This design comes from an exercise in tuning for small area and a short achievable clock period on the open sky130 flow, not from production work.
At most, simulation tests tie the RTL to the original design; equivalence was not proved.
Some runs may be left out. An edit can pass the tests and still lose a function that they never use.
No functional check of the RTL was part of runs 2, 3 and 6 to 12.
The clock input has no modelled driver; a real chip could not lean on it and would need a root buffer or a full tree.

==> run.sh <==
#!/bin/bash
# synth_recipe.tcl (not shown) runs the flow's synth.tcl, then flattens the netlist and writes it again
# the make line also repeats each setting of config.mk as NAME=value (left out here)
make -C /OpenROAD-flow-scripts/flow DESIGN_CONFIG=/design/flow/config.mk WORK_HOME=/design/flow/orfs CLKGATE_MAP_FILE= SYNTH_SCRIPT=/design/flow/synth_recipe.tcl finish
==> config.mk <==
export PLATFORM = sky130hd
export DESIGN_NAME = module_64_8
export DESIGN_NICKNAME = module_64_8
export VERILOG_FILES = /design/flow/design.v
export SDC_FILE = /design/flow/constraint.sdc
export NUM_CORES = 4
export LEC_CHECK = 0
export CAP_MARGIN = 20
export CORE_MARGIN = 2
export CORE_UTILIZATION = 50
export SLEW_MARGIN = 20
==> constraint.sdc <==
create_clock -name core_clock -period 5.0 [get_ports {clk}]
set_input_delay 1.0000 -clock core_clock [delete_from_list [all_inputs] [get_ports {clk}]]
set_output_delay 1.0000 -clock core_clock [all_outputs]
set_load 0.01 [all_outputs]
==> design.v <==
module FSM_out
(
    input clk,
    input reset_n,
    input [63:0] fifo_data,
    input fifo_empty,
    input req,
    output reg data_end,
    output reg read_enable,
    output reg strobe_out,
    output reg [7:0] data_out
);
reg [3:0] state;
always @(posedge clk)
begin
    if(!reset_n)
    begin
      read_enable <= 0;
      state <= 0;
      strobe_out <= 0;
      data_out <= 0;
      data_end <= 0; 
    end
    else
    begin
        case(state)
            0: begin
                if(req && !fifo_empty)
                begin
                    state <= 1;
                    read_enable <= 1;
                end
                else state <= 0;
            end
            1: begin
               read_enable <= 0;
               state <= 2; 
            end
            2: begin
               strobe_out <= 1;
               data_out <= fifo_data[7:0];
               state <= 3; 
            end
            3: begin
                data_out <= fifo_data[15:8];
                state <= 4;
            end
            4: begin
                data_out <= fifo_data[23:16];
                state <= 5;
            end
            5: begin
                data_out <= fifo_data[31:24];
                state <= 6;
            end
            6: begin
               data_out <= fifo_data[39:32];
               state <= 7;
            end
            7: begin
                data_out <= fifo_data[47:40];
                state <= 8;
            end
            8: begin
                data_out <= fifo_data[55:48];
                state <= 9;
            end
            9: begin
                data_out <= fifo_data[63:56];
                data_end <= 1;
                state <= 10;
            end
            10: begin
                strobe_out <= 0;
                data_end <= 0;
                state <= 0;
            end
            default: state <= 0;
        endcase
    end
end
endmodule
module module_64_8
#(parameter width = 64, parameter depth = 8)
(
    input   clk,                                 
    input   reset_n,                             
    input   strobe_in,                           
    input   [width-1:0] input_data,              
    input   req_data,                            
    output  ready,                               
    output data_end,                             
    output  strobe_out,                          
    output  [7:0] data_out,                      
    output [$clog2(depth)-1:0]  write_counter
);
reg [width-1:0] mem [depth-1:0];
reg [$clog2(depth):0] wr_adr;
reg [$clog2(depth):0] rd_adr;
wire read_enable;
wire full = (wr_adr[$clog2(depth)-1:0] == rd_adr[$clog2(depth)-1:0]) && (wr_adr[$clog2(depth)]!= rd_adr[$clog2(depth)]);
wire empty = wr_adr == rd_adr;
assign write_counter = wr_adr - rd_adr;
assign ready = empty;
always @(posedge clk)
begin
    if(!reset_n)  
    begin
       wr_adr <= 0; 
    end
    else
    begin
        if(strobe_in && !full)
        begin
          wr_adr <= wr_adr + 1;  
        end
    end
end
always @(posedge clk)
begin
    if(strobe_in && !full)
    begin
        mem[wr_adr[$clog2(depth)-1:0]] <= input_data;  
    end
end
always @(posedge clk)
begin
    if(!reset_n)
    begin
       rd_adr <= 0; 
    end
    else
    begin
        if(read_enable)
        begin
           rd_adr <= rd_adr + 1;  
        end
    end
end
reg [width-1:0] data_out_fifo;
always @(posedge clk)
begin
    if(!reset_n)
    begin
        data_out_fifo <= 0;
    end
    else
    begin
        if(read_enable)
        begin
           data_out_fifo <=  mem[rd_adr[$clog2(depth)-1:0]];  
        end
    end
end
FSM_out FSM_out_1
(
    .clk            (clk),
    .reset_n        (reset_n),
    .fifo_data      (data_out_fifo),
    .fifo_empty     (empty),
    .req            (req_data),
    .data_end       (data_end),
    .read_enable    (read_enable),
    .strobe_out     (strobe_out),
    .data_out       (data_out)
);
endmodule
==> run_1/layer_met1.png <==
Scale bar: 50 um. Supply wires on this layer in grey.
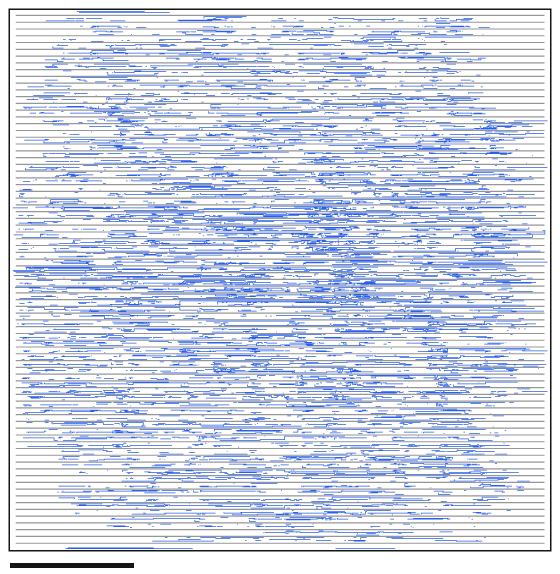
The layer carries 21.5 mm of wire. 1300 nets have wire on it. The wires run mostly horizontal.

==> run_1/layer_met2.png <==
Scale bar: 50 um. Cells faint in the background.
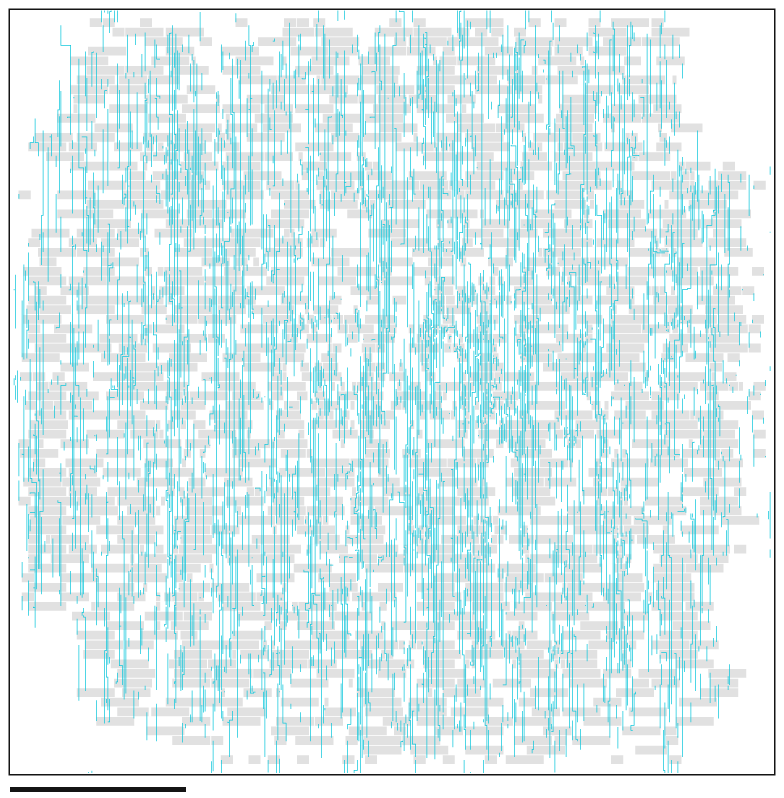
The layer holds 48% of the routed length. The layer carries 23.6 mm of wire.

==> run_1/layer_met3.png <==
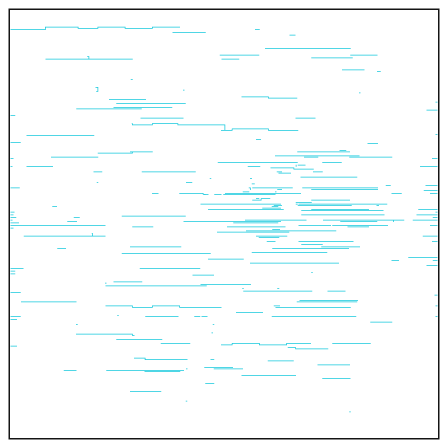
The longest straight run is 51.1 um. 117 nets have wire on it.

==> impl_metrics.tcl, run 1 <==
set metrics [dict create \
    critPathMaxFanout 57 \
    die_h_um 217 \
    synth_edf_count 512 \
    post_cts_buffers 0 \
    tritoncts "done" \
    dp_slack_ps 1150 \
    start_util_pct 50.3 \
    place.gp.congestion 0.770 \
    final_cells 1965 \
    fillers 3437 \
    avgSynthCellArea_um2 18.5 \
    synth_top_area_share_pct 67.7 \
    cts_root_buf "clkbuf_16" \
    synth_cells 1230 \
    crit_chain "xnor2_1 > nand4_1 > inv_1 > clkdlybuf4s50_1" \
    dpl.hpwl_um 27200 \
    clock.fmax_mhz 257 \
    grt_max_degree 93 \
    ys_types 47 \
    hold_class "reg2reg" \
    period_needed_ps 3900 \
    htreeDepth 2 \
    rsz0062_at_grt "no" \
    startpoint_type "flop" \
    worstSetupPathType "reg2out" \
    diodes 0 \
    numCtsBuffers 59 \
    wire_per_inst_um 25.2 \
    vias 11600 \
    die_x_um 217 \
    numClockSinks 599 \
    yosysSeqAreaShare_pct 75.4 \
    fin_util_pct 57.8 \
    outcome "finished clean" \
    synth.cells.most_frequent "edfxtp_1 (512), nand2_1 (142), mux4_2 (128)" \
    flow.area_growth_from_synthesis_pct 14.8 \
    drc 0 \
    slowest_stage "dfxtp_4" \
    core_area_mm2 0.0451 \
    relSlewSlack_pct 33.0 \
    final_layout_size_suffix_gt1_share_pct 19.1 \
    drt_pass1_iterations 5 \
    final_hold_viol_count 0 \
    yosysTopAreaCell "edfxtp_1" \
]
[run 1: path summary, 6_finish.rpt]
check | start | endpoint | slack, ps | depth (start not counted)
max | rd_adr[2] | ready | 1100 | 4
min | rd_adr[3] | rd_adr[3] | 550 | 2
max reg2reg | rd_adr[2] | mem[7][22] | 1440 | 4
min reg2reg | rd_adr[3] | rd_adr[3] | 550 | 2
[run 1: critical path, delay by kind of cell (launching register included)]
kind,cells,cell delay [ps]
flip-flops,1,950
buffers and inverters,2,680
AND/OR/NAND/NOR,1,390
XOR/XNOR,1,260
[run 1: sequential cells by signal, indices dropped and copies added, names as in the netlist]
signal and flops:
FSM_out_1.data_end 1, FSM_out_1.data_out 8, FSM_out_1.read_enable 1, FSM_out_1.state 4, FSM_out_1.strobe_out 1, data_out_fifo 64, mem 512, rd_adr 4
wr_adr 4
[run 1: cell families (layout without fill, tap and decap cells)]
group	count (synthesis)	after routing	share of synthesized area (%)
XOR/XNOR	10	10	0.386
buffers and inverters	89	224	2.01
multiplexers	136	136	13.1
adder cells (fa/ha/maj)	5	5	0.309
flip-flops	599	599	75.4
AO/OA/AOI/OAI	204	204	5.45
AND/OR/NAND/NOR	187	187	3.39
[run 1: cell type report]
| class | instances | area [um^2] | area share, % |
|---|---|---|---|
| sequential | 599 | 17100 | 65.7 |
| multi-input combinational | 542 | 5190 | 19.9 |
| timing repair buffer | 104 | 1010 | 3.87 |
| clock buffer | 94 | 1760 | 6.76 |
| clock inverter | 16 | 178 | 0.682 |
| inverter | 10 | 37.5 | 0.144 |
| tap | 600 | 751 | 2.88 |
[run 1: metrics by stage]
stage	cell area (um^2)	hold WS, ps
2_1_floorplan	22700	495
3_3_place_gp	24100	520
3_5_place_dp	24100	528
4_1_cts	26000	546
5_1_grt	26100	585
6_report	26100	545
[run 1: metal layers]
metal	share of wire [%]	wire, um	track usage, %
met5	0.026	13	0
met1	44	21500	31.2
met4	2.3	1140	6.00
met2	48	23600	34.0
met3	6.4	3190	4.01
==> run_1/layer_met4.png <==
Scale bar: 50 um. Supply wires on this layer in grey.
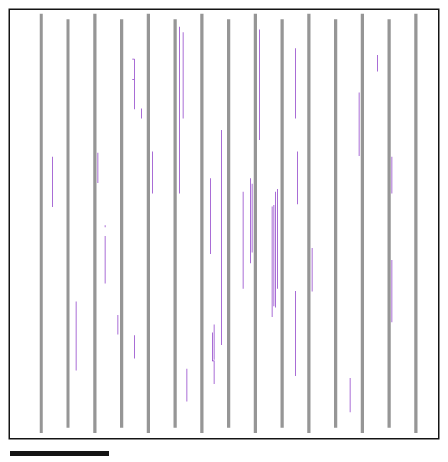

## Run 2: what changed since run 1
==> design.v (replaced) <==
module FSM_out
(
    input             clk,
    input             reset_n,
    input             req,
    input             fifo_empty,
    input      [63:0] fifo_data,    
    output            remove,       
    output            load,         
    output reg        strobe_out,
    output reg        data_end,
    output reg  [7:0] data_out
);
reg [3:0] state;
reg [55:0] buf_q;
wire idle  = (state == 4'd0);
assign remove = (state == 4'd1);
assign load   = (state == 4'd2);
wire shift = (state >= 4'd3) && (state <= 4'd9);
always @(posedge clk)
begin
    if (!reset_n)
        state <= 4'd0;
    else if (idle)
        state <= (req && !fifo_empty) ? 4'd1 : 4'd0;
    else if (state == 4'd10)
        state <= 4'd0;
    else
        state <= state + 4'd1;
end
always @(posedge clk)
    buf_q <= fifo_data[63:8] | ({56{!load}} & {8'd0, buf_q[55:8]});
always @(posedge clk)
begin
    if (!reset_n)
    begin
        strobe_out <= 1'b0;
        data_end   <= 1'b0;
        data_out   <= 8'd0;
    end
    else
    begin
        if (load)
        begin
            strobe_out <= 1'b1;
            data_out   <= fifo_data[7:0];
        end
        else if (shift)
            data_out <= buf_q[7:0];
        if (state == 4'd9)
            data_end <= 1'b1;
        else if (state == 4'd10)
        begin
            strobe_out <= 1'b0;
            data_end   <= 1'b0;
        end
    end
end
endmodule
module module_64_8
#(parameter width = 64, parameter depth = 8)
(
    input   clk,
    input   reset_n,
    input   strobe_in,
    input   [width-1:0] input_data,
    input   req_data,
    output  ready,
    output  data_end,
    output  strobe_out,
    output  [7:0] data_out,
    output  [$clog2(depth)-1:0] write_counter
);
localparam aw = $clog2(depth);
reg [width-1:0] mem [depth-1:0];
reg [depth-1:0] wr_ptr;
reg [depth-1:0] rd_ptr;
reg [depth-1:0] wr_en;
reg [aw:0] count;
reg        empty;
wire full = count[aw];
wire write = strobe_in && !full;
wire remove;
wire load;
wire [aw:0]    count_w  = remove ? count : count + 1'b1;
wire [aw:0]    count_nw = remove ? count - 1'b1 : count;
wire [depth-1:0] wr_ptr_w = {wr_ptr[depth-2:0], wr_ptr[depth-1]};
wire           full_w   = (count_w == depth);
wire           full_nw  = (count_nw == depth);
wire           empty_nw = (count_nw == 0);
assign write_counter = count[aw-1:0];
assign ready = empty;
always @(posedge clk)
begin
    if (!reset_n)
    begin
        count  <= 0;
        empty  <= 1'b1;
        wr_ptr <= 1;
        wr_en  <= 1;
    end
    else if (write)
    begin
        count  <= count_w;
        empty  <= 1'b0;
        wr_ptr <= wr_ptr_w;
        wr_en  <= full_w ? {depth{1'b0}} : wr_ptr_w;
    end
    else
    begin
        count  <= count_nw;
        empty  <= empty_nw;
        wr_en  <= full_nw ? {depth{1'b0}} : wr_ptr;
    end
end
always @(posedge clk)
begin
    if (!reset_n)
        rd_ptr <= 1;
    else if (load)
        rd_ptr <= {rd_ptr[depth-2:0], rd_ptr[depth-1]};
end
integer i;
always @(posedge clk)
begin
    for (i = 0; i < depth; i = i + 1)
        if (wr_en[i])
            mem[i] <= input_data;
end
reg [width-1:0] rd_data;
always @*
begin
    rd_data = 0;
    for (i = 0; i < depth; i = i + 1)
        rd_data = rd_data | ({width{load && rd_ptr[i]}} & mem[i]);
end
FSM_out FSM_out_1
(
    .clk        (clk),
    .reset_n    (reset_n),
    .req        (req_data),
    .fifo_empty (empty),
    .fifo_data  (rd_data),
    .remove     (remove),
    .load       (load),
    .strobe_out (strobe_out),
    .data_end   (data_end),
    .data_out   (data_out)
);
endmodule
==> flow/run.sh (new file) <==
#!/bin/bash
# The standard ORFS layout, with the port buffers made of buf_2 cells (instead of the
# delay cells buffer_ports picks by default) and timing repair free to change a cell's
# footprint.
set -euo pipefail
bash standard.sh MATCH_CELL_FOOTPRINT=0 "BUFFER_PORTS_ARGS=-buffer_cell sky130_fd_sc_hd__buf_2" finish > standard_flow.log 2>&1
==> standard.sh (new file) <==
#!/bin/bash
# synth_recipe.tcl (not shown) runs the flow's synth.tcl, then flattens the netlist and writes it again
# the make line also repeats each setting of config.mk as NAME=value (left out here)
make -C /OpenROAD-flow-scripts/flow DESIGN_CONFIG=/design/flow/config.mk WORK_HOME=/design/flow/orfs CLKGATE_MAP_FILE= SYNTH_SCRIPT=/design/flow/synth_recipe.tcl "${@:-finish}"
--- a/config.mk
+++ b/config.mk
@@ -9,3 +9,5 @@
 export CORE_MARGIN = 2
 export CORE_UTILIZATION = 50
+export CTS_BUF_LIST = sky130_fd_sc_hd__clkbuf_4 sky130_fd_sc_hd__clkbuf_8
+export SETUP_SLACK_MARGIN = 2.5
 export SLEW_MARGIN = 20
removed: run.sh
==> run_2/layer_met4.png <==
Scale bar: 50 um. Supply wires on this layer in grey.
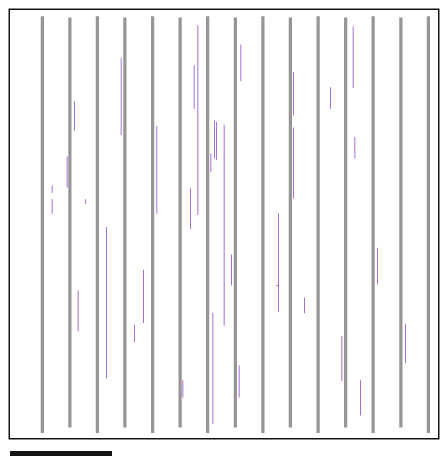
19 nets have wire on it. The wires run mostly vertical. The layer carries 877 um of wire.

==> run_2/congestion.png <==
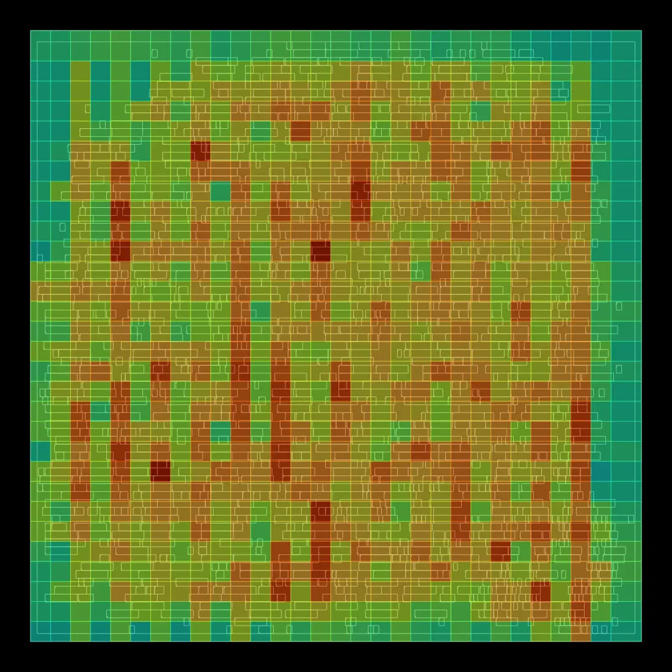
Tot GR Track Use: 23.0%
M3 GR Usage: 4.31%
GR peak layer: met2

==> run 2 against run 1 <==
  * Clock skew is 13 ps higher
  * Cell count is 0.97% lower
  * Via count is 2.1% higher
  * Wire length is 1.5% higher
  * Sequential cell count is 12 higher
  * Die area is 5.9% lower
  * Register-to-register slack better by 1300 ps
  * Utilization is 0.054 points lower
  * Largest cell class unchanged
==> impl_metrics.tcl, run 2 <==
set metrics [dict create \
    rsz0062_at_grt "no" \
    yosys.cell_count.top_type "edfxtp_1" \
    period_needed_ps 2300 \
    numCtsBuffers 94 \
    synth_cells 1207 \
    flow.area_growth_from_synthesis_pct 13.7 \
    fillers 3315 \
    place.gp.congestion 0.772 \
    placed_area_mm2 0.0223 \
    die_h_um 211 \
    fin_crit_sh_pct 46.0 \
    vias 11800 \
    relSlewSlack_pct 26.9 \
    final_hold_viol_count 0 \
    dpl.hpwl_um 25000 \
    die_x_um 211 \
    tritoncts "done" \
    ys_ff_latch 611 \
    final_layout_size_suffix_gt1_share_pct 20.8 \
    ys_types 40 \
    fin_area_mm2 0.0243 \
    clock.fmax_mhz 434 \
    wire_per_inst_um 25.8 \
    drc 0 \
    outcome "finished clean" \
    drt_pass1_iterations 4 \
    critPathMaxFanout 83 \
    final_common_cell "edfxtp_1" \
    ant_nets 0 \
    synth.cells.most_frequent "edfxtp_1 (512), a221oi_1 (104), a22o_1 (104)" \
    hold-worst-slack_ps 474 \
    grt_max_degree 84 \
    avgSynthCellArea_um2 17.7 \
    worstSetupPathType "reg2reg" \
    grt_pass1_wl_um 74800 \
    r2r_slack_ps 2700 \
    start_util_pct 50.8 \
    largest_reg_flops 512 \
    hold_class "reg2reg" \
    dp_slack_ps 2560 \
    yosysTopAreaCell "edfxtp_1" \
    cts_root_buf "clkbuf_8" \
    wl_um 50200 \
    startpoint_type "flop" \
    core_area_mm2 0.0420 \
    post_cts_buffers 0 \
    most-common-layout-cells "edfxtp_1 (512), clkbuf_8 (105), a22o_1 (104), a221oi_1 (104), dfxtp_1 (83)" \
    synth_edf_count 512 \
    yosysSeqAreaShare_pct 81.3 \
    numClockSinks 611 \
    synth_top_area_share_pct 72.0 \
    htreeDepth 3 \
]
==> run_2/layer_met2.png <==
Scale bar: 50 um. Cells faint in the background.
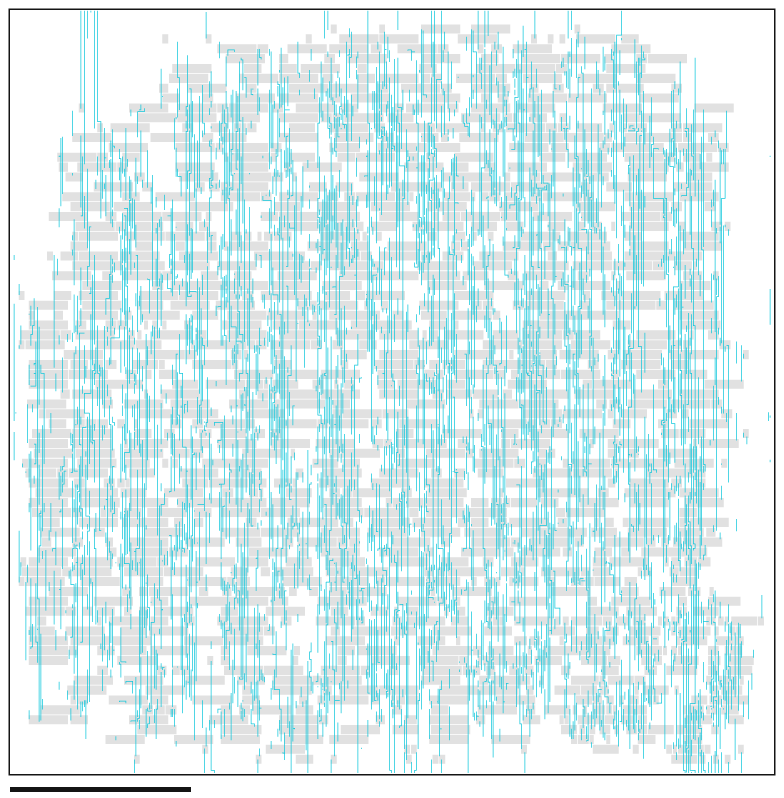
1162 nets have wire on it. The wires run mostly vertical. The layer holds 49% of the routed length. The layer carries 24.5 mm of wire. The longest straight run is 83.0 um.

==> run 2: logic make-up (layout without fill, tap and decap cells) <==
logic type | after synthesis | after routing | synth area share [%]
other cells | 0 | 3 | 0
simple gates | 134 | 134 | 2.74
buf+inv | 86 | 283 | 1.64
xor+xnor | 5 | 5 | 0.205
fa+ha+maj | 6 | 6 | 0.352
compound gates | 356 | 356 | 13.3
mux | 9 | 9 | 0.422
flops | 611 | 611 | 81.3
==> run 2: worst max-delay path: stages (launching register included) <==
cell and delay (ps):
dfxtp_1 340, inv_1 90, ha_1 260, and2_4 800, buf_4 410, nor2_1 70, a31oi_1 160
==> run 2: worst paths after layout <==
kind | start | end | depth (start not counted)
setup reg to reg | FSM_out_1.state[0] | FSM_out_1.buf_q[45] | 6
setup / recovery | FSM_out_1.state[0] | FSM_out_1.buf_q[45] | 6
hold / removal | FSM_out_1.buf_q[23] | FSM_out_1.buf_q[15] | 2
hold reg to reg | FSM_out_1.buf_q[23] | FSM_out_1.buf_q[15] | 2
==> run 2: cell type report <==
type	instances	area, um^2	share of cell area, %
Sequential cell	611	17400	71.7
Clock buffer	157	1840	7.56
Inverter	6	22.5	0.0928
Multi-Input combinational cell	510	3640	15.0
Tap cell	539	674	2.78
Timing Repair Buffer	102	563	2.32
Clock inverter	18	136	0.562
Antenna cell	3	7.51	0.0309
==> run 2: through the flow <==
stage	util, %	std cells
floorplan	-	1207
global placement	53.0	1768
detailed placement	53.0	1768
CTS	57.7	1943
global route	57.7	1946
finish	57.7	1946
==> run 2: per-layer routing <==
layer  global-route usage, %  routed length, um  up-vias
li1                        -                  -     5230
met1                    32.2              22200     6132
met2                    37.2              24500      349
met3                    4.31               2590       84
met4                    6.73                876        6
met5                       0                 33        -
==> run_2/layer_met3.png <==
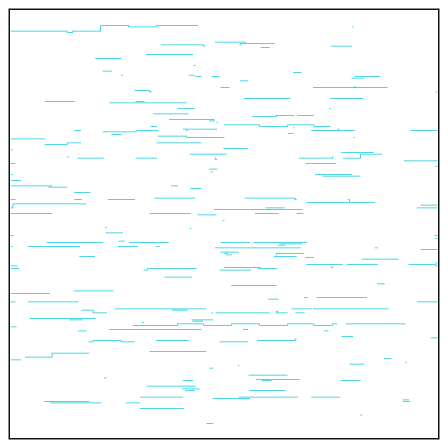

## Run 3: what changed since run 2
==> run.sh (new file) <==
#!/bin/bash
# synth_recipe.tcl (not shown) runs the flow's synth.tcl, then flattens the netlist and writes it again
# the make line also repeats each setting of config.mk as NAME=value (left out here)
make -C /OpenROAD-flow-scripts/flow DESIGN_CONFIG=/design/flow/config.mk WORK_HOME=/design/flow/orfs CLKGATE_MAP_FILE= SYNTH_SCRIPT=/design/flow/synth_recipe.tcl finish
removed: flow/run.sh
removed: standard.sh
==> run_3/layer_met3.png <==
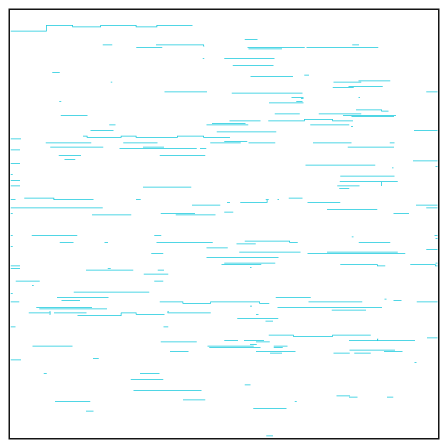
88 nets have wire on it. The layer carries 2720 um of wire. The layer holds 5.3% of the routed length.

==> run_3/layer_met2.png <==
Scale bar: 50 um. Cells faint in the background.
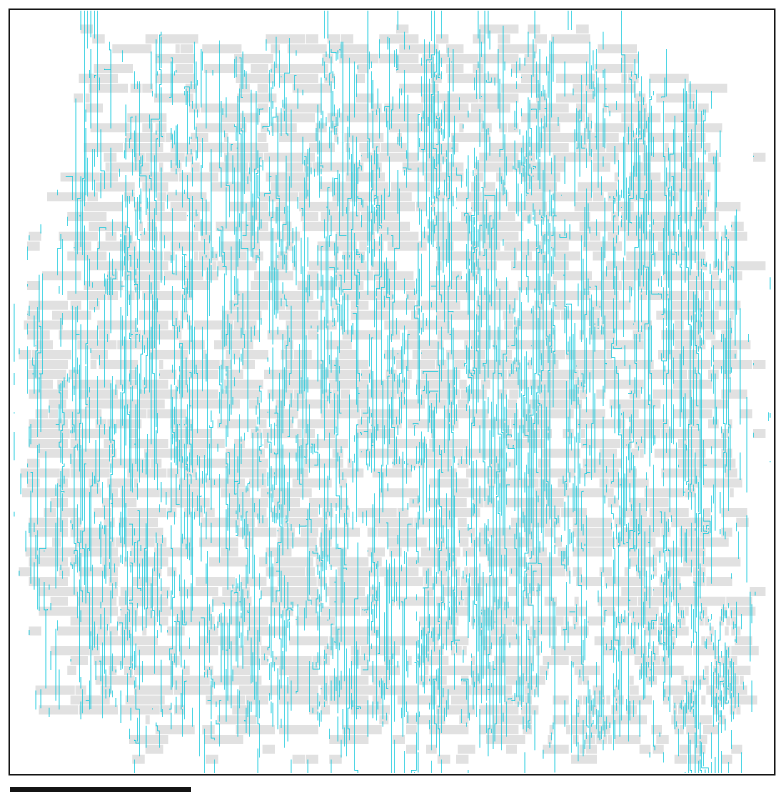
The wires run mostly vertical. The layer holds 48% of the routed length. The layer carries 24.7 mm of wire. 1154 nets have wire on it.

==> run_3/layer_met1.png <==
Scale bar: 50 um. Supply wires on this layer in grey.
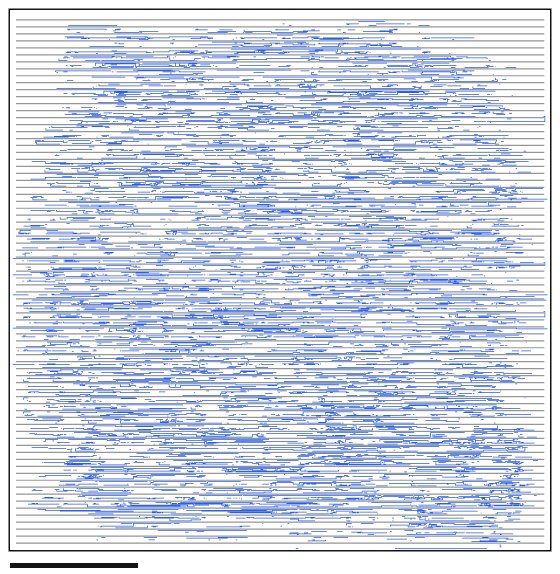
The wires run mostly horizontal. 1339 nets have wire on it.

==> run 3 against run 2 <==
  * Still clean on timing, DRC and antenna
  * Sequential cell count did not move
  * Synthesized area did not move
  * Worst hold slack improved by 6.6 ps
  * Synthesized cell count did not move
  * Wire length rose by 2.2%
  * Critical path depth fell by 5
  * Die area did not move
  * Cell count barely moved
  * Largest cell class unchanged
  * Highest routed layer unchanged
==> impl_metrics.tcl, run 3 <==
set metrics [dict create \
    dpl.hpwl_um 24500 \
    htreeDepth 3 \
    post_cts_buffers 0 \
    grt_max_degree 70 \
    most-common-layout-cells "edfxtp_1 (512), clkbuf_8 (109), a22o_1 (104), a221oi_1 (104), dfxtp_1 (80)" \
    relSlewSlack_pct 30.0 \
    outcome "finished clean" \
    fin_crit_sh_pct 46.3 \
    slowest_stage "dfxtp_1" \
    cpPeakStageDelay_ps 370 \
    synth_edf_count 512 \
    place.gp.congestion 0.764 \
    die_h_um 211 \
    clock.fmax_mhz 432 \
    rsz0062_at_grt "no" \
    wire_per_inst_um 26.3 \
    wl_um 51300 \
    flow.area_growth_from_synthesis_pct 15.4 \
    startpoint_type "flop" \
    largest_reg_flops 512 \
    crit_chain "dlygate4sd2_1" \
    r2r-start "rd_ptr[0]" \
    hold_class "reg2reg" \
    final_hold_viol_count 0 \
    vias 11800 \
    numClockSinks 611 \
    drc 0 \
    avgSynthCellArea_um2 17.7 \
    synth.cells.most_frequent "edfxtp_1 (512), a221oi_1 (104), a22o_1 (104)" \
    grt_pass1_wl_um 75300 \
    cp_num_buf_inv 1 \
    critPathMaxFanout 2 \
    ys_types 40 \
    cp_top_family "flip-flops" \
    synth_cells 1207 \
    hp-start "FSM_out_1.buf_q[48]" \
    final_common_cell "edfxtp_1" \
    cts_root_buf "clkbuf_8" \
    synth_top_area_share_pct 72.0 \
    start_util_pct 50.8 \
    ys_ff_latch 611 \
    crit_start "FSM_out_1.data_out[1]" \
    grtUsageTotal_pct 23.0 \
    tritoncts "done" \
    yosys.cell_count.top_type "edfxtp_1" \
    die_x_um 211 \
]
-- run 3: repair_timing --
| item | 4_1_cts | 5_1_grt |
|---|---|---|
| gates cloned | 0 | 2 |
| pin swaps | 0 | 1 |
| setup endpoints to repair | 14 | 19 |
| gates resized for setup | 16 | 1 |
-- run 3: final timing paths --
kind	to	depth (start not counted)
hold / removal	FSM_out_1.buf_q[40]	2
setup reg to reg	FSM_out_1.data_out[3]	5
hold reg to reg	FSM_out_1.buf_q[40]	2
setup / recovery	data_out[1]	1
-- run 3: logic make-up after synthesis --
group / synth area share, %
AOI/OAI and AO/OA: 13.3
xor gates and xnor gates: 0.205
adders and majority gates: 0.352
buffers and inverters: 1.64
DFF: 81.3
muxes: 0.422
and+or+nand+nor: 2.74
-- run 3: per-stage QoR --
| stage | instance area, um^2 | cells | hold WS, ps | setup slack, ps |
|---|---|---|---|---|
| after global placement | 22700 | 1767 | 468 | 2150 |
| after detailed placement | 22700 | 1767 | 472 | 2140 |
| after CTS | 24600 | 1943 | 482 | 2380 |
| final | 24600 | 1947 | 480 | 2680 |
| after floorplan | 21300 | 1207 | 445 | 2900 |
| after global routing | 24600 | 1947 | 503 | 2530 |
-- run 3: area by class of cell --
class | count | area [um^2]
inverter | 6 | 22.5
multi-input combinational | 512 | 3650
antenna | 2 | 5.00
timing repair buffer | 101 | 947
clock buffer | 147 | 1790
clock inverter | 29 | 136
tap | 539 | 674
fill | 3198 | 17400
sequential | 611 | 17400
-- run 3: routing by layer --
layer,track usage [%],up-vias,share of wire [%]
li1,-,5247,-
met1,32.8,6128,45
met2,37.0,340,48
met3,4.23,72,5.3
met4,6.22,2,1.6
met5,0,-,0.031
==> run_3/congestion.png <==
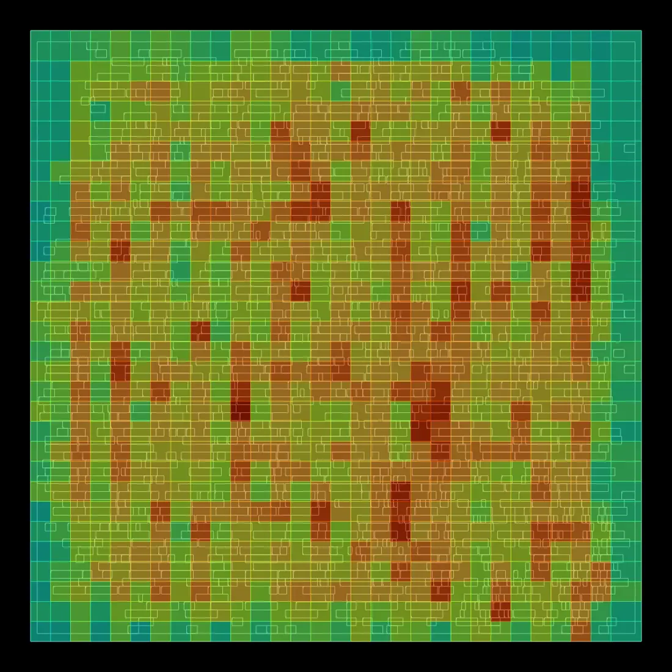

## Run 4: what changed since run 3
--- a/design.v
+++ b/design.v
@@ -72,22 +72,15 @@
     output  [$clog2(depth)-1:0] write_counter
 );
-localparam aw = $clog2(depth);
 reg [width-1:0] mem [depth-1:0];
 reg [depth-1:0] wr_ptr;
 reg [depth-1:0] rd_ptr;
-reg [depth-1:0] wr_en;
-reg [aw:0] count;
-reg        empty;
-wire full = count[aw];
+reg [$clog2(depth):0] count;
+reg                   empty;
+wire full = count[$clog2(depth)];
 wire write = strobe_in && !full;
 wire remove;
 wire load;
-wire [aw:0]    count_w  = remove ? count : count + 1'b1;
-wire [aw:0]    count_nw = remove ? count - 1'b1 : count;
-wire [depth-1:0] wr_ptr_w = {wr_ptr[depth-2:0], wr_ptr[depth-1]};
-wire           full_w   = (count_w == depth);
-wire           full_nw  = (count_nw == depth);
-wire           empty_nw = (count_nw == 0);
-assign write_counter = count[aw-1:0];
+wire [$clog2(depth):0] count_next = count + {{$clog2(depth){1'b0}}, write} - {{$clog2(depth){1'b0}}, remove};
+assign write_counter = count[$clog2(depth)-1:0];
 assign ready = empty;
 always @(posedge clk)
@@ -95,21 +88,14 @@
     if (!reset_n)
     begin
-        count  <= 0;
-        empty  <= 1'b1;
+        count <= 0;
+        empty <= 1'b1;
         wr_ptr <= 1;
-        wr_en  <= 1;
-    end
-    else if (write)
-    begin
-        count  <= count_w;
-        empty  <= 1'b0;
-        wr_ptr <= wr_ptr_w;
-        wr_en  <= full_w ? {depth{1'b0}} : wr_ptr_w;
     end
     else
     begin
-        count  <= count_nw;
-        empty  <= empty_nw;
-        wr_en  <= full_nw ? {depth{1'b0}} : wr_ptr;
+        count <= count_next;
+        empty <= (count_next == 0);
+        if (write)
+            wr_ptr <= {wr_ptr[depth-2:0], wr_ptr[depth-1]};
     end
 end
@@ -125,5 +111,5 @@
 begin
     for (i = 0; i < depth; i = i + 1)
-        if (wr_en[i])
+        if (write && wr_ptr[i])
             mem[i] <= input_data;
 end
==> run_4/congestion.png <==
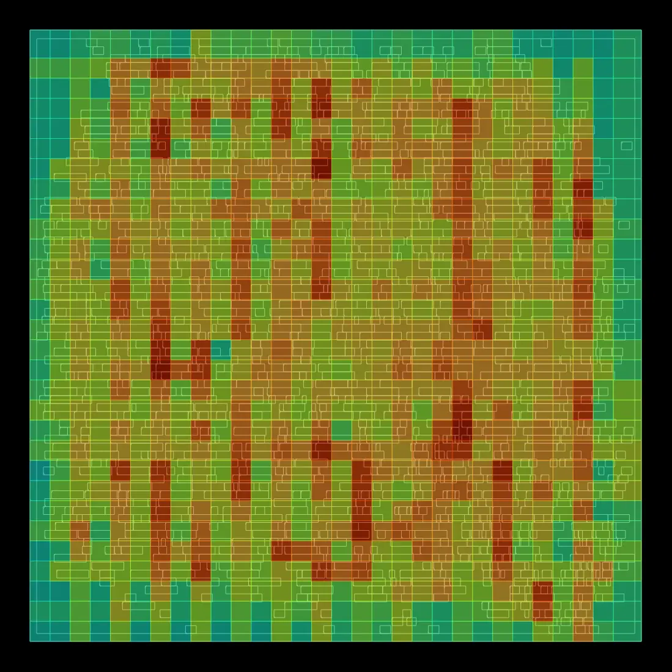
met1 Usage GRT: 31.2%
global routing usage on met2: 37.1%
Tot GR Track Use: 22.5%
post-detailed-route wirelength per cell: 25.7 um

==> run_4/clock_tree.png <==
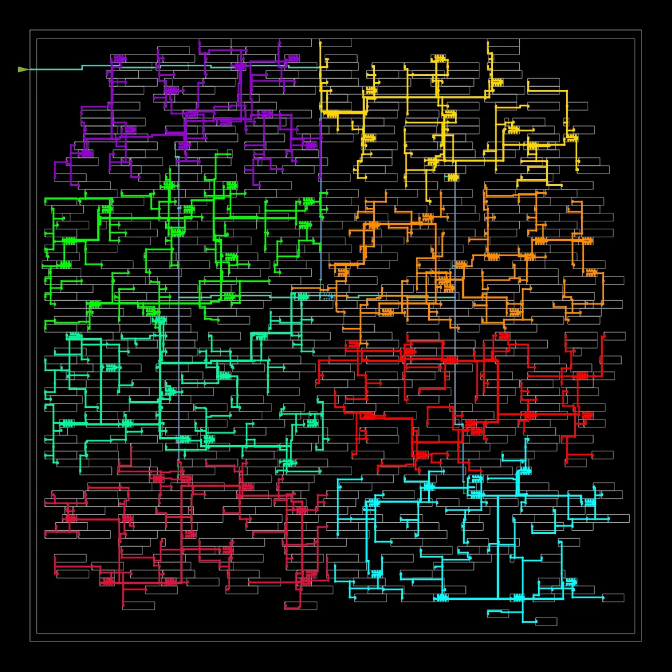
TritonCTS Buffers: 95
sequential cells: 603
clock sink count: 603
H-tree levels: 3
Clock Tree Root: clkbuf_8

==> run_4/layer_met2.png <==
Scale bar: 50 um. Cells faint in the background.
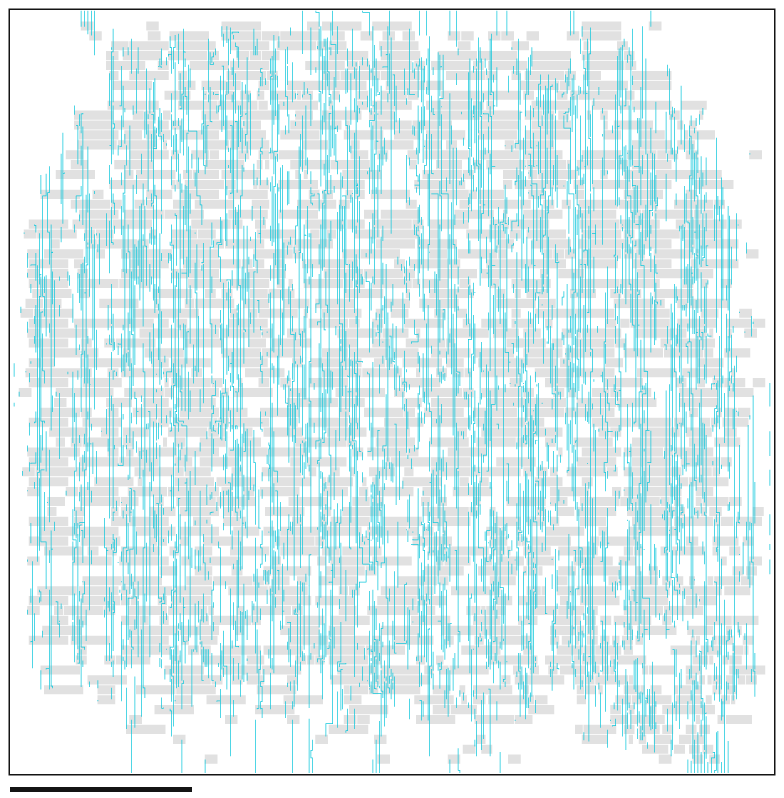
The wires run mostly vertical. The layer carries 24.0 mm of wire. The layer holds 49% of the routed length. 1146 nets have wire on it.

==> run 4 against run 3 <==
  * Synthesized area decreased by 0.83%
  * Critical endpoint is now empty
  * Utilization increased by 0.17 points
  * Synthesized cell count decreased by 3.0%
  * Still clean on timing, DRC and antenna
  * Clock-buffer cell count increased by 6
  * Highest routed layer is now met4
  * Sequential cell count decreased by 8
  * First-iteration DRC count decreased by 14%
==> impl_metrics.tcl, run 4 <==
set metrics [dict create \
    outcome "finished clean" \
    final_common_cell "edfxtp_1" \
    final_hold_viol_count 0 \
    die_x_um 210 \
    tritoncts "done" \
    hold_class "reg2reg" \
    startpoint_type "input port" \
    placed_cells 1746 \
    avgSynthCellArea_um2 18.1 \
    ys_types 36 \
    most-common-layout-cells "edfxtp_1 (512), clkbuf_8 (107), a22o_1 (104), a221oi_1 (104), dfxtp_1 (83)" \
    final_cells 1929 \
    drc 0 \
    die_h_um 210 \
    rsz0062_at_grt "yes" \
    largest_reg_flops 512 \
    synth_cells 1171 \
    synth_edf_count 512 \
    vias 11500 \
    wl_met2_um 24000 \
    relSlewSlack_pct 31.6 \
    fin_crit_sh_pct 52.0 \
    hold_depth 2 \
    start_util_pct 50.6 \
    dr_wl_met3_um 2730 \
    dpl.hpwl_um 25500 \
    hold-worst-slack_ps 469 \
    flow.area_growth_from_synthesis_pct 16.2 \
    highest_layer "met4" \
    clock.fmax_mhz 384 \
    rr_worst_depth 4 \
    critPathMaxFanout 9 \
    grt_max_degree 74 \
    ys_ff_latch 603 \
]
==> run 4: cell families (layout without fill, tap and decap cells) <==
group	count (synthesis)	after routing	synth area share (%)
multiplexers	9	9	0.426
flip-flops	603	603	81.3
adder cells (fa/ha/maj)	9	9	0.568
buffers and inverters	83	299	1.89
AND/OR/NAND/NOR	112	115	2.46
AO/OA/AOI/OAI	350	350	13.2
XOR/XNOR	5	5	0.207
==> run 4: layer usage <==
layer,GRT usage (%),vias to the layer above
met4,6.60,0
met2,37.1,355
met3,3.56,77
met5,0,-
li1,-,5131
met1,31.2,5956
==> run 4: what timing repair did <==
| action | 4_1_cts | 5_1_grt |
|---|---|---|
| resized for setup | 14 | 3 |
| pin swaps | 3 | 3 |
| endpoints found under the setup margin | 58 | 146 |
| cloned | 0 | 3 |
| buffers inserted | 2 | 1 |
==> run 4: critical path, cell delays in order <==
cell and delay (ps):
clkdlybuf4s50_1 450, nor2b_4 270, inv_4 90, ha_4 270, inv_2 40, ha_4 150
fa_2 330, xor2_1 170, o41ai_2 340
==> run 4: path summary, 6_finish.rpt <==
check / from / end / slack, ps
setup / recovery: strobe_in / empty / 2400
hold reg to reg: FSM_out_1.buf_q[14] / FSM_out_1.buf_q[6] / 470
hold / removal: FSM_out_1.buf_q[14] / FSM_out_1.buf_q[6] / 470
setup reg to reg: rd_ptr[4] / FSM_out_1.buf_q[23] / 2680
==> run 4: cell type report <==
type | count | area, um^2 | share of cell area (%)
repair buffers | 113 | 1050 | 4.27
clock inverters | 24 | 148 | 0.601
inverters | 9 | 36.3 | 0.148
clock buffers | 153 | 1820 | 7.39
flip-flops and latches | 603 | 17200 | 70.0
multi-input cells | 488 | 3650 | 14.9
well taps | 539 | 674 | 2.74
==> run_4/layer_met1.png <==
Scale bar: 50 um. Supply wires on this layer in grey.
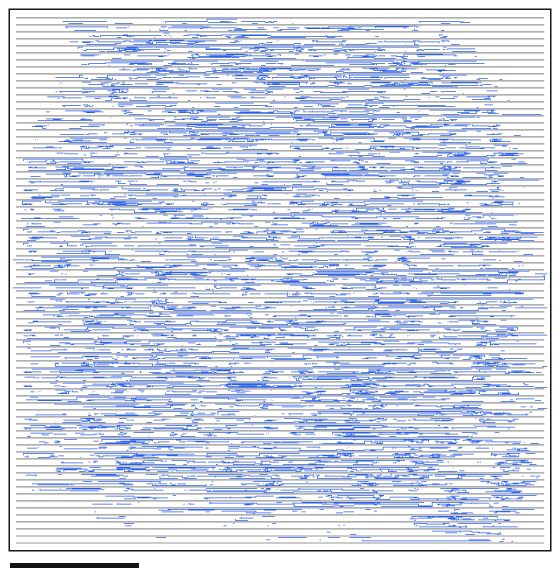

## Run 5: what changed since run 4
--- a/config.mk
+++ b/config.mk
@@ -9,5 +9,3 @@
 export CORE_MARGIN = 2
 export CORE_UTILIZATION = 50
-export CTS_BUF_LIST = sky130_fd_sc_hd__clkbuf_4 sky130_fd_sc_hd__clkbuf_8
-export SETUP_SLACK_MARGIN = 2.5
 export SLEW_MARGIN = 20
==> run_5/layer_met1.png <==
Scale bar: 50 um. Supply wires on this layer in grey.
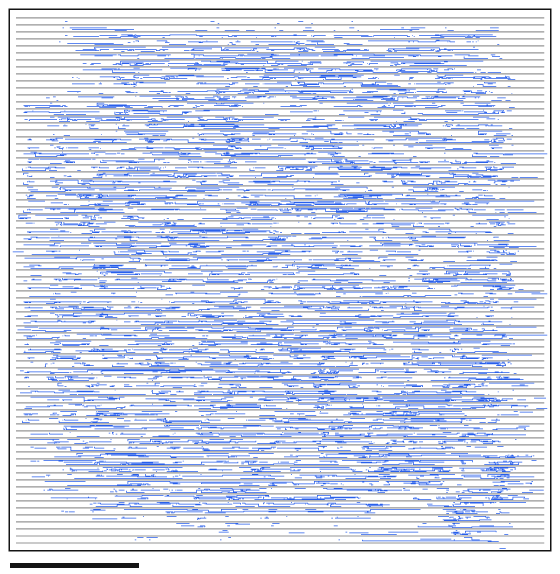
The layer carries 21.3 mm of wire. The layer holds 44% of the routed length. The wires run mostly horizontal.

==> run_5/layer_met4.png <==
Scale bar: 50 um. Supply wires on this layer in grey.
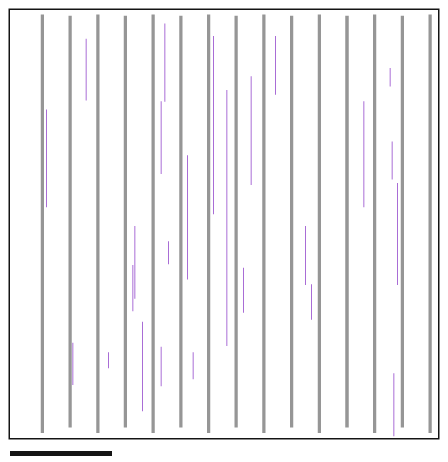
The longest straight run is 125 um. The layer carries 904 um of wire. The layer holds 1.9% of the routed length. 13 nets have wire on it.

==> run 5 against run 4 <==
  * Clock-buffer cell count decreased by 72
  * Utilization decreased by 0.29 points
  * Highest routed layer unchanged
  * Global-route usage decreased by 0.11 points
  * Maximum frequency decreased by 23%
  * Critical endpoint unchanged
  * Via count decreased by 2.2%
==> impl_metrics.tcl, run 5 <==
set metrics [dict create \
    outcome "finished clean" \
    clock.fmax_mhz 296 \
    post_cts_buffers 0 \
    most-common-layout-cells "edfxtp_1 (512), a22o_1 (104), a221oi_1 (104)" \
    drc 0 \
    final_hold_viol_count 0 \
    hold_depth 2 \
    numClockSinks 603 \
    grtUsageTotal_pct 22.4 \
    rr_worst_depth 8 \
    startpoint_type "input port" \
    critPathMaxFanout 9 \
    fin_crit_sh_pct 67.5 \
    cp.depth 9 \
    ctsResizeCount 0 \
    rsz0062_at_grt "no" \
    cp_num_buf_inv 3 \
    ys_types 36 \
    dpl.hpwl_um 26200 \
    avgSynthCellArea_um2 18.1 \
    flow.area_growth_from_synthesis_pct 15.6 \
    relSlewSlack_pct 29.6 \
    largest_reg_flops 512 \
]
==> run_5/clock_tree.png <==
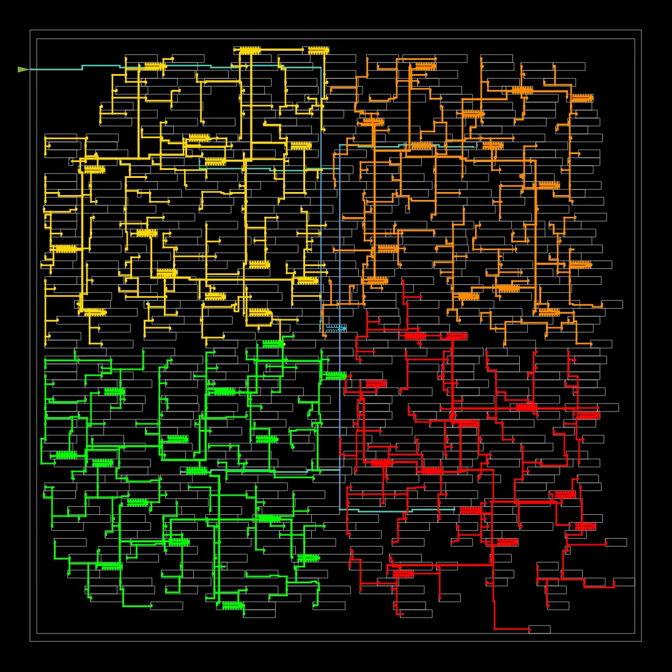
TritonCTS Buffers: 58
H-tree levels: 2
Clock Tree Root: clkbuf_16

## run 5: worst min-delay path, delay by kind of cell (launching register included)
family,cells,cell delay (ps)
flip-flops,1,300
AND/OR/NAND/NOR,1,90
AO/OA/AOI/OAI,1,40
## run 5: final cells by class
cell class	count	area, um^2	share of cell area (%)
inverter	9	33.8	0.138
sequential	603	17200	70.3
antenna	1	2.50	0.0102
tap	539	674	2.76
clock buffer	81	1610	6.58
clock inverter	28	305	1.25
multi-input combinational	485	3590	14.7
timing repair buffer	109	1050	4.28
## run 5: metal layers
layer,track usage (%),part of all wire (%),vias to the layer above
met5,0,0,-
met4,5.65,1.9,0
met3,3.80,5.5,64
met2,36.8,49,326
met1,31.4,44,5866
li1,-,-,5015
## run 5: final timing paths
check	endpoint	slack [ps]	from
max	empty	1630	strobe_in
min	FSM_out_1.buf_q[3]	480	FSM_out_1.buf_q[11]
max reg2reg	empty	2170	count[3]
min reg2reg	FSM_out_1.buf_q[3]	480	FSM_out_1.buf_q[11]
## run 5: kinds of logic after synthesis
family                     after synthesis  share of synthesized area [%]
DFF                                    603                           81.3
buffers and inverters                   83                           1.89
muxes                                    9                          0.426
AOI/OAI and AO/OA                      350                           13.2
xor gates and xnor gates                 5                          0.207
adders and majority gates                9                          0.568
and+or+nand+nor                        112                           2.46
## run 5: metrics by stage
stage	instances	worst slack, ps	utilization (%)
3_5_place_dp	1745	995	53.9
3_3_place_gp	1745	1100	53.9
2_1_floorplan	1171	1700	-
6_report	1855	1630	58.5
5_1_grt	1854	1430	58.4
4_1_cts	1854	1620	58.4
==> run_5/congestion.png <==
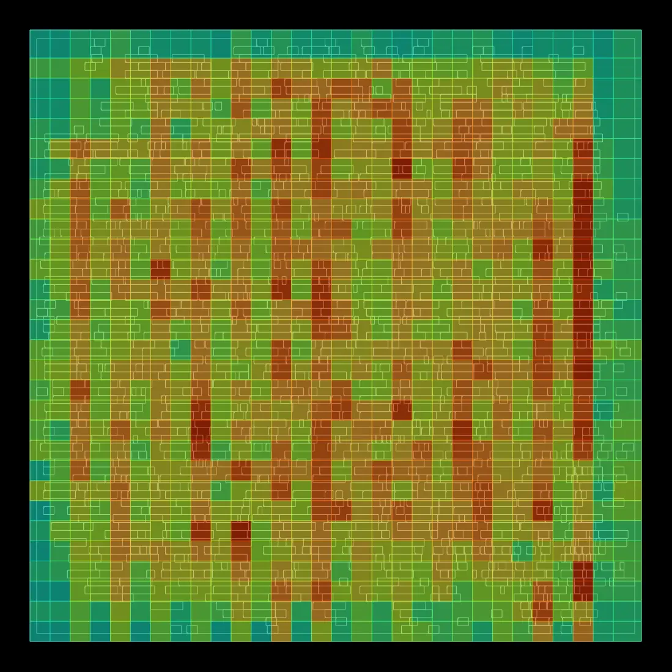

## Run 6: what changed since run 5
==> design.v (replaced) <==
module FSM_out
(
    input             clk,
    input             reset_n,
    input             req,
    input             fifo_empty,
    input      [63:0] fifo_data,    
    output reg        remove,       
    output reg        load,         
    output reg        strobe_out,
    output reg        data_end,
    output reg  [7:0] data_out
);
reg [3:0] state;
reg       shift;
reg [55:0] buf_q;
wire idle = (state == 4'd0);
wire start = idle && req && !fifo_empty;
always @(posedge clk)
begin
    if (!reset_n)
    begin
        state  <= 4'd0;
        remove <= 1'b0;
        load   <= 1'b0;
        shift  <= 1'b0;
    end
    else
    begin
        if (idle)
            state <= start ? 4'd1 : 4'd0;
        else if (state == 4'd10)
            state <= 4'd0;
        else
            state <= state + 4'd1;
        remove <= start;
        load   <= (state == 4'd1);
        shift  <= (state >= 4'd2) && (state <= 4'd8);
    end
end
always @(posedge clk)
    buf_q <= fifo_data[63:8] | ({56{shift}} & {8'd0, buf_q[55:8]});
always @(posedge clk)
begin
    if (!reset_n)
    begin
        strobe_out <= 1'b0;
        data_end   <= 1'b0;
        data_out   <= 8'd0;
    end
    else
    begin
        if (load)
        begin
            strobe_out <= 1'b1;
            data_out   <= fifo_data[7:0];
        end
        else if (shift)
            data_out <= buf_q[7:0];
        if (state == 4'd9)
            data_end <= 1'b1;
        else if (state == 4'd10)
        begin
            strobe_out <= 1'b0;
            data_end   <= 1'b0;
        end
    end
end
endmodule
module module_64_8
#(parameter width = 64, parameter depth = 8)
(
    input   clk,
    input   reset_n,
    input   strobe_in,
    input   [width-1:0] input_data,
    input   req_data,
    output  ready,
    output  data_end,
    output  strobe_out,
    output  [7:0] data_out,
    output  [$clog2(depth)-1:0] write_counter
);
localparam aw = $clog2(depth);
reg [width-1:0] mem [depth-1:0];
reg [depth-1:0] wr_ptr;
reg [depth-1:0] rd_ptr;
reg [depth-1:0] wr_en;
reg [aw:0] count;
reg        empty;
wire full = count[aw];
wire write = strobe_in && !full;
wire remove;
wire load;
wire [aw:0]    count_w  = remove ? count : count + 1'b1;
wire [aw:0]    count_nw = remove ? count - 1'b1 : count;
wire [depth-1:0] wr_ptr_w = {wr_ptr[depth-2:0], wr_ptr[depth-1]};
wire           full_w   = (count_w == depth);
wire           full_nw  = (count_nw == depth);
wire           empty_nw = (count_nw == 0);
assign write_counter = count[aw-1:0];
assign ready = empty;
always @(posedge clk)
begin
    if (!reset_n)
    begin
        count  <= 0;
        empty  <= 1'b1;
        wr_ptr <= 1;
        wr_en  <= 1;
    end
    else if (write)
    begin
        count  <= count_w;
        empty  <= 1'b0;
        wr_ptr <= wr_ptr_w;
        wr_en  <= full_w ? {depth{1'b0}} : wr_ptr_w;
    end
    else
    begin
        count  <= count_nw;
        empty  <= empty_nw;
        wr_en  <= full_nw ? {depth{1'b0}} : wr_ptr;
    end
end
reg [depth-1:0] rd_sel;
always @(posedge clk)
begin
    if (!reset_n)
    begin
        rd_ptr <= 1;
        rd_sel <= 0;
    end
    else
    begin
        if (load)
            rd_ptr <= {rd_ptr[depth-2:0], rd_ptr[depth-1]};
        rd_sel <= remove ? rd_ptr : {depth{1'b0}};
    end
end
integer i;
always @(posedge clk)
begin
    for (i = 0; i < depth; i = i + 1)
        if (wr_en[i])
            mem[i] <= input_data;
end
reg [width-1:0] rd_data;
always @*
begin
    rd_data = 0;
    for (i = 0; i < depth; i = i + 1)
        rd_data = rd_data | ({width{rd_sel[i]}} & mem[i]);
end
FSM_out FSM_out_1
(
    .clk        (clk),
    .reset_n    (reset_n),
    .req        (req_data),
    .fifo_empty (empty),
    .fifo_data  (rd_data),
    .remove     (remove),
    .load       (load),
    .strobe_out (strobe_out),
    .data_end   (data_end),
    .data_out   (data_out)
);
endmodule
==> flow/run.sh (new file) <==
#!/bin/bash
# The standard ORFS layout, with the port buffers made of buf_2 cells (instead of the
# delay cells buffer_ports picks by default) and timing repair free to change a cell's
# footprint.
set -euo pipefail
bash standard.sh MATCH_CELL_FOOTPRINT=0 "BUFFER_PORTS_ARGS=-buffer_cell sky130_fd_sc_hd__buf_2" finish > standard_flow.log 2>&1
==> standard.sh (new file) <==
#!/bin/bash
# synth_recipe.tcl (not shown) runs the flow's synth.tcl, then flattens the netlist and writes it again
# the make line also repeats each setting of config.mk as NAME=value (left out here)
make -C /OpenROAD-flow-scripts/flow DESIGN_CONFIG=/design/flow/config.mk WORK_HOME=/design/flow/orfs CLKGATE_MAP_FILE= SYNTH_SCRIPT=/design/flow/synth_recipe.tcl "${@:-finish}"
--- a/config.mk
+++ b/config.mk
@@ -9,3 +9,5 @@
 export CORE_MARGIN = 2
 export CORE_UTILIZATION = 50
+export CTS_BUF_LIST = sky130_fd_sc_hd__clkbuf_4 sky130_fd_sc_hd__clkbuf_8
+export SETUP_SLACK_MARGIN = 3.0
 export SLEW_MARGIN = 20
removed: run.sh
==> run_6/congestion.png <==
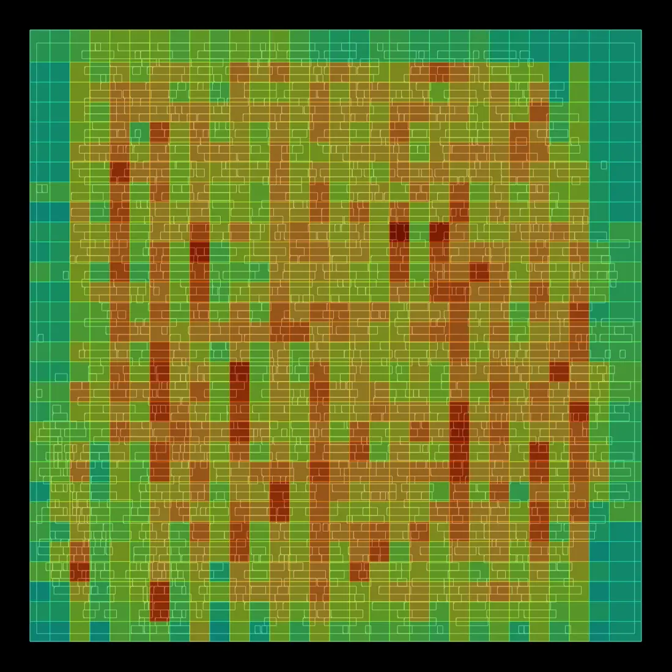
Tot GR Track Use: 22.3%
M3 GR Usage: 4.48%

==> run_6/layer_met1.png <==
Scale bar: 50 um. Supply wires on this layer in grey.
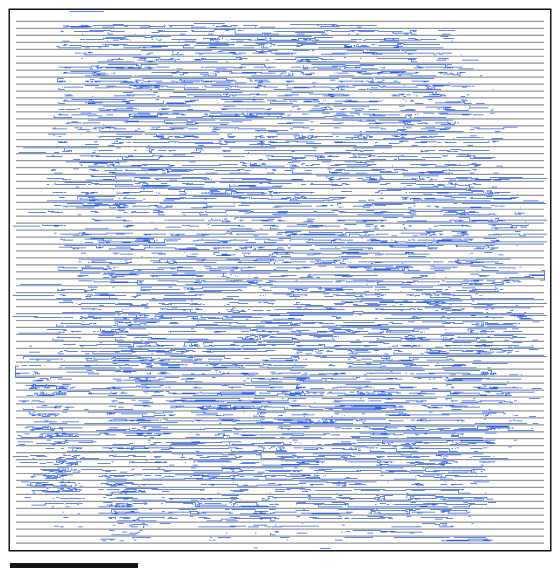
The wires run mostly horizontal. The longest straight run is 52.4 um. The layer holds 43% of the routed length.

==> run 6 against run 5 <==
  * Still clean
  * Global-route usage decreased by 0.091 points
  * Worst hold slack got worse by 38 ps
  * Maximum frequency increased by 60%
  * Sequential share of layout area increased by 1.7 points
  * Cell count increased by 2.5%
  * Cell area increased by 0.32%
  * Die area increased by 1.4%
  * Wire length increased by 1.8%
  * Clock skew increased by 4.9 ps
  * Critical path type is now reg2out
  * Synthesized area increased by 1.4%
==> impl_metrics.tcl, run 6 <==
set metrics [dict create \
    die_h_um 211 \
    cts_buffer_depth 3 \
    flow.area_growth_from_synthesis_pct 14.3 \
    setup_viol 0 \
    hp-start "empty" \
    hold_depth 1 \
    syn_area_mm2 0.0215 \
    final_hold_viol_count 0 \
    drc 0 \
    final_layout_size_suffix_gt1_share_pct 22.8 \
    clock.fmax_mhz 475 \
    htreeDepth 3 \
    fin_util_pct 58.2 \
    largest_reg_flops 512 \
    most-common-layout-cells "edfxtp_1 (512), clkbuf_8 (114), a22oi_1 (81)" \
    fin_area_mm2 0.0245 \
    die-area_mm2 0.0446 \
    critPathMaxFanout 2 \
    hold_class "reg2reg" \
    num_io_pins 82 \
    period_needed_ps 2110 \
    seq_area_mm2 0.0177 \
    cp_num_buf_inv 1 \
    fin_crit_sh_pct 42.1 \
    multi_input_area_mm2 0.00353 \
    insertion_delay_ps 650 \
    ys_types 47 \
    vias_per_cell 6.08 \
    wl_um 49200 \
    numCtsBuffers 96 \
    whs_endpoint "FSM_out_1.remove" \
    startpoint_type "flop" \
    rsz0062_at_grt "yes" \
    rr_worst_depth 4 \
    slowest_stage "dfxtp_2" \
    drt_iter0_drc 1156 \
    fin_setup_tns_ps 0 \
    yosys.cell_count.top_type "edfxtp_1" \
    relSlewSlack_pct 29.8 \
    synth_area_leaders "edfxtp_1 (72%), dfxtp_1 (10%), a22oi_1 (2.8%)" \
    final_common_cell "edfxtp_1" \
    outcome "finished clean" \
    r2r-start "rd_sel[6]" \
    finClkSkew_ps 24.5 \
    dpl.hpwl_um 24200 \
    avgSynthCellArea_um2 18.5 \
    grt_max_degree 56 \
    rr_endpoint "FSM_out_1.data_out[5]" \
    syn-num-nets 1232 \
    clk_transition_reported_paths_ps 60 \
    cpPeakStageDelay_ps 360 \
    crit_chain "buf_6" \
    r2r_slack_ps 3140 \
]
==> run_6/clock_tree.png <==
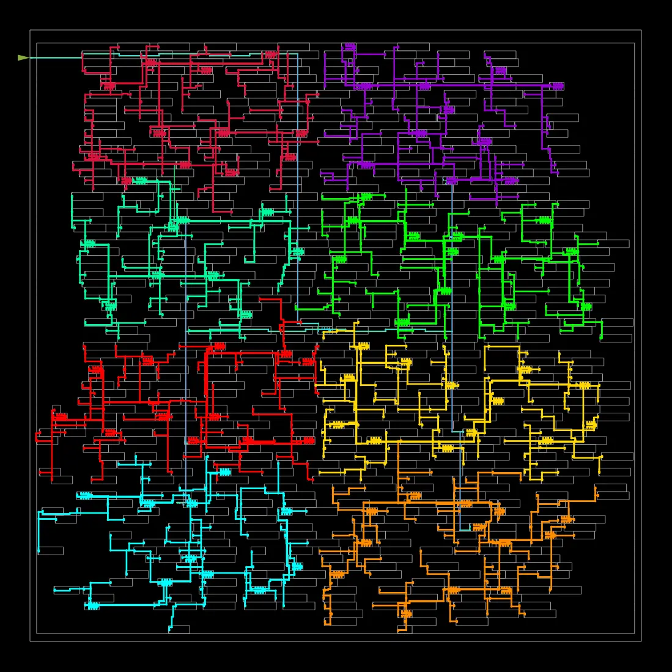
Clock Tree Root: clkbuf_8
sequential cells: 622
clock sink count: 622

## run 6: cell types whose count changed after synthesis, moves of 32 or more
cell      change
a22o_1       -41
a22oi_1      +32
nand3_1      +47
a222oi_1     +57
a221oi_1     -47
nor2_1       -47
a31oi_1      -55
## run 6: timing repair
action	4_1_cts	5_1_grt
resized for setup	39	5
pin swaps	0	0
setup endpoints to repair	67	21
setup buffers	3	1
## run 6: how the worst max path moves through the flow
stage                                       end                   from  depth (start not counted)
after floorplan                        wr_en[7]              strobe_in                          5
final                               data_out[5]  FSM_out_1.data_out[5]                          1
after global routing                data_out[6]  FSM_out_1.data_out[6]                          1
after global placement    FSM_out_1.data_out[1]        FSM_out_1.shift                          4
after CTS                           data_out[1]  FSM_out_1.data_out[1]                          1
after detailed placement  FSM_out_1.data_out[6]        FSM_out_1.shift                          4
## run 6: per-layer routing
layer	GRT usage, %	share of wire, %
met5	0	0.13
met1	31.6	43
met4	6.05	1.2
met2	35.5	48
met3	4.48	7.6
## run 6: through the flow
step                      worst slack (ps)  std cells
final                                 2890       1902
after global routing                  2840       1900
after CTS                             2840       1899
after detailed placement              2720       1718
after global placement                2730       1718
after floorplan                       3180       1158
## run 6: layout make-up
| cell class | instances | share of cell area, % |
|---|---|---|
| multi-input cells | 453 | 14.4 |
| clock inverters | 36 | 0.780 |
| repair buffers | 102 | 2.75 |
| diodes | 2 | 0.0204 |
| inverters | 6 | 0.0918 |
| flip-flops and latches | 622 | 72.0 |
| well taps | 539 | 2.75 |
| clock buffers | 142 | 7.25 |
## run 6: cells by family (layout without fill, tap and decap cells)
| logic type | after synthesis | after routing | share of synthesized area (%) |
|---|---|---|---|
| DFF | 622 | 622 | 81.9 |
| buffers and inverters | 83 | 286 | 1.70 |
| other | 0 | 2 | 0 |
| adders and majority gates | 6 | 6 | 0.350 |
| AOI/OAI and AO/OA | 294 | 294 | 11.7 |
| xor gates and xnor gates | 6 | 6 | 0.245 |
| and+or+nand+nor | 130 | 130 | 3.35 |
| muxes | 17 | 17 | 0.839 |
==> run_6/layer_met4.png <==
Scale bar: 50 um. Supply wires on this layer in grey.
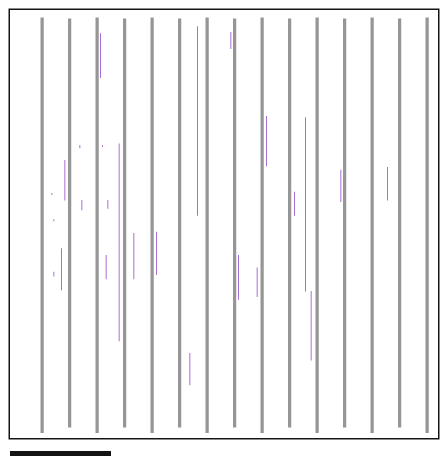

## Run 7: what changed since run 6
==> flow/run.sh (replaced) <==
#!/bin/bash
# The standard ORFS layout, with the port buffers made of buf_1 cells (instead of the
# delay cells buffer_ports picks by default), timing repair free to change a cell's
# footprint, and a clock tree of fewer, larger leaf clusters.
set -euo pipefail
bash standard.sh MATCH_CELL_FOOTPRINT=0 \
  "BUFFER_PORTS_ARGS=-buffer_cell sky130_fd_sc_hd__buf_1" \
  "CTS_ARGS=-sink_clustering_enable -repair_clock_nets -buf_list {sky130_fd_sc_hd__clkbuf_8 sky130_fd_sc_hd__clkbuf_16} -sink_clustering_size 20 -sink_clustering_max_diameter 60" \
  finish > standard_flow.log 2>&1
--- a/config.mk
+++ b/config.mk
@@ -8,6 +8,5 @@
 export CAP_MARGIN = 20
 export CORE_MARGIN = 2
-export CORE_UTILIZATION = 50
-export CTS_BUF_LIST = sky130_fd_sc_hd__clkbuf_4 sky130_fd_sc_hd__clkbuf_8
+export CORE_UTILIZATION = 60
 export SETUP_SLACK_MARGIN = 3.0
 export SLEW_MARGIN = 20
==> run_7/layer_met4.png <==
Scale bar: 50 um. Supply wires on this layer in grey.
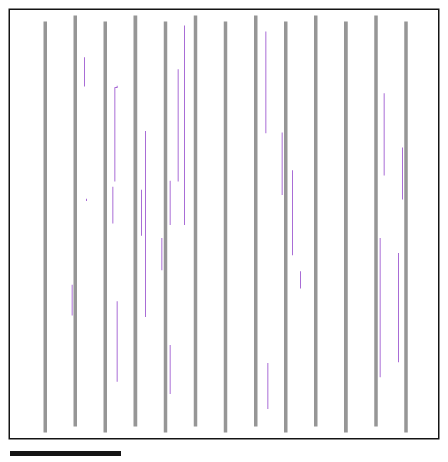
The wires run mostly vertical. The layer carries 734 um of wire. 11 nets have wire on it. The layer holds 1.6% of the routed length.

==> run_7/layer_met3.png <==
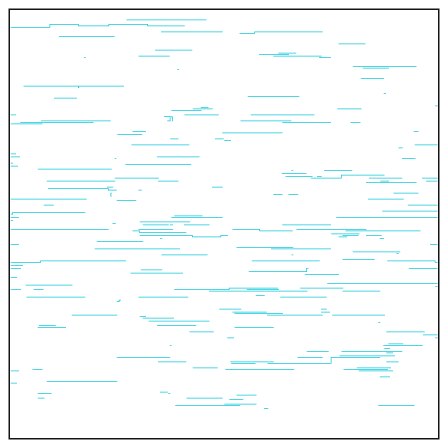
95 nets have wire on it. The longest straight run is 49.5 um. The layer holds 6.4% of the routed length. The wires run mostly horizontal.

==> run_7/congestion.png <==
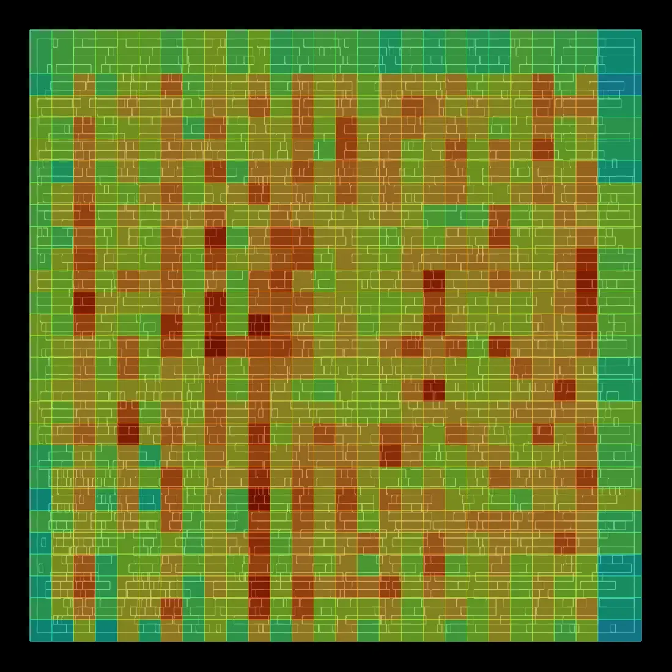
met1 Usage GRT: 37.4%
final core occ: 66.9%
post-detailed-route wirelength per cell: 27.4 um
global routing usage on met2: 41.1%
Tot GR Track Use: 25.3%

==> run 7 against run 6 <==
  * Clock-buffer cell count decreased by 99
  * Die area decreased by 16%
  * Wire length decreased by 4.5%
  * First-iteration DRC count decreased by 5.1%
  * Worst setup slack improved by 86 ps
  * Global-route usage increased by 3.0 points
  * Register-to-register slack got worse by 120 ps
  * Via count decreased by 3.1%
==> impl_metrics.tcl, run 7 <==
set metrics [dict create \
    rr_worst_depth 4 \
    grt_max_degree 55 \
    flow.area_growth_from_synthesis_pct 10.2 \
    rr_endpoint "FSM_out_1.buf_q[37]" \
    yosys.cell_count.top_type "edfxtp_1" \
    ys_types 47 \
    final_common_cell "edfxtp_1" \
    period_needed_ps 2020 \
    die-area_mm2 0.0373 \
    outcome "finished clean" \
    crit_start "FSM_out_1.data_out[4]" \
    drc 0 \
    critPathMaxFanout 2 \
    rsz0062_at_grt "yes" \
    clock.fmax_mhz 495 \
    most-common-layout-cells "edfxtp_1 (512), a22oi_1 (81), dfxtp_1 (79)" \
    htreeDepth 2 \
    whs_endpoint "FSM_out_1.remove" \
    die_h_um 193 \
    hp-start "empty" \
    crit_chain "buf_6" \
    wl_um 47000 \
    hold_class "reg2reg" \
    num_io_pins 82 \
    relSlewSlack_pct 30.5 \
    hold_depth 1 \
    startpoint_type "flop" \
    vias_per_cell 6.52 \
    r2r_slack_ps 3020 \
    syn_area_mm2 0.0215 \
    cp_top_family "flip-flops" \
    setup_viol 0 \
    clk_transition_reported_paths_ps 80 \
    fin_area_mm2 0.0237 \
    numCtsBuffers 40 \
    synth_area_leaders "edfxtp_1 (72%), dfxtp_1 (10%), a22oi_1 (2.8%)" \
    cpPeakStageDelay_ps 370 \
    insertion_delay_ps 540 \
    dpl.hpwl_um 23500 \
    cts_buffer_depth 3 \
    drt_iter0_drc 1097 \
    yosysSeqAreaShare_pct 81.9 \
    final_hold_viol_count 0 \
    slowest_stage "dfxtp_2" \
    avgSynthCellArea_um2 18.5 \
    r2r-start "rd_sel[3]" \
    numClockSinks 622 \
    cts_root_buf "clkbuf_16" \
    finClkSkew_ps 15.3 \
    placed_area_mm2 0.0222 \
    cp_num_buf_inv 1 \
    fin_crit_sh_pct 40.4 \
]
==> run 7: cell counts after synthesis <==
No cell type changed its count.
==> run 7: repair_timing <==
item	4_1_cts	5_1_grt
gates resized for setup	64	5
gates cloned	0	0
setup endpoints to repair	65	22
buffers inserted	2	3
pin swaps	0	0
==> run 7: metal layers <==
layer / share of wire, % / vias up / GRT usage (%)
met4: 1.6 / 2 / 4.95
met1: 44 / 5800 / 37.4
met2: 48 / 368 / 41.1
met3: 6.4 / 57 / 3.40
li1: - / 4974 / -
met5: 0.028 / - / 0
==> run 7: logic make-up after synthesis <==
kind of cell    share of synthesized area [%]
fa+ha+maj                               0.350
flops                                    81.9
buf+inv                                  1.70
compound gates                           11.7
mux                                     0.839
simple gates                             3.35
xor+xnor                                0.245
==> run 7: how the worst max path moves through the flow <==
stage / end / slack [ps] / cells after the start
5_1_grt: write_counter[0] / 2960 / 1
4_1_cts: write_counter[0] / 2860 / 1
6_report: data_out[4] / 2980 / 1
3_3_place_gp: count[1] / 2780 / 5
3_5_place_dp: count[1] / 2740 / 5
2_1_floorplan: wr_en[7] / 3180 / 5
==> run 7: through the flow <==
stage                     setup slack (ps)  hold slack [ps]  std cells
after floorplan                       3180              437       1158
after global placement                2780              422       1642
after detailed placement              2740              430       1642
after CTS                             2860              409       1714
after global routing                  2960              423       1717
final                                 2980              408       1718
==> run 7: cell type report <==
type	instances	area [um^2]	share of cell area, %
Sequential cell	622	17700	74.6
Inverter	6	22.5	0.0952
Antenna cell	1	2.50	0.0106
Clock buffer	43	1050	4.45
Multi-Input combinational cell	453	3530	14.9
Timing Repair Buffer	105	596	2.52
Clock inverter	27	230	0.973
Tap cell	461	577	2.44
==> run_7/layer_met1.png <==
Scale bar: 50 um. Supply wires on this layer in grey.
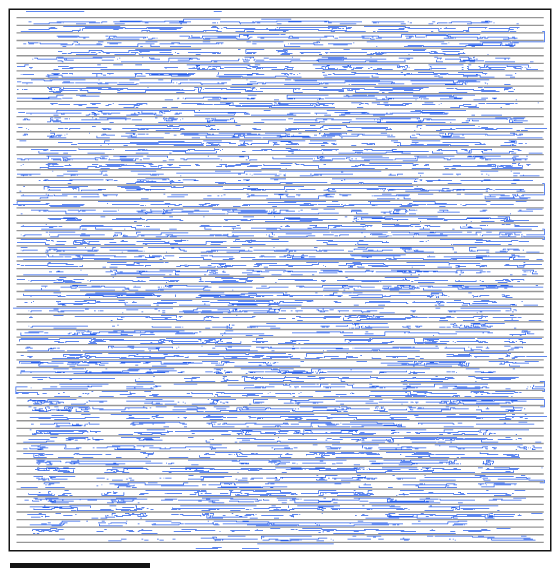

## Run 8: what changed since run 7
==> flow/run.sh (replaced) <==
#!/bin/bash
# The standard ORFS layout, with the port buffers made of buf_1 cells (instead of the
# delay cells buffer_ports picks by default), timing repair free to change a cell's
# footprint, and a clock tree with custom clustering.
set -euo pipefail
bash standard.sh MATCH_CELL_FOOTPRINT=0 \
  "BUFFER_PORTS_ARGS=-buffer_cell sky130_fd_sc_hd__buf_1" \
  "CTS_ARGS=-sink_clustering_enable -repair_clock_nets -buf_list {sky130_fd_sc_hd__clkbuf_8 sky130_fd_sc_hd__clkbuf_16} -sink_clustering_size 20 -sink_clustering_max_diameter 60 -dont_use_dummy_load" \
  finish > standard_flow.log 2>&1
==> run_8/layer_met1.png <==
Scale bar: 50 um. Supply wires on this layer in grey.
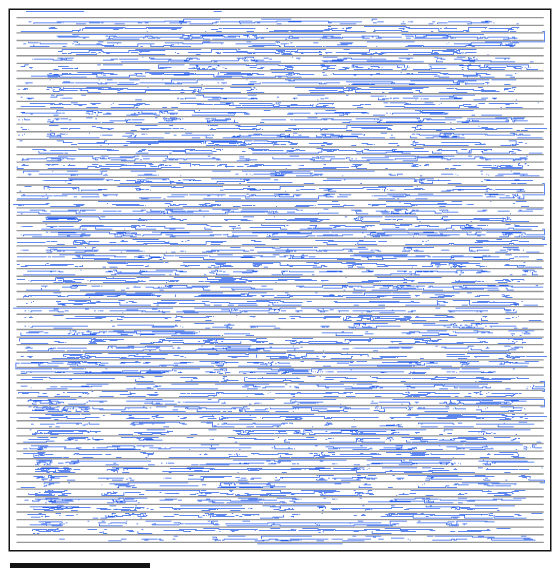
The layer holds 43% of the routed length. The longest straight run is 80.0 um.

==> run_8/congestion.png <==
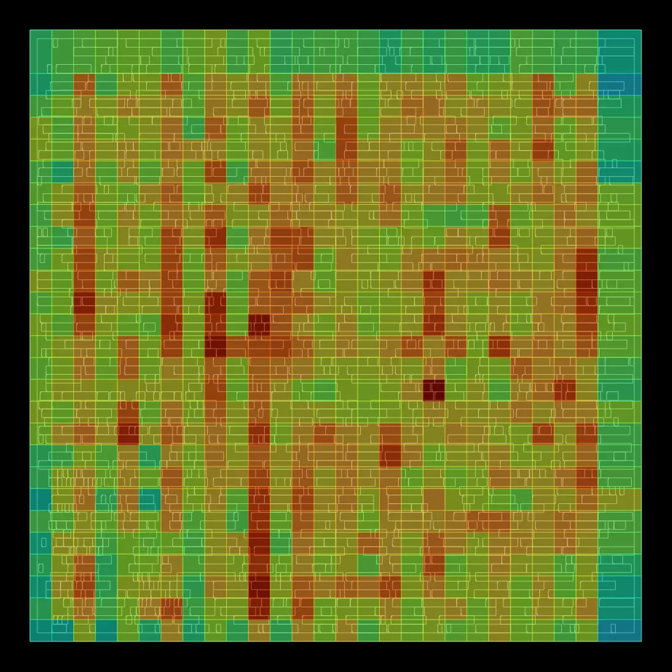
final core occ: 66.0%
met1 Usage GRT: 37.3%
M3 GR Usage: 3.40%
post-detailed-route wirelength per cell: 27.7 um
Tot GR Track Use: 25.2%

==> run_8/layer_met2.png <==
Scale bar: 50 um. Cells faint in the background.
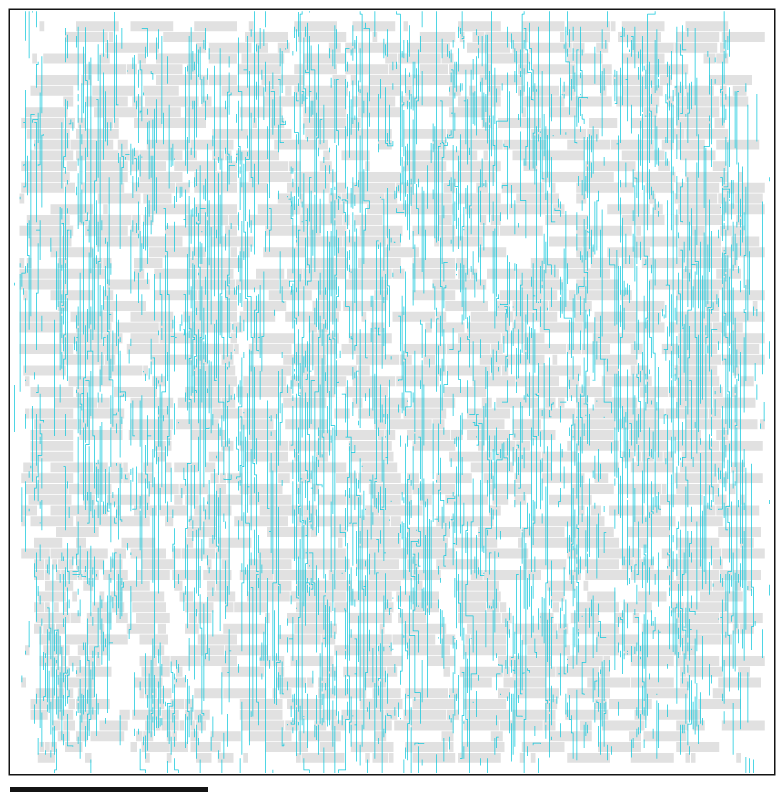
The layer carries 22.6 mm of wire. The wires run mostly vertical. The longest straight run is 79.9 um.

==> run 8 against run 7 <==
  * Worst setup slack better by 12 ps
  * Sequential cell count did not move
  * Cell area shrank 1.2%
  * Wire length decreased by 0.35%
  * Die area unchanged
  * Synthesized cell count unchanged
  * Clock skew up 17 ps
  * Critical path depth unchanged
==> impl_metrics.tcl, run 8 <==
set metrics [dict create \
    cp_num_buf_inv 1 \
    vias_per_cell 6.56 \
    crit_chain "buf_6" \
    cpPeakStageDelay_ps 370 \
    die-area_mm2 0.0373 \
    critPathMaxFanout 2 \
    relSlewSlack_pct 31.1 \
    cts_root_buf "clkbuf_16" \
    cts_buffer_depth 3 \
    slowest_stage "dfxtp_2" \
    multi_input_area_mm2 0.00353 \
    clk_transition_reported_paths_ps 80 \
    final_common_cell "edfxtp_1" \
    final_hold_viol_count 0 \
    synth_area_leaders "edfxtp_1 (72%), dfxtp_1 (10%), a22oi_1 (2.8%)" \
    rsz0062_at_grt "yes" \
    seq_area_mm2 0.0177 \
    yosysSeqAreaShare_pct 81.9 \
    placed_area_mm2 0.0222 \
    num_io_pins 82 \
    fin_ws_ps 2990 \
    startpoint_type "flop" \
    hold_class "reg2reg" \
    insertion_delay_ps 530 \
    dp_slack_ps 2740 \
    grt_max_degree 55 \
    numCtsBuffers 40 \
    die_h_um 193 \
    clock.fmax_mhz 498 \
    outcome "finished clean" \
    finClkSkew_ps 32.4 \
    wl_um 46800 \
]
## run 8: cells by family after synthesis
family                     synth area share, %
xor gates and xnor gates                 0.245
and+or+nand+nor                           3.35
DFF                                       81.9
AOI/OAI and AO/OA                         11.7
adders and majority gates                0.350
muxes                                    0.839
buffers and inverters                     1.70
## run 8: worst reg2reg max path: cells and delay by family, from the launching register on
family / cells / cell delay, ps
DFF: 1 / 600
and+or+nand+nor: 1 / 220
AOI/OAI and AO/OA: 2 / 340
buffers and inverters: 1 / 710
## run 8: timing repair
action,CTS,global route
buffers inserted,2,3
setup endpoints to repair,54,18
resized for setup,55,7
cloned,0,0
## run 8: path summary, 6_finish.rpt
| path | startpoint | to | slack, ps | cells past startpoint |
|---|---|---|---|---|
| setup reg to reg | rd_sel[3] | FSM_out_1.buf_q[37] | 3050 | 4 |
| setup / recovery | FSM_out_1.data_out[4] | data_out[4] | 2990 | 1 |
| hold / removal | empty | FSM_out_1.remove | 400 | 1 |
| hold reg to reg | empty | FSM_out_1.remove | 400 | 1 |
## run 8: layout make-up
| cell class | instances | area share (%) |
|---|---|---|
| repair buffers | 105 | 2.49 |
| inverters | 6 | 0.0964 |
| flip-flops and latches | 622 | 75.5 |
| clock buffers | 40 | 4.28 |
| well taps | 461 | 2.47 |
| diodes | 2 | 0.0214 |
| multi-input cells | 453 | 15.1 |
## run 8: through the flow
stage                     hold WS [ps]  cells
after floorplan                    437   1158
after global placement             422   1642
after detailed placement           430   1642
after CTS                          408   1684
after global routing               423   1688
final                              404   1689
## run 8: routing by layer
metal | up-vias | routed length [um] | global-route usage, %
met5 | - | 13 | 0
met4 | 2 | 757 | 5.22
met3 | 58 | 3260 | 3.40
met2 | 389 | 22600 | 40.9
met1 | 5691 | 20200 | 37.3
li1 | 4940 | - | -
==> run_8/layer_met3.png <==
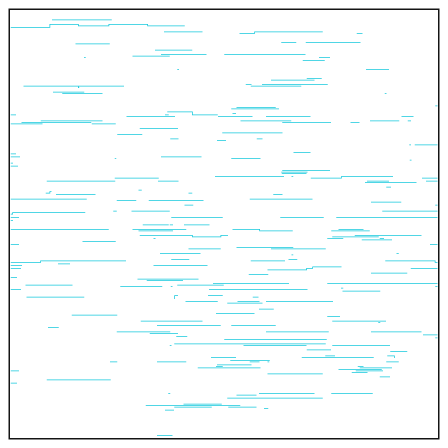

## Run 9: what changed since run 8
--- a/config.mk
+++ b/config.mk
@@ -9,4 +9,4 @@
 export CORE_MARGIN = 2
 export CORE_UTILIZATION = 60
-export SETUP_SLACK_MARGIN = 3.0
+export SETUP_SLACK_MARGIN = 3.4
 export SLEW_MARGIN = 20
==> run_9/layer_met3.png <==
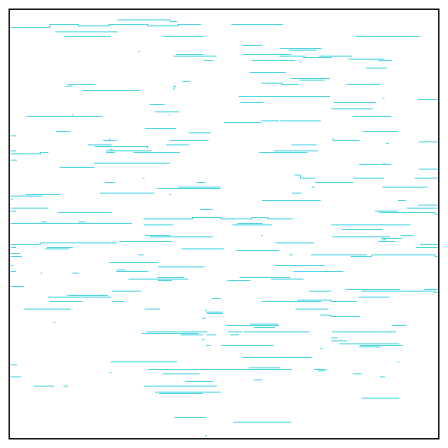
The layer holds 6.4% of the routed length. 109 nets have wire on it.

==> run_9/layer_met2.png <==
Scale bar: 50 um. Cells faint in the background.
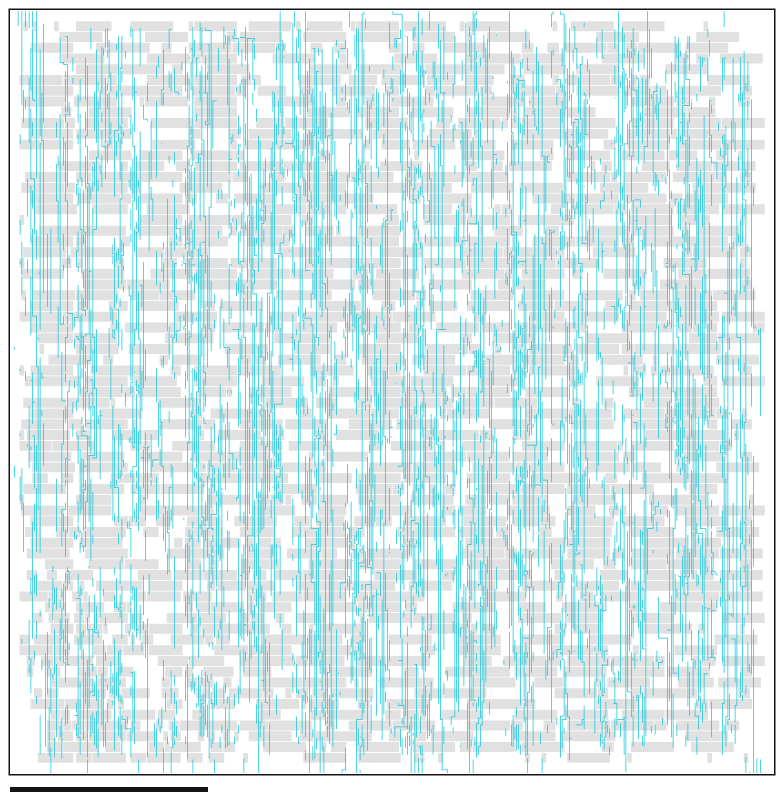
1089 nets have wire on it. The layer holds 49% of the routed length. The longest straight run is 72.4 um. The wires run mostly vertical. The layer carries 23.7 mm of wire.

==> run_9/layer_met1.png <==
Scale bar: 50 um. Supply wires on this layer in grey.
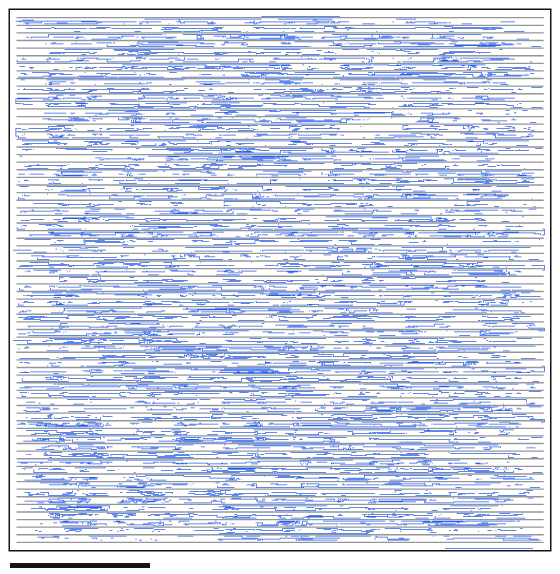
The wires run mostly horizontal. The longest straight run is 53.4 um.

==> run 9 against run 8 <==
  * Critical path type unchanged
  * Via count is 0.99% higher
  * First-iteration DRC count is 25% higher
  * Critical path depth unchanged
  * Worst hold slack better by 25 ps
  * Still clean
  * Sequential cell count unchanged
  * Cell count grew 0.89%
  * Maximum frequency is 0.83% lower
  * Non-clock buffer count rose by 17
  * Wire length up 3.0%
==> impl_metrics.tcl, run 9 <==
set metrics [dict create \
    outcome "finished clean" \
    relSlewSlack_pct 51.3 \
    crit_chain "buf_6" \
    final_hold_viol_count 0 \
    hold-worst-slack_ps 428 \
    hold_class "reg2reg" \
    cp_num_buf_inv 1 \
    vias_per_cell 6.57 \
    die-area_mm2 0.0373 \
    numCtsBuffers 38 \
    fin_util_pct 67.2 \
    seq_area_mm2 0.0177 \
    io_buffer_count 81 \
    drc 0 \
    num_io_pins 82 \
    fin_ws_ps 2970 \
    dp_slack_ps 2370 \
    cts_buffer_depth 3 \
    synth_area_leaders "edfxtp_1 (72%), dfxtp_1 (10%), a22oi_1 (2.8%)" \
    wl_um 48300 \
    fin_setup_tns_ps 0 \
    avgSynthCellArea_um2 18.5 \
    rsz0062_at_grt "yes" \
    clk_transition_reported_paths_ps 80 \
    cpPeakStageDelay_ps 360 \
    crit_start "FSM_out_1.data_out[4]" \
    r2r-start "count[1]" \
    grtUsageTotal_pct 26.0 \
    cts_root_buf "clkbuf_16" \
    hp-start "empty" \
    clock.fmax_mhz 493 \
    critPathMaxFanout 2 \
    grt_max_degree 56 \
    wire_per_inst_um 28.3 \
    yosys.cell_count.top_type "edfxtp_1" \
    yosysSeqAreaShare_pct 81.9 \
    slowest_stage "dfxtp_4" \
    die_h_um 193 \
    startpoint_type "flop" \
]
==> run 9: changes by cell type in the layout (fill, tap and decap cells not counted), moves of 3 or more <==
cell and delta:
dfxtp_1 -3, dfxtp_4 +5, buf_1 -3, buf_8 +7, buf_12 +7, buf_6 +14
buf_4 -9
==> run 9: what timing repair did <==
item	CTS	global route
setup endpoints to repair	458	90
resized for setup	108	27
pin swaps	6	12
buffers inserted	16	6
==> run 9: final cells by class <==
cell class	instances	share of cell area, %
tap	461	2.42
timing repair buffer	122	4.02
multi-input combinational	453	15.2
inverter	6	0.116
antenna	2	0.0210
sequential	622	74.3
clock buffer	38	4.00
==> run 9: cells by family (layout without fill, tap and decap cells) <==
kind of cell	after synthesis	in the layout	share of synthesized area, %
multiplexers	17	17	0.839
XOR/XNOR	6	6	0.245
AND/OR/NAND/NOR	130	130	3.35
buffers and inverters	83	166	1.70
other	0	2	0
AO/OA/AOI/OAI	294	294	11.7
flip-flops	622	622	81.9
adder cells (fa/ha/maj)	6	6	0.350
==> run 9: metal layers <==
metal,wire length (um),GRT usage [%],up-vias
met4,813,5.33,2
met2,23700,43.2,396
met5,13,0,-
li1,-,-,4965
met1,20600,37.5,5769
met3,3090,3.29,58
==> run 9: worst paths after layout <==
check | to | slack [ps] | cells after the start
worst min register to register | FSM_out_1.remove | 430 | 1
worst max-delay path | data_out[4] | 2970 | 1
worst min-delay path | FSM_out_1.remove | 430 | 1
worst max register to register | wr_en[4] | 3290 | 8
==> run 9: through the flow <==
step / cells
after detailed placement: 1642
after global routing: 1703
after CTS: 1696
after global placement: 1642
final: 1704
after floorplan: 1158
==> run_9/layer_met4.png <==
Scale bar: 50 um. Supply wires on this layer in grey.
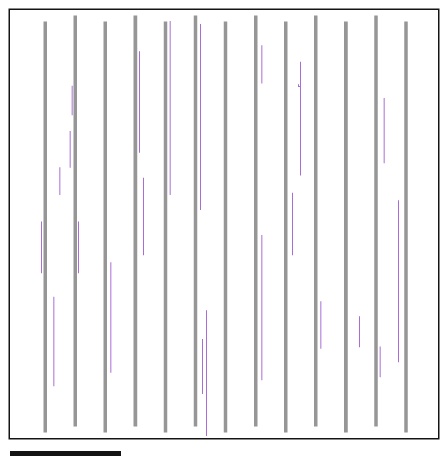

## Run 10: what changed since run 9
==> flow/run.sh (replaced) <==
#!/bin/bash
# The standard ORFS layout, with the port buffers made of buf_1 cells (instead of the
# delay cells buffer_ports picks by default), timing repair free to change a cell's
# footprint, and a clock tree with custom clustering.
set -euo pipefail
bash standard.sh MATCH_CELL_FOOTPRINT=0 \
  "BUFFER_PORTS_ARGS=-buffer_cell sky130_fd_sc_hd__buf_1" \
  "CTS_ARGS=-sink_clustering_enable -repair_clock_nets -buf_list {sky130_fd_sc_hd__clkbuf_16} -sink_clustering_size 30 -sink_clustering_max_diameter 80 -dont_use_dummy_load" \
  finish > standard_flow.log 2>&1
--- a/config.mk
+++ b/config.mk
@@ -9,4 +9,4 @@
 export CORE_MARGIN = 2
 export CORE_UTILIZATION = 60
-export SETUP_SLACK_MARGIN = 3.4
+export SETUP_SLACK_MARGIN = 3.0
 export SLEW_MARGIN = 20
==> run_10/layer_met4.png <==
Scale bar: 50 um. Supply wires on this layer in grey.
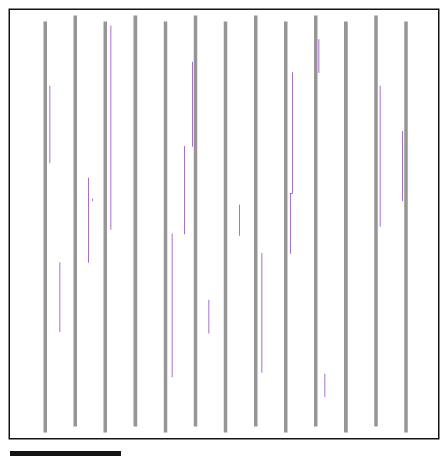
The wires run mostly vertical. The layer holds 1.3% of the routed length. The layer carries 623 um of wire. The longest straight run is 91.8 um. 7 nets have wire on it.

==> run_10/layer_met1.png <==
Scale bar: 50 um. Supply wires on this layer in grey.
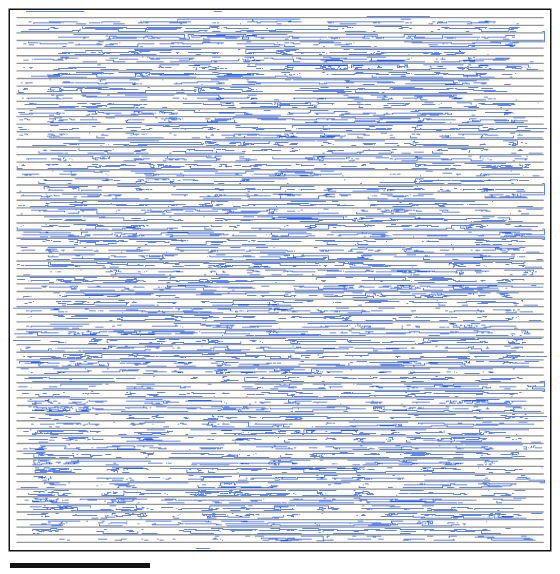
The wires run mostly horizontal. The longest straight run is 80.0 um. The layer carries 20.4 mm of wire.

==> run 10 against run 9 <==
  * Synthesized cell count stayed put
  * Non-clock buffer count is 17 lower
  * Critical endpoint is now data_out[7]
  * Cell count is 1.8% lower
  * Critical path type unchanged
  * Synthesized area stayed put
==> impl_metrics.tcl, run 10 <==
set metrics [dict create \
    outcome "finished clean" \
    dp_slack_ps 2740 \
    fin_setup_tns_ps 0 \
    grt_pass1_wl_um 68300 \
    final_layout_size_suffix_gt1_share_pct 9.33 \
    synth_area_leaders "edfxtp_1 (72%), dfxtp_1 (10%), a22oi_1 (2.8%)" \
    grt_max_degree 55 \
    avgSynthCellArea_um2 18.5 \
    hold_class "reg2reg" \
    final_hold_viol_count 0 \
    final_cells 1674 \
    tritoncts "done" \
    die_h_um 193 \
    rsz0062_at_grt "yes" \
    relSlewSlack_pct 30.7 \
    cpPeakStageDelay_ps 370 \
    slowest_stage "dfxtp_4" \
    numCtsBuffers 25 \
    critPathMaxFanout 2 \
    io_buffer_count 81 \
    cts_buffer_depth 3 \
    cp.required_ps 4000 \
    die-area_mm2 0.0373 \
    synth.cells.most_frequent "edfxtp_1 (512), dfxtp_1 (110), a22oi_1 (81)" \
    clk_transition_reported_paths_ps 110 \
    syn-num-nets 1232 \
    cp_num_buf_inv 1 \
    num_io_pins 82 \
    yosys.cell_count.top_type "edfxtp_1" \
    fin_ws_ps 2940 \
    vias_per_cell 6.59 \
    yosysSeqAreaShare_pct 81.9 \
    flow.area_growth_from_synthesis_pct 7.27 \
    placed_cells 1642 \
    drc 0 \
    place.gp.congestion 0.746 \
    clock.fmax_mhz 485 \
    startpoint_type "flop" \
    grtUsageTotal_pct 25.0 \
    cts_root_buf "clkbuf_16" \
    wl_um 46500 \
    crit_chain "buf_6" \
]
==> run_10/congestion.png <==
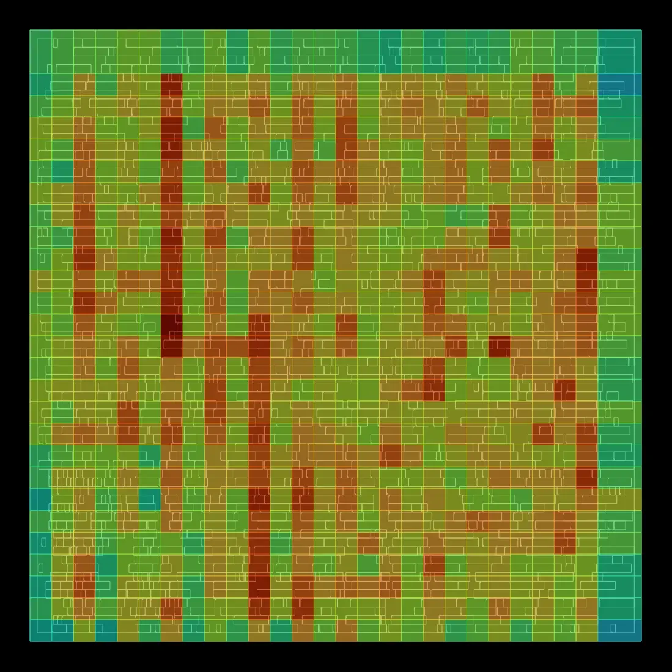
post-detailed-route wirelength per cell: 27.8 um
final core occ: 65.1%
met1 Usage GRT: 37.4%

-- run 10: kinds of logic (layout without fill, tap and decap cells) --
| group | after synthesis | count (layout) | synth area share, % |
|---|---|---|---|
| simple gates | 130 | 130 | 3.35 |
| compound gates | 294 | 294 | 11.7 |
| mux | 17 | 17 | 0.839 |
| xor+xnor | 6 | 6 | 0.245 |
| fa+ha+maj | 6 | 6 | 0.350 |
| flops | 622 | 622 | 81.9 |
| other cells | 0 | 2 | 0 |
| buf+inv | 83 | 136 | 1.70 |
-- run 10: stage by stage --
step                instance area, um^2  hold slack, ps
floorplan                         21500             437
global placement                  22200             422
detailed placement                22200             430
CTS                               23000             443
global route                      23000             469
finish                            23000             440
-- run 10: area by class of cell --
type | count | area [um^2]
Antenna cell | 2 | 5.00
Clock buffer | 25 | 626
Fill cell | 2478 | 12400
Inverter | 6 | 22.5
Multi-Input combinational cell | 453 | 3530
Sequential cell | 622 | 17700
Tap cell | 461 | 577
Timing Repair Buffer | 105 | 612
-- run 10: final timing paths --
| kind | end | slack (ps) | cells past startpoint | start |
|---|---|---|---|---|
| worst min-delay path | FSM_out_1.remove | 440 | 1 | empty |
| worst max register to register | wr_en[1] | 3110 | 7 | count[1] |
| worst max-delay path | data_out[7] | 2940 | 1 | FSM_out_1.data_out[7] |
| worst min register to register | FSM_out_1.remove | 440 | 1 | empty |
-- run 10: per-layer routing --
metal	track usage [%]	vias up	wire, um
met4	4.31	2	623
met3	2.81	39	2930
li1	-	4893	-
met1	37.4	5754	20400
met5	0	-	11
met2	40.9	352	22600
-- run 10: what timing repair did --
item                       in CTS  in global routing
resized for setup              65                  9
setup buffers                   2                  3
setup endpoints to repair      65                 28
pin swaps                       0                  0
==> run_10/layer_met2.png <==
Scale bar: 50 um. Cells faint in the background.
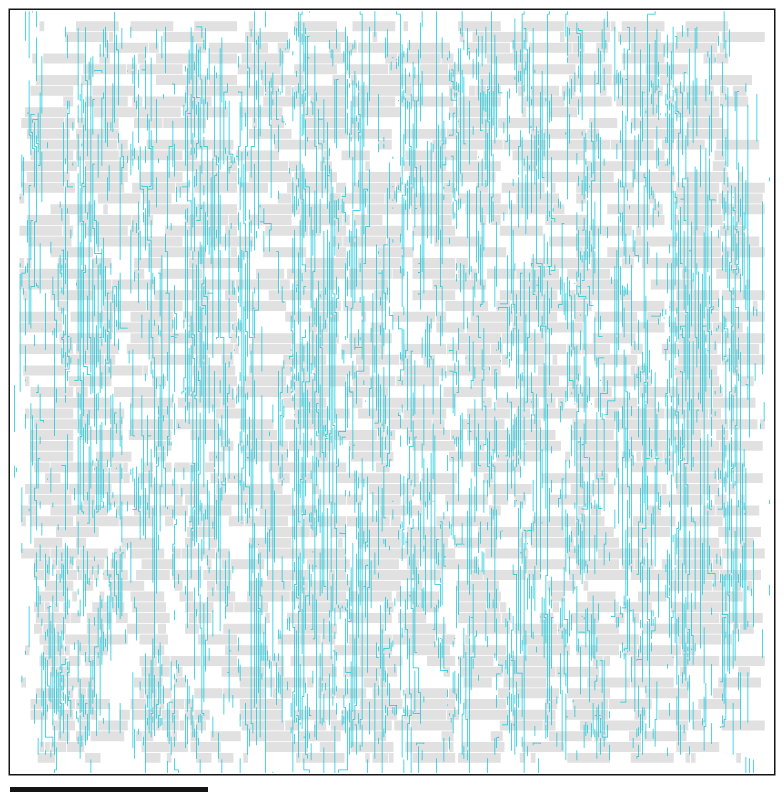

## Run 11: what changed since run 10
--- a/config.mk
+++ b/config.mk
@@ -9,4 +9,4 @@
 export CORE_MARGIN = 2
 export CORE_UTILIZATION = 60
-export SETUP_SLACK_MARGIN = 3.0
+export SETUP_SLACK_MARGIN = 3.4
 export SLEW_MARGIN = 20
==> run_11/layer_met2.png <==
Scale bar: 50 um. Cells faint in the background.
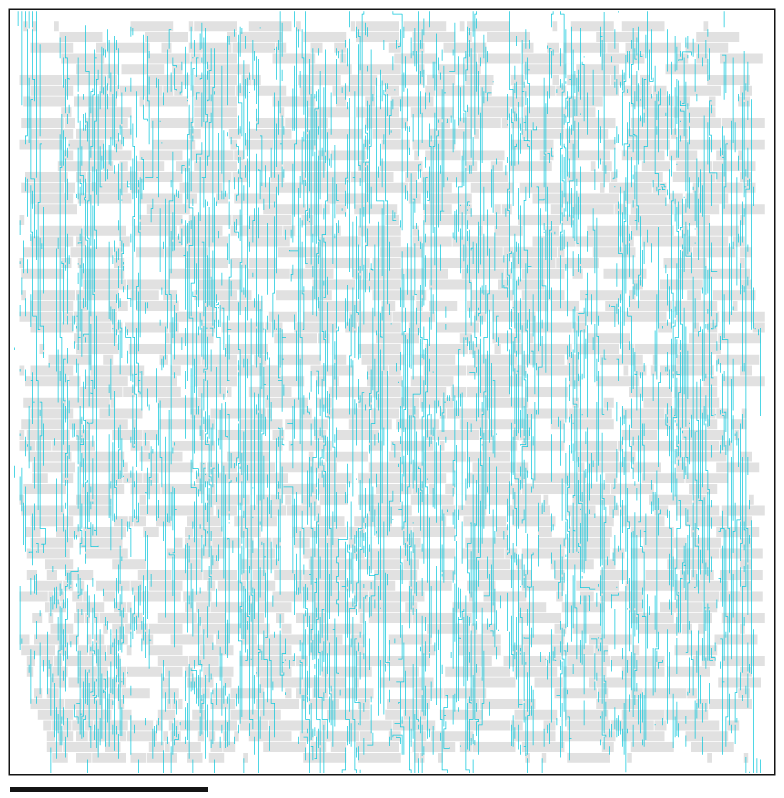
1083 nets have wire on it. The longest straight run is 85.8 um. The wires run mostly vertical.

==> run_11/layer_met4.png <==
Scale bar: 50 um. Supply wires on this layer in grey.
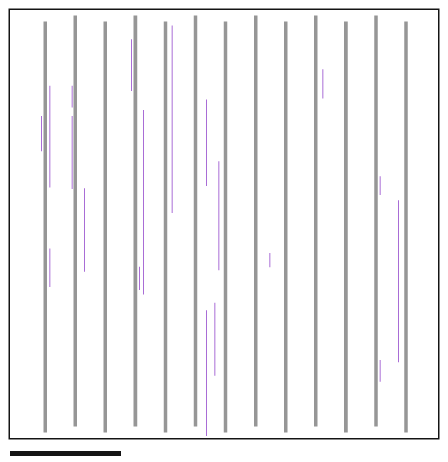
The layer carries 645 um of wire. 12 nets have wire on it. The wires run mostly vertical. The layer holds 1.3% of the routed length. The longest straight run is 84.3 um.

==> run 11 against run 10 <==
  * Still clean
  * Sequential share of layout area is 1.4 points lower
  * Cell count is 1.1% higher
  * Critical endpoint unchanged
  * Largest cell class unchanged
==> impl_metrics.tcl, run 11 <==
set metrics [dict create \
    flow.area_growth_from_synthesis_pct 9.37 \
    cts_root_buf "clkbuf_16" \
    rsz0062_at_grt "yes" \
    placed_area_mm2 0.0222 \
    drc 0 \
    fin_setup_tns_ps 0 \
    numCtsBuffers 25 \
    wire_per_inst_um 28.7 \
    muxShareOfSynthArea_pct 0.839 \
    synthSimpleGateAreaFrac_pct 3.35 \
    synth-compound-area-share_pct 11.7 \
    fin_util_pct 66.3 \
    grt_max_degree 56 \
    hold_class "reg2reg" \
    final_layout_size_suffix_gt1_share_pct 11.6 \
    fillers 2466 \
    synth_top_family_by_area "compound AO/OA/AOI/OAI gates" \
    critPathCapture "data_out[7]" \
    rr_endpoint "wr_en[2]" \
    synthAdderAreaFrac_pct 0.350 \
    place.gp.congestion 0.743 \
    tritoncts "done" \
    relSlewSlack_pct 51.6 \
    io_buffer_count 81 \
    startpoint_type "flop" \
    final_hold_viol_count 0 \
    die_h_um 193 \
    slowest_stage "dfxtp_4" \
    outcome "finished clean" \
    cp_num_buf_inv 1 \
    syn-num-nets 1232 \
    clk_transition_reported_paths_ps 110 \
    grt_pass1_wl_um 69600 \
    grtUsageTotal_pct 25.6 \
    r2r_slack_ps 3250 \
    die-area_mm2 0.0373 \
    hold_depth 1 \
]
==> run_11/layer_met1.png <==
Scale bar: 50 um. Supply wires on this layer in grey.
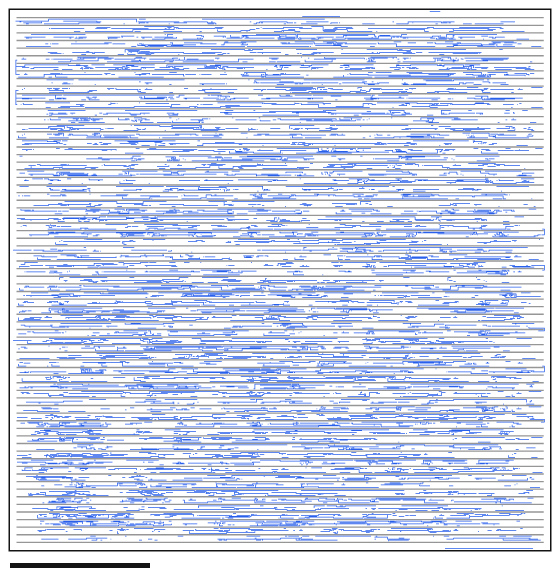
The longest straight run is 60.7 um. The wires run mostly horizontal. The layer carries 20.6 mm of wire. The layer holds 42% of the routed length.

[run 11: changes by cell type in the layout (fill, tap and decap cells not counted), moves of 3 or more]
cell     change
buf_12       +7
buf_8        +8
buf_4        -9
buf_6       +10
dfxtp_4      +3
[run 11: logic make-up (layout without fill, tap and decap cells)]
kind of cell / Yosys count / in the layout
other: 0 / 2
multiplexers: 17 / 17
flip-flops: 622 / 622
AND/OR/NAND/NOR: 130 / 130
AO/OA/AOI/OAI: 294 / 294
buffers and inverters: 83 / 154
XOR/XNOR: 6 / 6
adder cells (fa/ha/maj): 6 / 6
[run 11: cell type report]
cell class	count	area [um^2]	area share [%]
flip-flops and latches	622	17700	75.3
inverters	6	27.5	0.117
well taps	461	577	2.46
multi-input cells	453	3600	15.3
repair buffers	123	977	4.16
diodes	2	5.00	0.0213
clock buffers	25	626	2.66
[run 11: worst min path at each step]
| stage | from | endpoint | slack (ps) |
|---|---|---|---|
| 5_1_grt | empty | FSM_out_1.remove | 440 |
| 3_3_place_gp | empty | FSM_out_1.remove | 420 |
| 2_1_floorplan | FSM_out_1.buf_q[8] | FSM_out_1.buf_q[0] | 440 |
| 3_5_place_dp | empty | FSM_out_1.remove | 420 |
| 4_1_cts | empty | FSM_out_1.remove | 430 |
| 6_report | empty | FSM_out_1.remove | 440 |
[run 11: repair_timing]
| item | CTS | global route |
|---|---|---|
| gates cloned | 0 | 0 |
| buffers inserted | 12 | 11 |
| gates resized for setup | 105 | 23 |
| pin swaps | 3 | 7 |
| setup endpoints to repair | 456 | 96 |
[run 11: metal layers]
| metal | share of wire, % | global-route usage, % | vias up |
|---|---|---|---|
| li1 | - | - | 4942 |
| met1 | 42 | 37.3 | 5832 |
| met2 | 49 | 42.5 | 390 |
| met3 | 7.2 | 3.35 | 43 |
| met4 | 1.3 | 4.75 | 2 |
| met5 | 0.027 | 0 | - |
[run 11: through the flow]
step	std cells	hold WS (ps)	setup slack [ps]
after floorplan	1158	437	3180
after global placement	1642	418	2420
after detailed placement	1642	417	2370
after CTS	1679	431	2920
after global routing	1691	441	2910
final	1692	435	2950
[run 11: worst register-to-register path, delay by kind of cell (launching register included)]
| family | cells | cell delay (ps) |
|---|---|---|
| buf+inv | 3 | 280 |
| flops | 1 | 370 |
| fa+ha+maj | 1 | 210 |
| simple gates | 3 | 560 |
| compound gates | 1 | 220 |
==> run_11/layer_met3.png <==
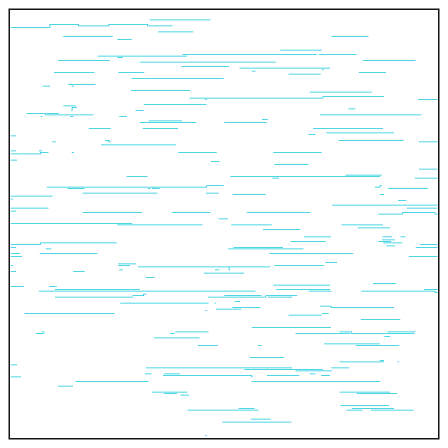

## Run 12: what changed since run 11
==> flow/run.sh (replaced) <==
#!/bin/bash
# The standard ORFS layout, with the port buffers made of buf_1 cells (instead of the
# delay cells buffer_ports picks by default), timing repair free to change a cell's
# footprint, a clock tree of about 30 flip-flops per leaf buffer, and the clock
# tree's root buffer taken out after CTS (flow/bypass_root.tcl).
set -euo pipefail
W=$(pwd)
bash standard.sh MATCH_CELL_FOOTPRINT=0 \
  "BUFFER_PORTS_ARGS=-buffer_cell sky130_fd_sc_hd__buf_1" \
  "CTS_ARGS=-sink_clustering_enable -repair_clock_nets -buf_list {sky130_fd_sc_hd__clkbuf_16} -sink_clustering_size 30 -sink_clustering_max_diameter 80 -dont_use_dummy_load" \
  "POST_CTS_TCL=$W/flow/bypass_root.tcl" \
  finish > standard_flow.log 2>&1
==> flow/bypass_root.tcl (new file) <==
# After clock tree synthesis: take out the tree's root buffer, so that the clock port
# drives the root's few loads (the first level of clock buffers) directly.
set block [ord::get_db_block]
set clk_net [[$block findBTerm clk] getNet]
set roots {}
foreach it [$clk_net getITerms] {
  lappend roots [$it getInst]
}
if {[llength $roots] != 1} {
  puts "bypass_root: clock port drives [llength $roots] cells, leaving the tree as it is"
  return
}
set root [lindex $roots 0]
set out_net {}
foreach it [$root getITerms] {
  if {[$it isOutputSignal]} { set out_net [$it getNet] }
}
set loads {}
foreach it [$out_net getITerms] {
  if {[$it getInst] ne $root} { lappend loads $it }
}
if {[llength $loads] > 4 || [llength [$out_net getBTerms]] > 0} {
  puts "bypass_root: root drives [llength $loads] pins, leaving the tree as it is"
  return
}
puts "bypass_root: removing [$root getName] ([[$root getMaster] getName]), clock port now drives [llength $loads] pins"
foreach it $loads { $it disconnect }
foreach it [$root getITerms] { $it disconnect }
odb::dbInst_destroy $root
odb::dbNet_destroy $out_net
foreach it $loads { $it connect $clk_net }
--- a/config.mk
+++ b/config.mk
@@ -9,4 +9,4 @@
 export CORE_MARGIN = 2
 export CORE_UTILIZATION = 60
-export SETUP_SLACK_MARGIN = 3.4
+export SETUP_SLACK_MARGIN = 3.0
 export SLEW_MARGIN = 20
==> run_12/layer_met3.png <==
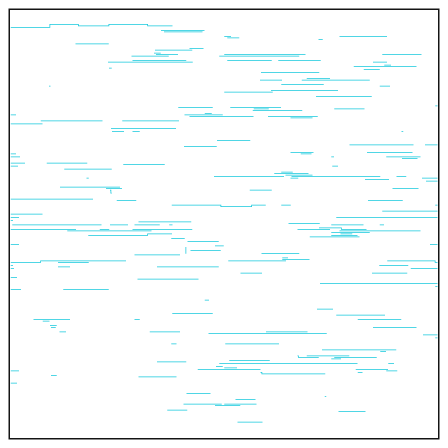
The layer carries 2870 um of wire. The longest straight run is 62.1 um. 93 nets have wire on it. The wires run mostly horizontal.

==> run_12/layer_met2.png <==
Scale bar: 50 um. Cells faint in the background.
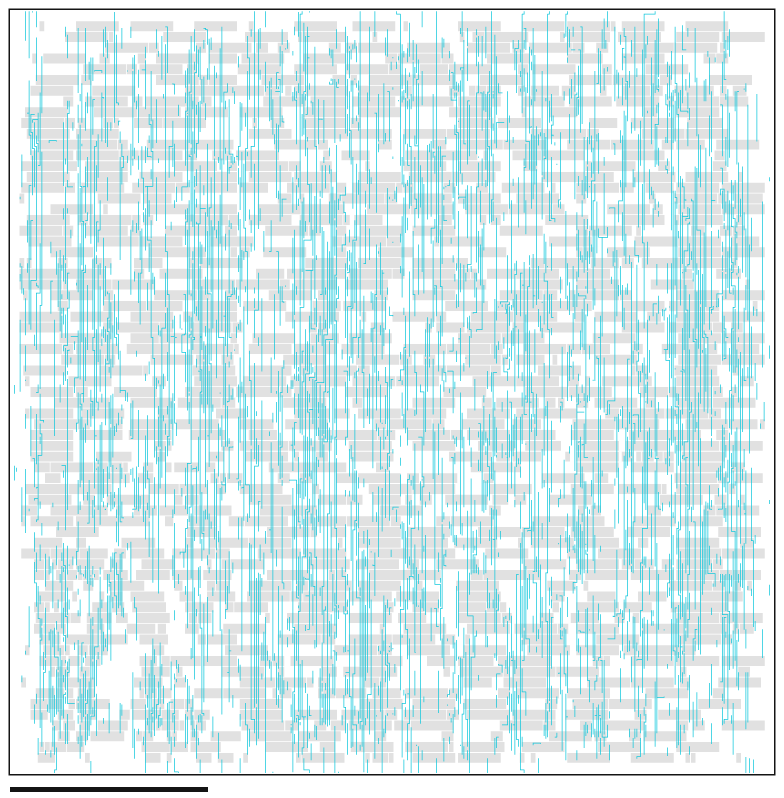
The wires run mostly vertical. The layer carries 22.5 mm of wire. The longest straight run is 77.0 um. The layer holds 48% of the routed length. 1052 nets have wire on it.

==> run 12 against run 11 <==
  * Worst setup slack better by 100 ps
  * Largest cell class unchanged
  * Synthesized cell count is the same
  * Sequential cell count is the same
  * Die area is the same
  * Maximum frequency rose by 5.2%
  * Worst hold slack improved by 4.4 ps
  * Sequential share of layout area up 1.5 points
  * Cell count is 1.1% lower
==> impl_metrics.tcl, run 12 <==
set metrics [dict create \
    relSlewSlack_pct 31.1 \
    numClockSinks 622 \
    hold_class "reg2reg" \
    final_layout_size_suffix_gt1_share_pct 9.25 \
    grt_pass1_wl_um 68200 \
    slowest_stage "dfxtp_4" \
    use_met2_pct 40.7 \
    syn-num-nets 1232 \
    grt.busiest_layer "met2" \
    flow.area_growth_from_synthesis_pct 7.13 \
    startpoint_type "flop" \
    dp_slack_ps 2740 \
    grtUsageTotal_pct 24.9 \
    place.gp.congestion 0.746 \
    fillers 2480 \
    met1_usage_pct 37.4 \
    outcome "finished clean" \
    rsz0062_at_grt "yes" \
    cp_num_buf_inv 1 \
    final_hold_viol_count 0 \
    die-area_mm2 0.0373 \
    die_h_um 193 \
    drt_iter0_drc 1153 \
    fin_ws_ps 3050 \
    clk_transition_reported_paths_ps 110 \
    io_buffer_count 81 \
    wire_per_inst_um 27.8 \
    hold_depth 1 \
]
==> run_12/congestion.png <==
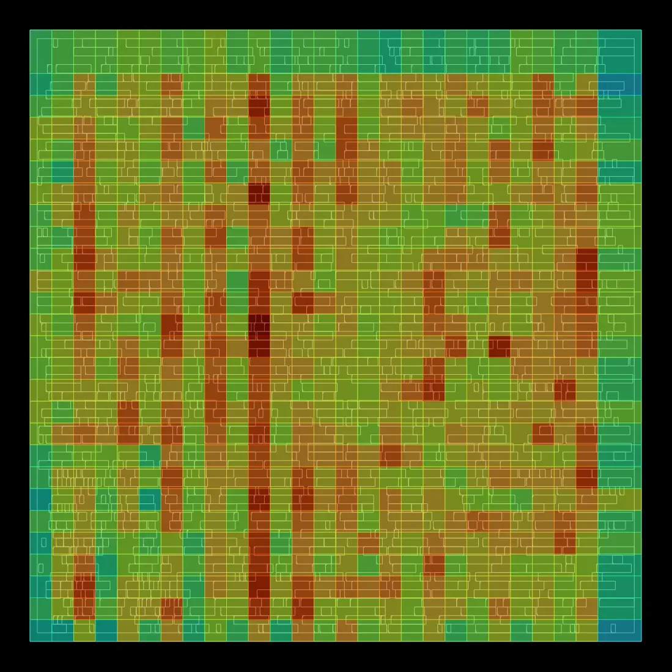
M3 GR Usage: 2.64%
final core occ: 65.0%

[run 12: cell counts after synthesis]
Identical to the previous run, type by type.
[run 12: worst reg2reg max path: stages, from the launching register on]
cell and delay (ps):
dfxtp_4 370, buf_4 160, inv_1 50, ha_1 330
nor4bb_1 300, and3_1 280, nor2_4 80, a22o_1 230
[run 12: final timing paths]
check,from,end,slack [ps]
setup / recovery,count[0],write_counter[0],3050
hold / removal,empty,FSM_out_1.remove,440
setup reg to reg,count[1],wr_en[1],3110
hold reg to reg,empty,FSM_out_1.remove,440
[run 12: cells by family after synthesis]
logic type | Yosys count | synth area share [%]
adder cells (fa/ha/maj) | 6 | 0.350
flip-flops | 622 | 81.9
buffers and inverters | 83 | 1.70
AND/OR/NAND/NOR | 130 | 3.35
AO/OA/AOI/OAI | 294 | 11.7
XOR/XNOR | 6 | 0.245
multiplexers | 17 | 0.839
[run 12: layout make-up]
type                       count  area (um^2)  share of cell area [%]
timing repair buffer         106          612                    2.66
antenna                        2         5.00                  0.0218
sequential                   622        17700                    76.8
multi-input combinational    453         3530                    15.3
tap                          461          577                    2.51
inverter                       6         22.5                  0.0979
clock buffer                  24          601                    2.61
[run 12: per-layer routing]
layer | share of wire, % | up-vias
met5 | 0.024 | -
met4 | 1.5 | 2
met3 | 6.2 | 42
met2 | 48 | 367
met1 | 44 | 5666
li1 | - | 4891
[run 12: metrics by stage]
step,util [%],hold WS [ps],instance area [um^2],std cells
after floorplan,-,437,21500,1158
after global placement,62.7,422,22200,1642
after detailed placement,62.7,430,22200,1642
after global routing,65.0,469,23000,1673
final,65.0,440,23000,1674

## Gallery

Track usage over the die.
Plate I
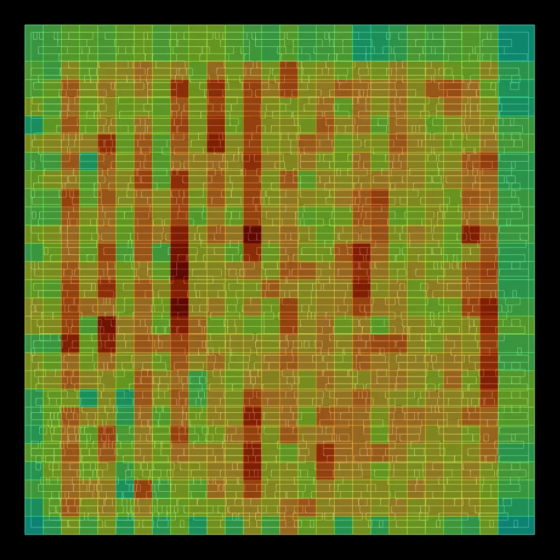
Plate II
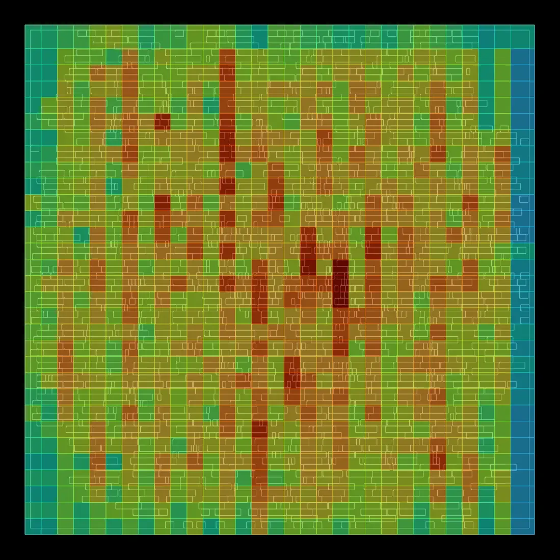
- highest utilization: Plate I
For run 9, see Plate I.
For run 1, see Plate II.

-- re-timing with driven ports --
The flow's constraints put no driver on any port. The routed layouts listed below were extracted and timed again, unchanged, in two steps.
Step 1 (the two cells are an assumption about what drives the block):
set clk [get_ports {clk}]
set_driving_cell -lib_cell sky130_fd_sc_hd__clkbuf_16 $clk
set_driving_cell -lib_cell sky130_fd_sc_hd__buf_2 [delete_from_list [all_inputs] $clk]
Step 2 adds t to the input delays and takes it off the output delays; t is the mean of the earliest and latest rising clock arrival at the registers after step 1. Input paths then give back, and output paths get back, about the clock's delay inside the block.
a / b / c = no drivers / after step 1 / after step 2; a / b = the first two.
run	t (ns)	slack for setup (ns)	worst hold slack (ns)	worst setup path after step 2	worst data-port slew with drivers (ns)
run 1	0.653	1.103 / 1.047 / 1.122	0.545 / 0.545 / 0.545	input to register	0.07
run 2	0.689	2.698 / 2.698 / 2.557	0.474 / 0.474 / 0.474	input to register	0.11
run 3	0.695	2.685 / 2.634 / 2.070	0.480 / 0.480 / 0.480	input to register	0.09
run 4	0.682	2.398 / 2.421 / 1.738	0.469 / 0.469 / 0.469	input to register	0.06
run 5	0.655	1.627 / 1.653 / 0.998	0.478 / 0.478 / 0.478	input to register	0.14
run 6	0.683	2.893 / 2.842 / 2.764	0.440 / 0.440 / 0.440	input to register	0.09
run 7	0.587	2.978 / 2.924 / 2.707	0.408 / 0.408 / 0.408	input to register	0.08
run 8	0.569	2.990 / 2.937 / 2.680	0.404 / 0.404 / 0.404	input to register	0.09
run 9	0.571	2.973 / 2.917 / 2.885	0.428 / 0.428 / 0.428	input to register	0.08
run 10	0.623	2.938 / 2.878 / 2.716	0.440 / 0.440 / 0.440	input to register	0.08
run 11	0.610	2.945 / 2.890 / 2.878	0.435 / 0.435 / 0.435	input to register	0.08
run 12	0.504	3.047 / 2.977 / 2.745	0.440 / 0.440 / 0.440	input to register	0.07
After both steps every run listed still meets setup and hold. The setup slack of run 4, which loses most, moves by +0.023 ns with the drivers and by -0.660 ns with both steps.
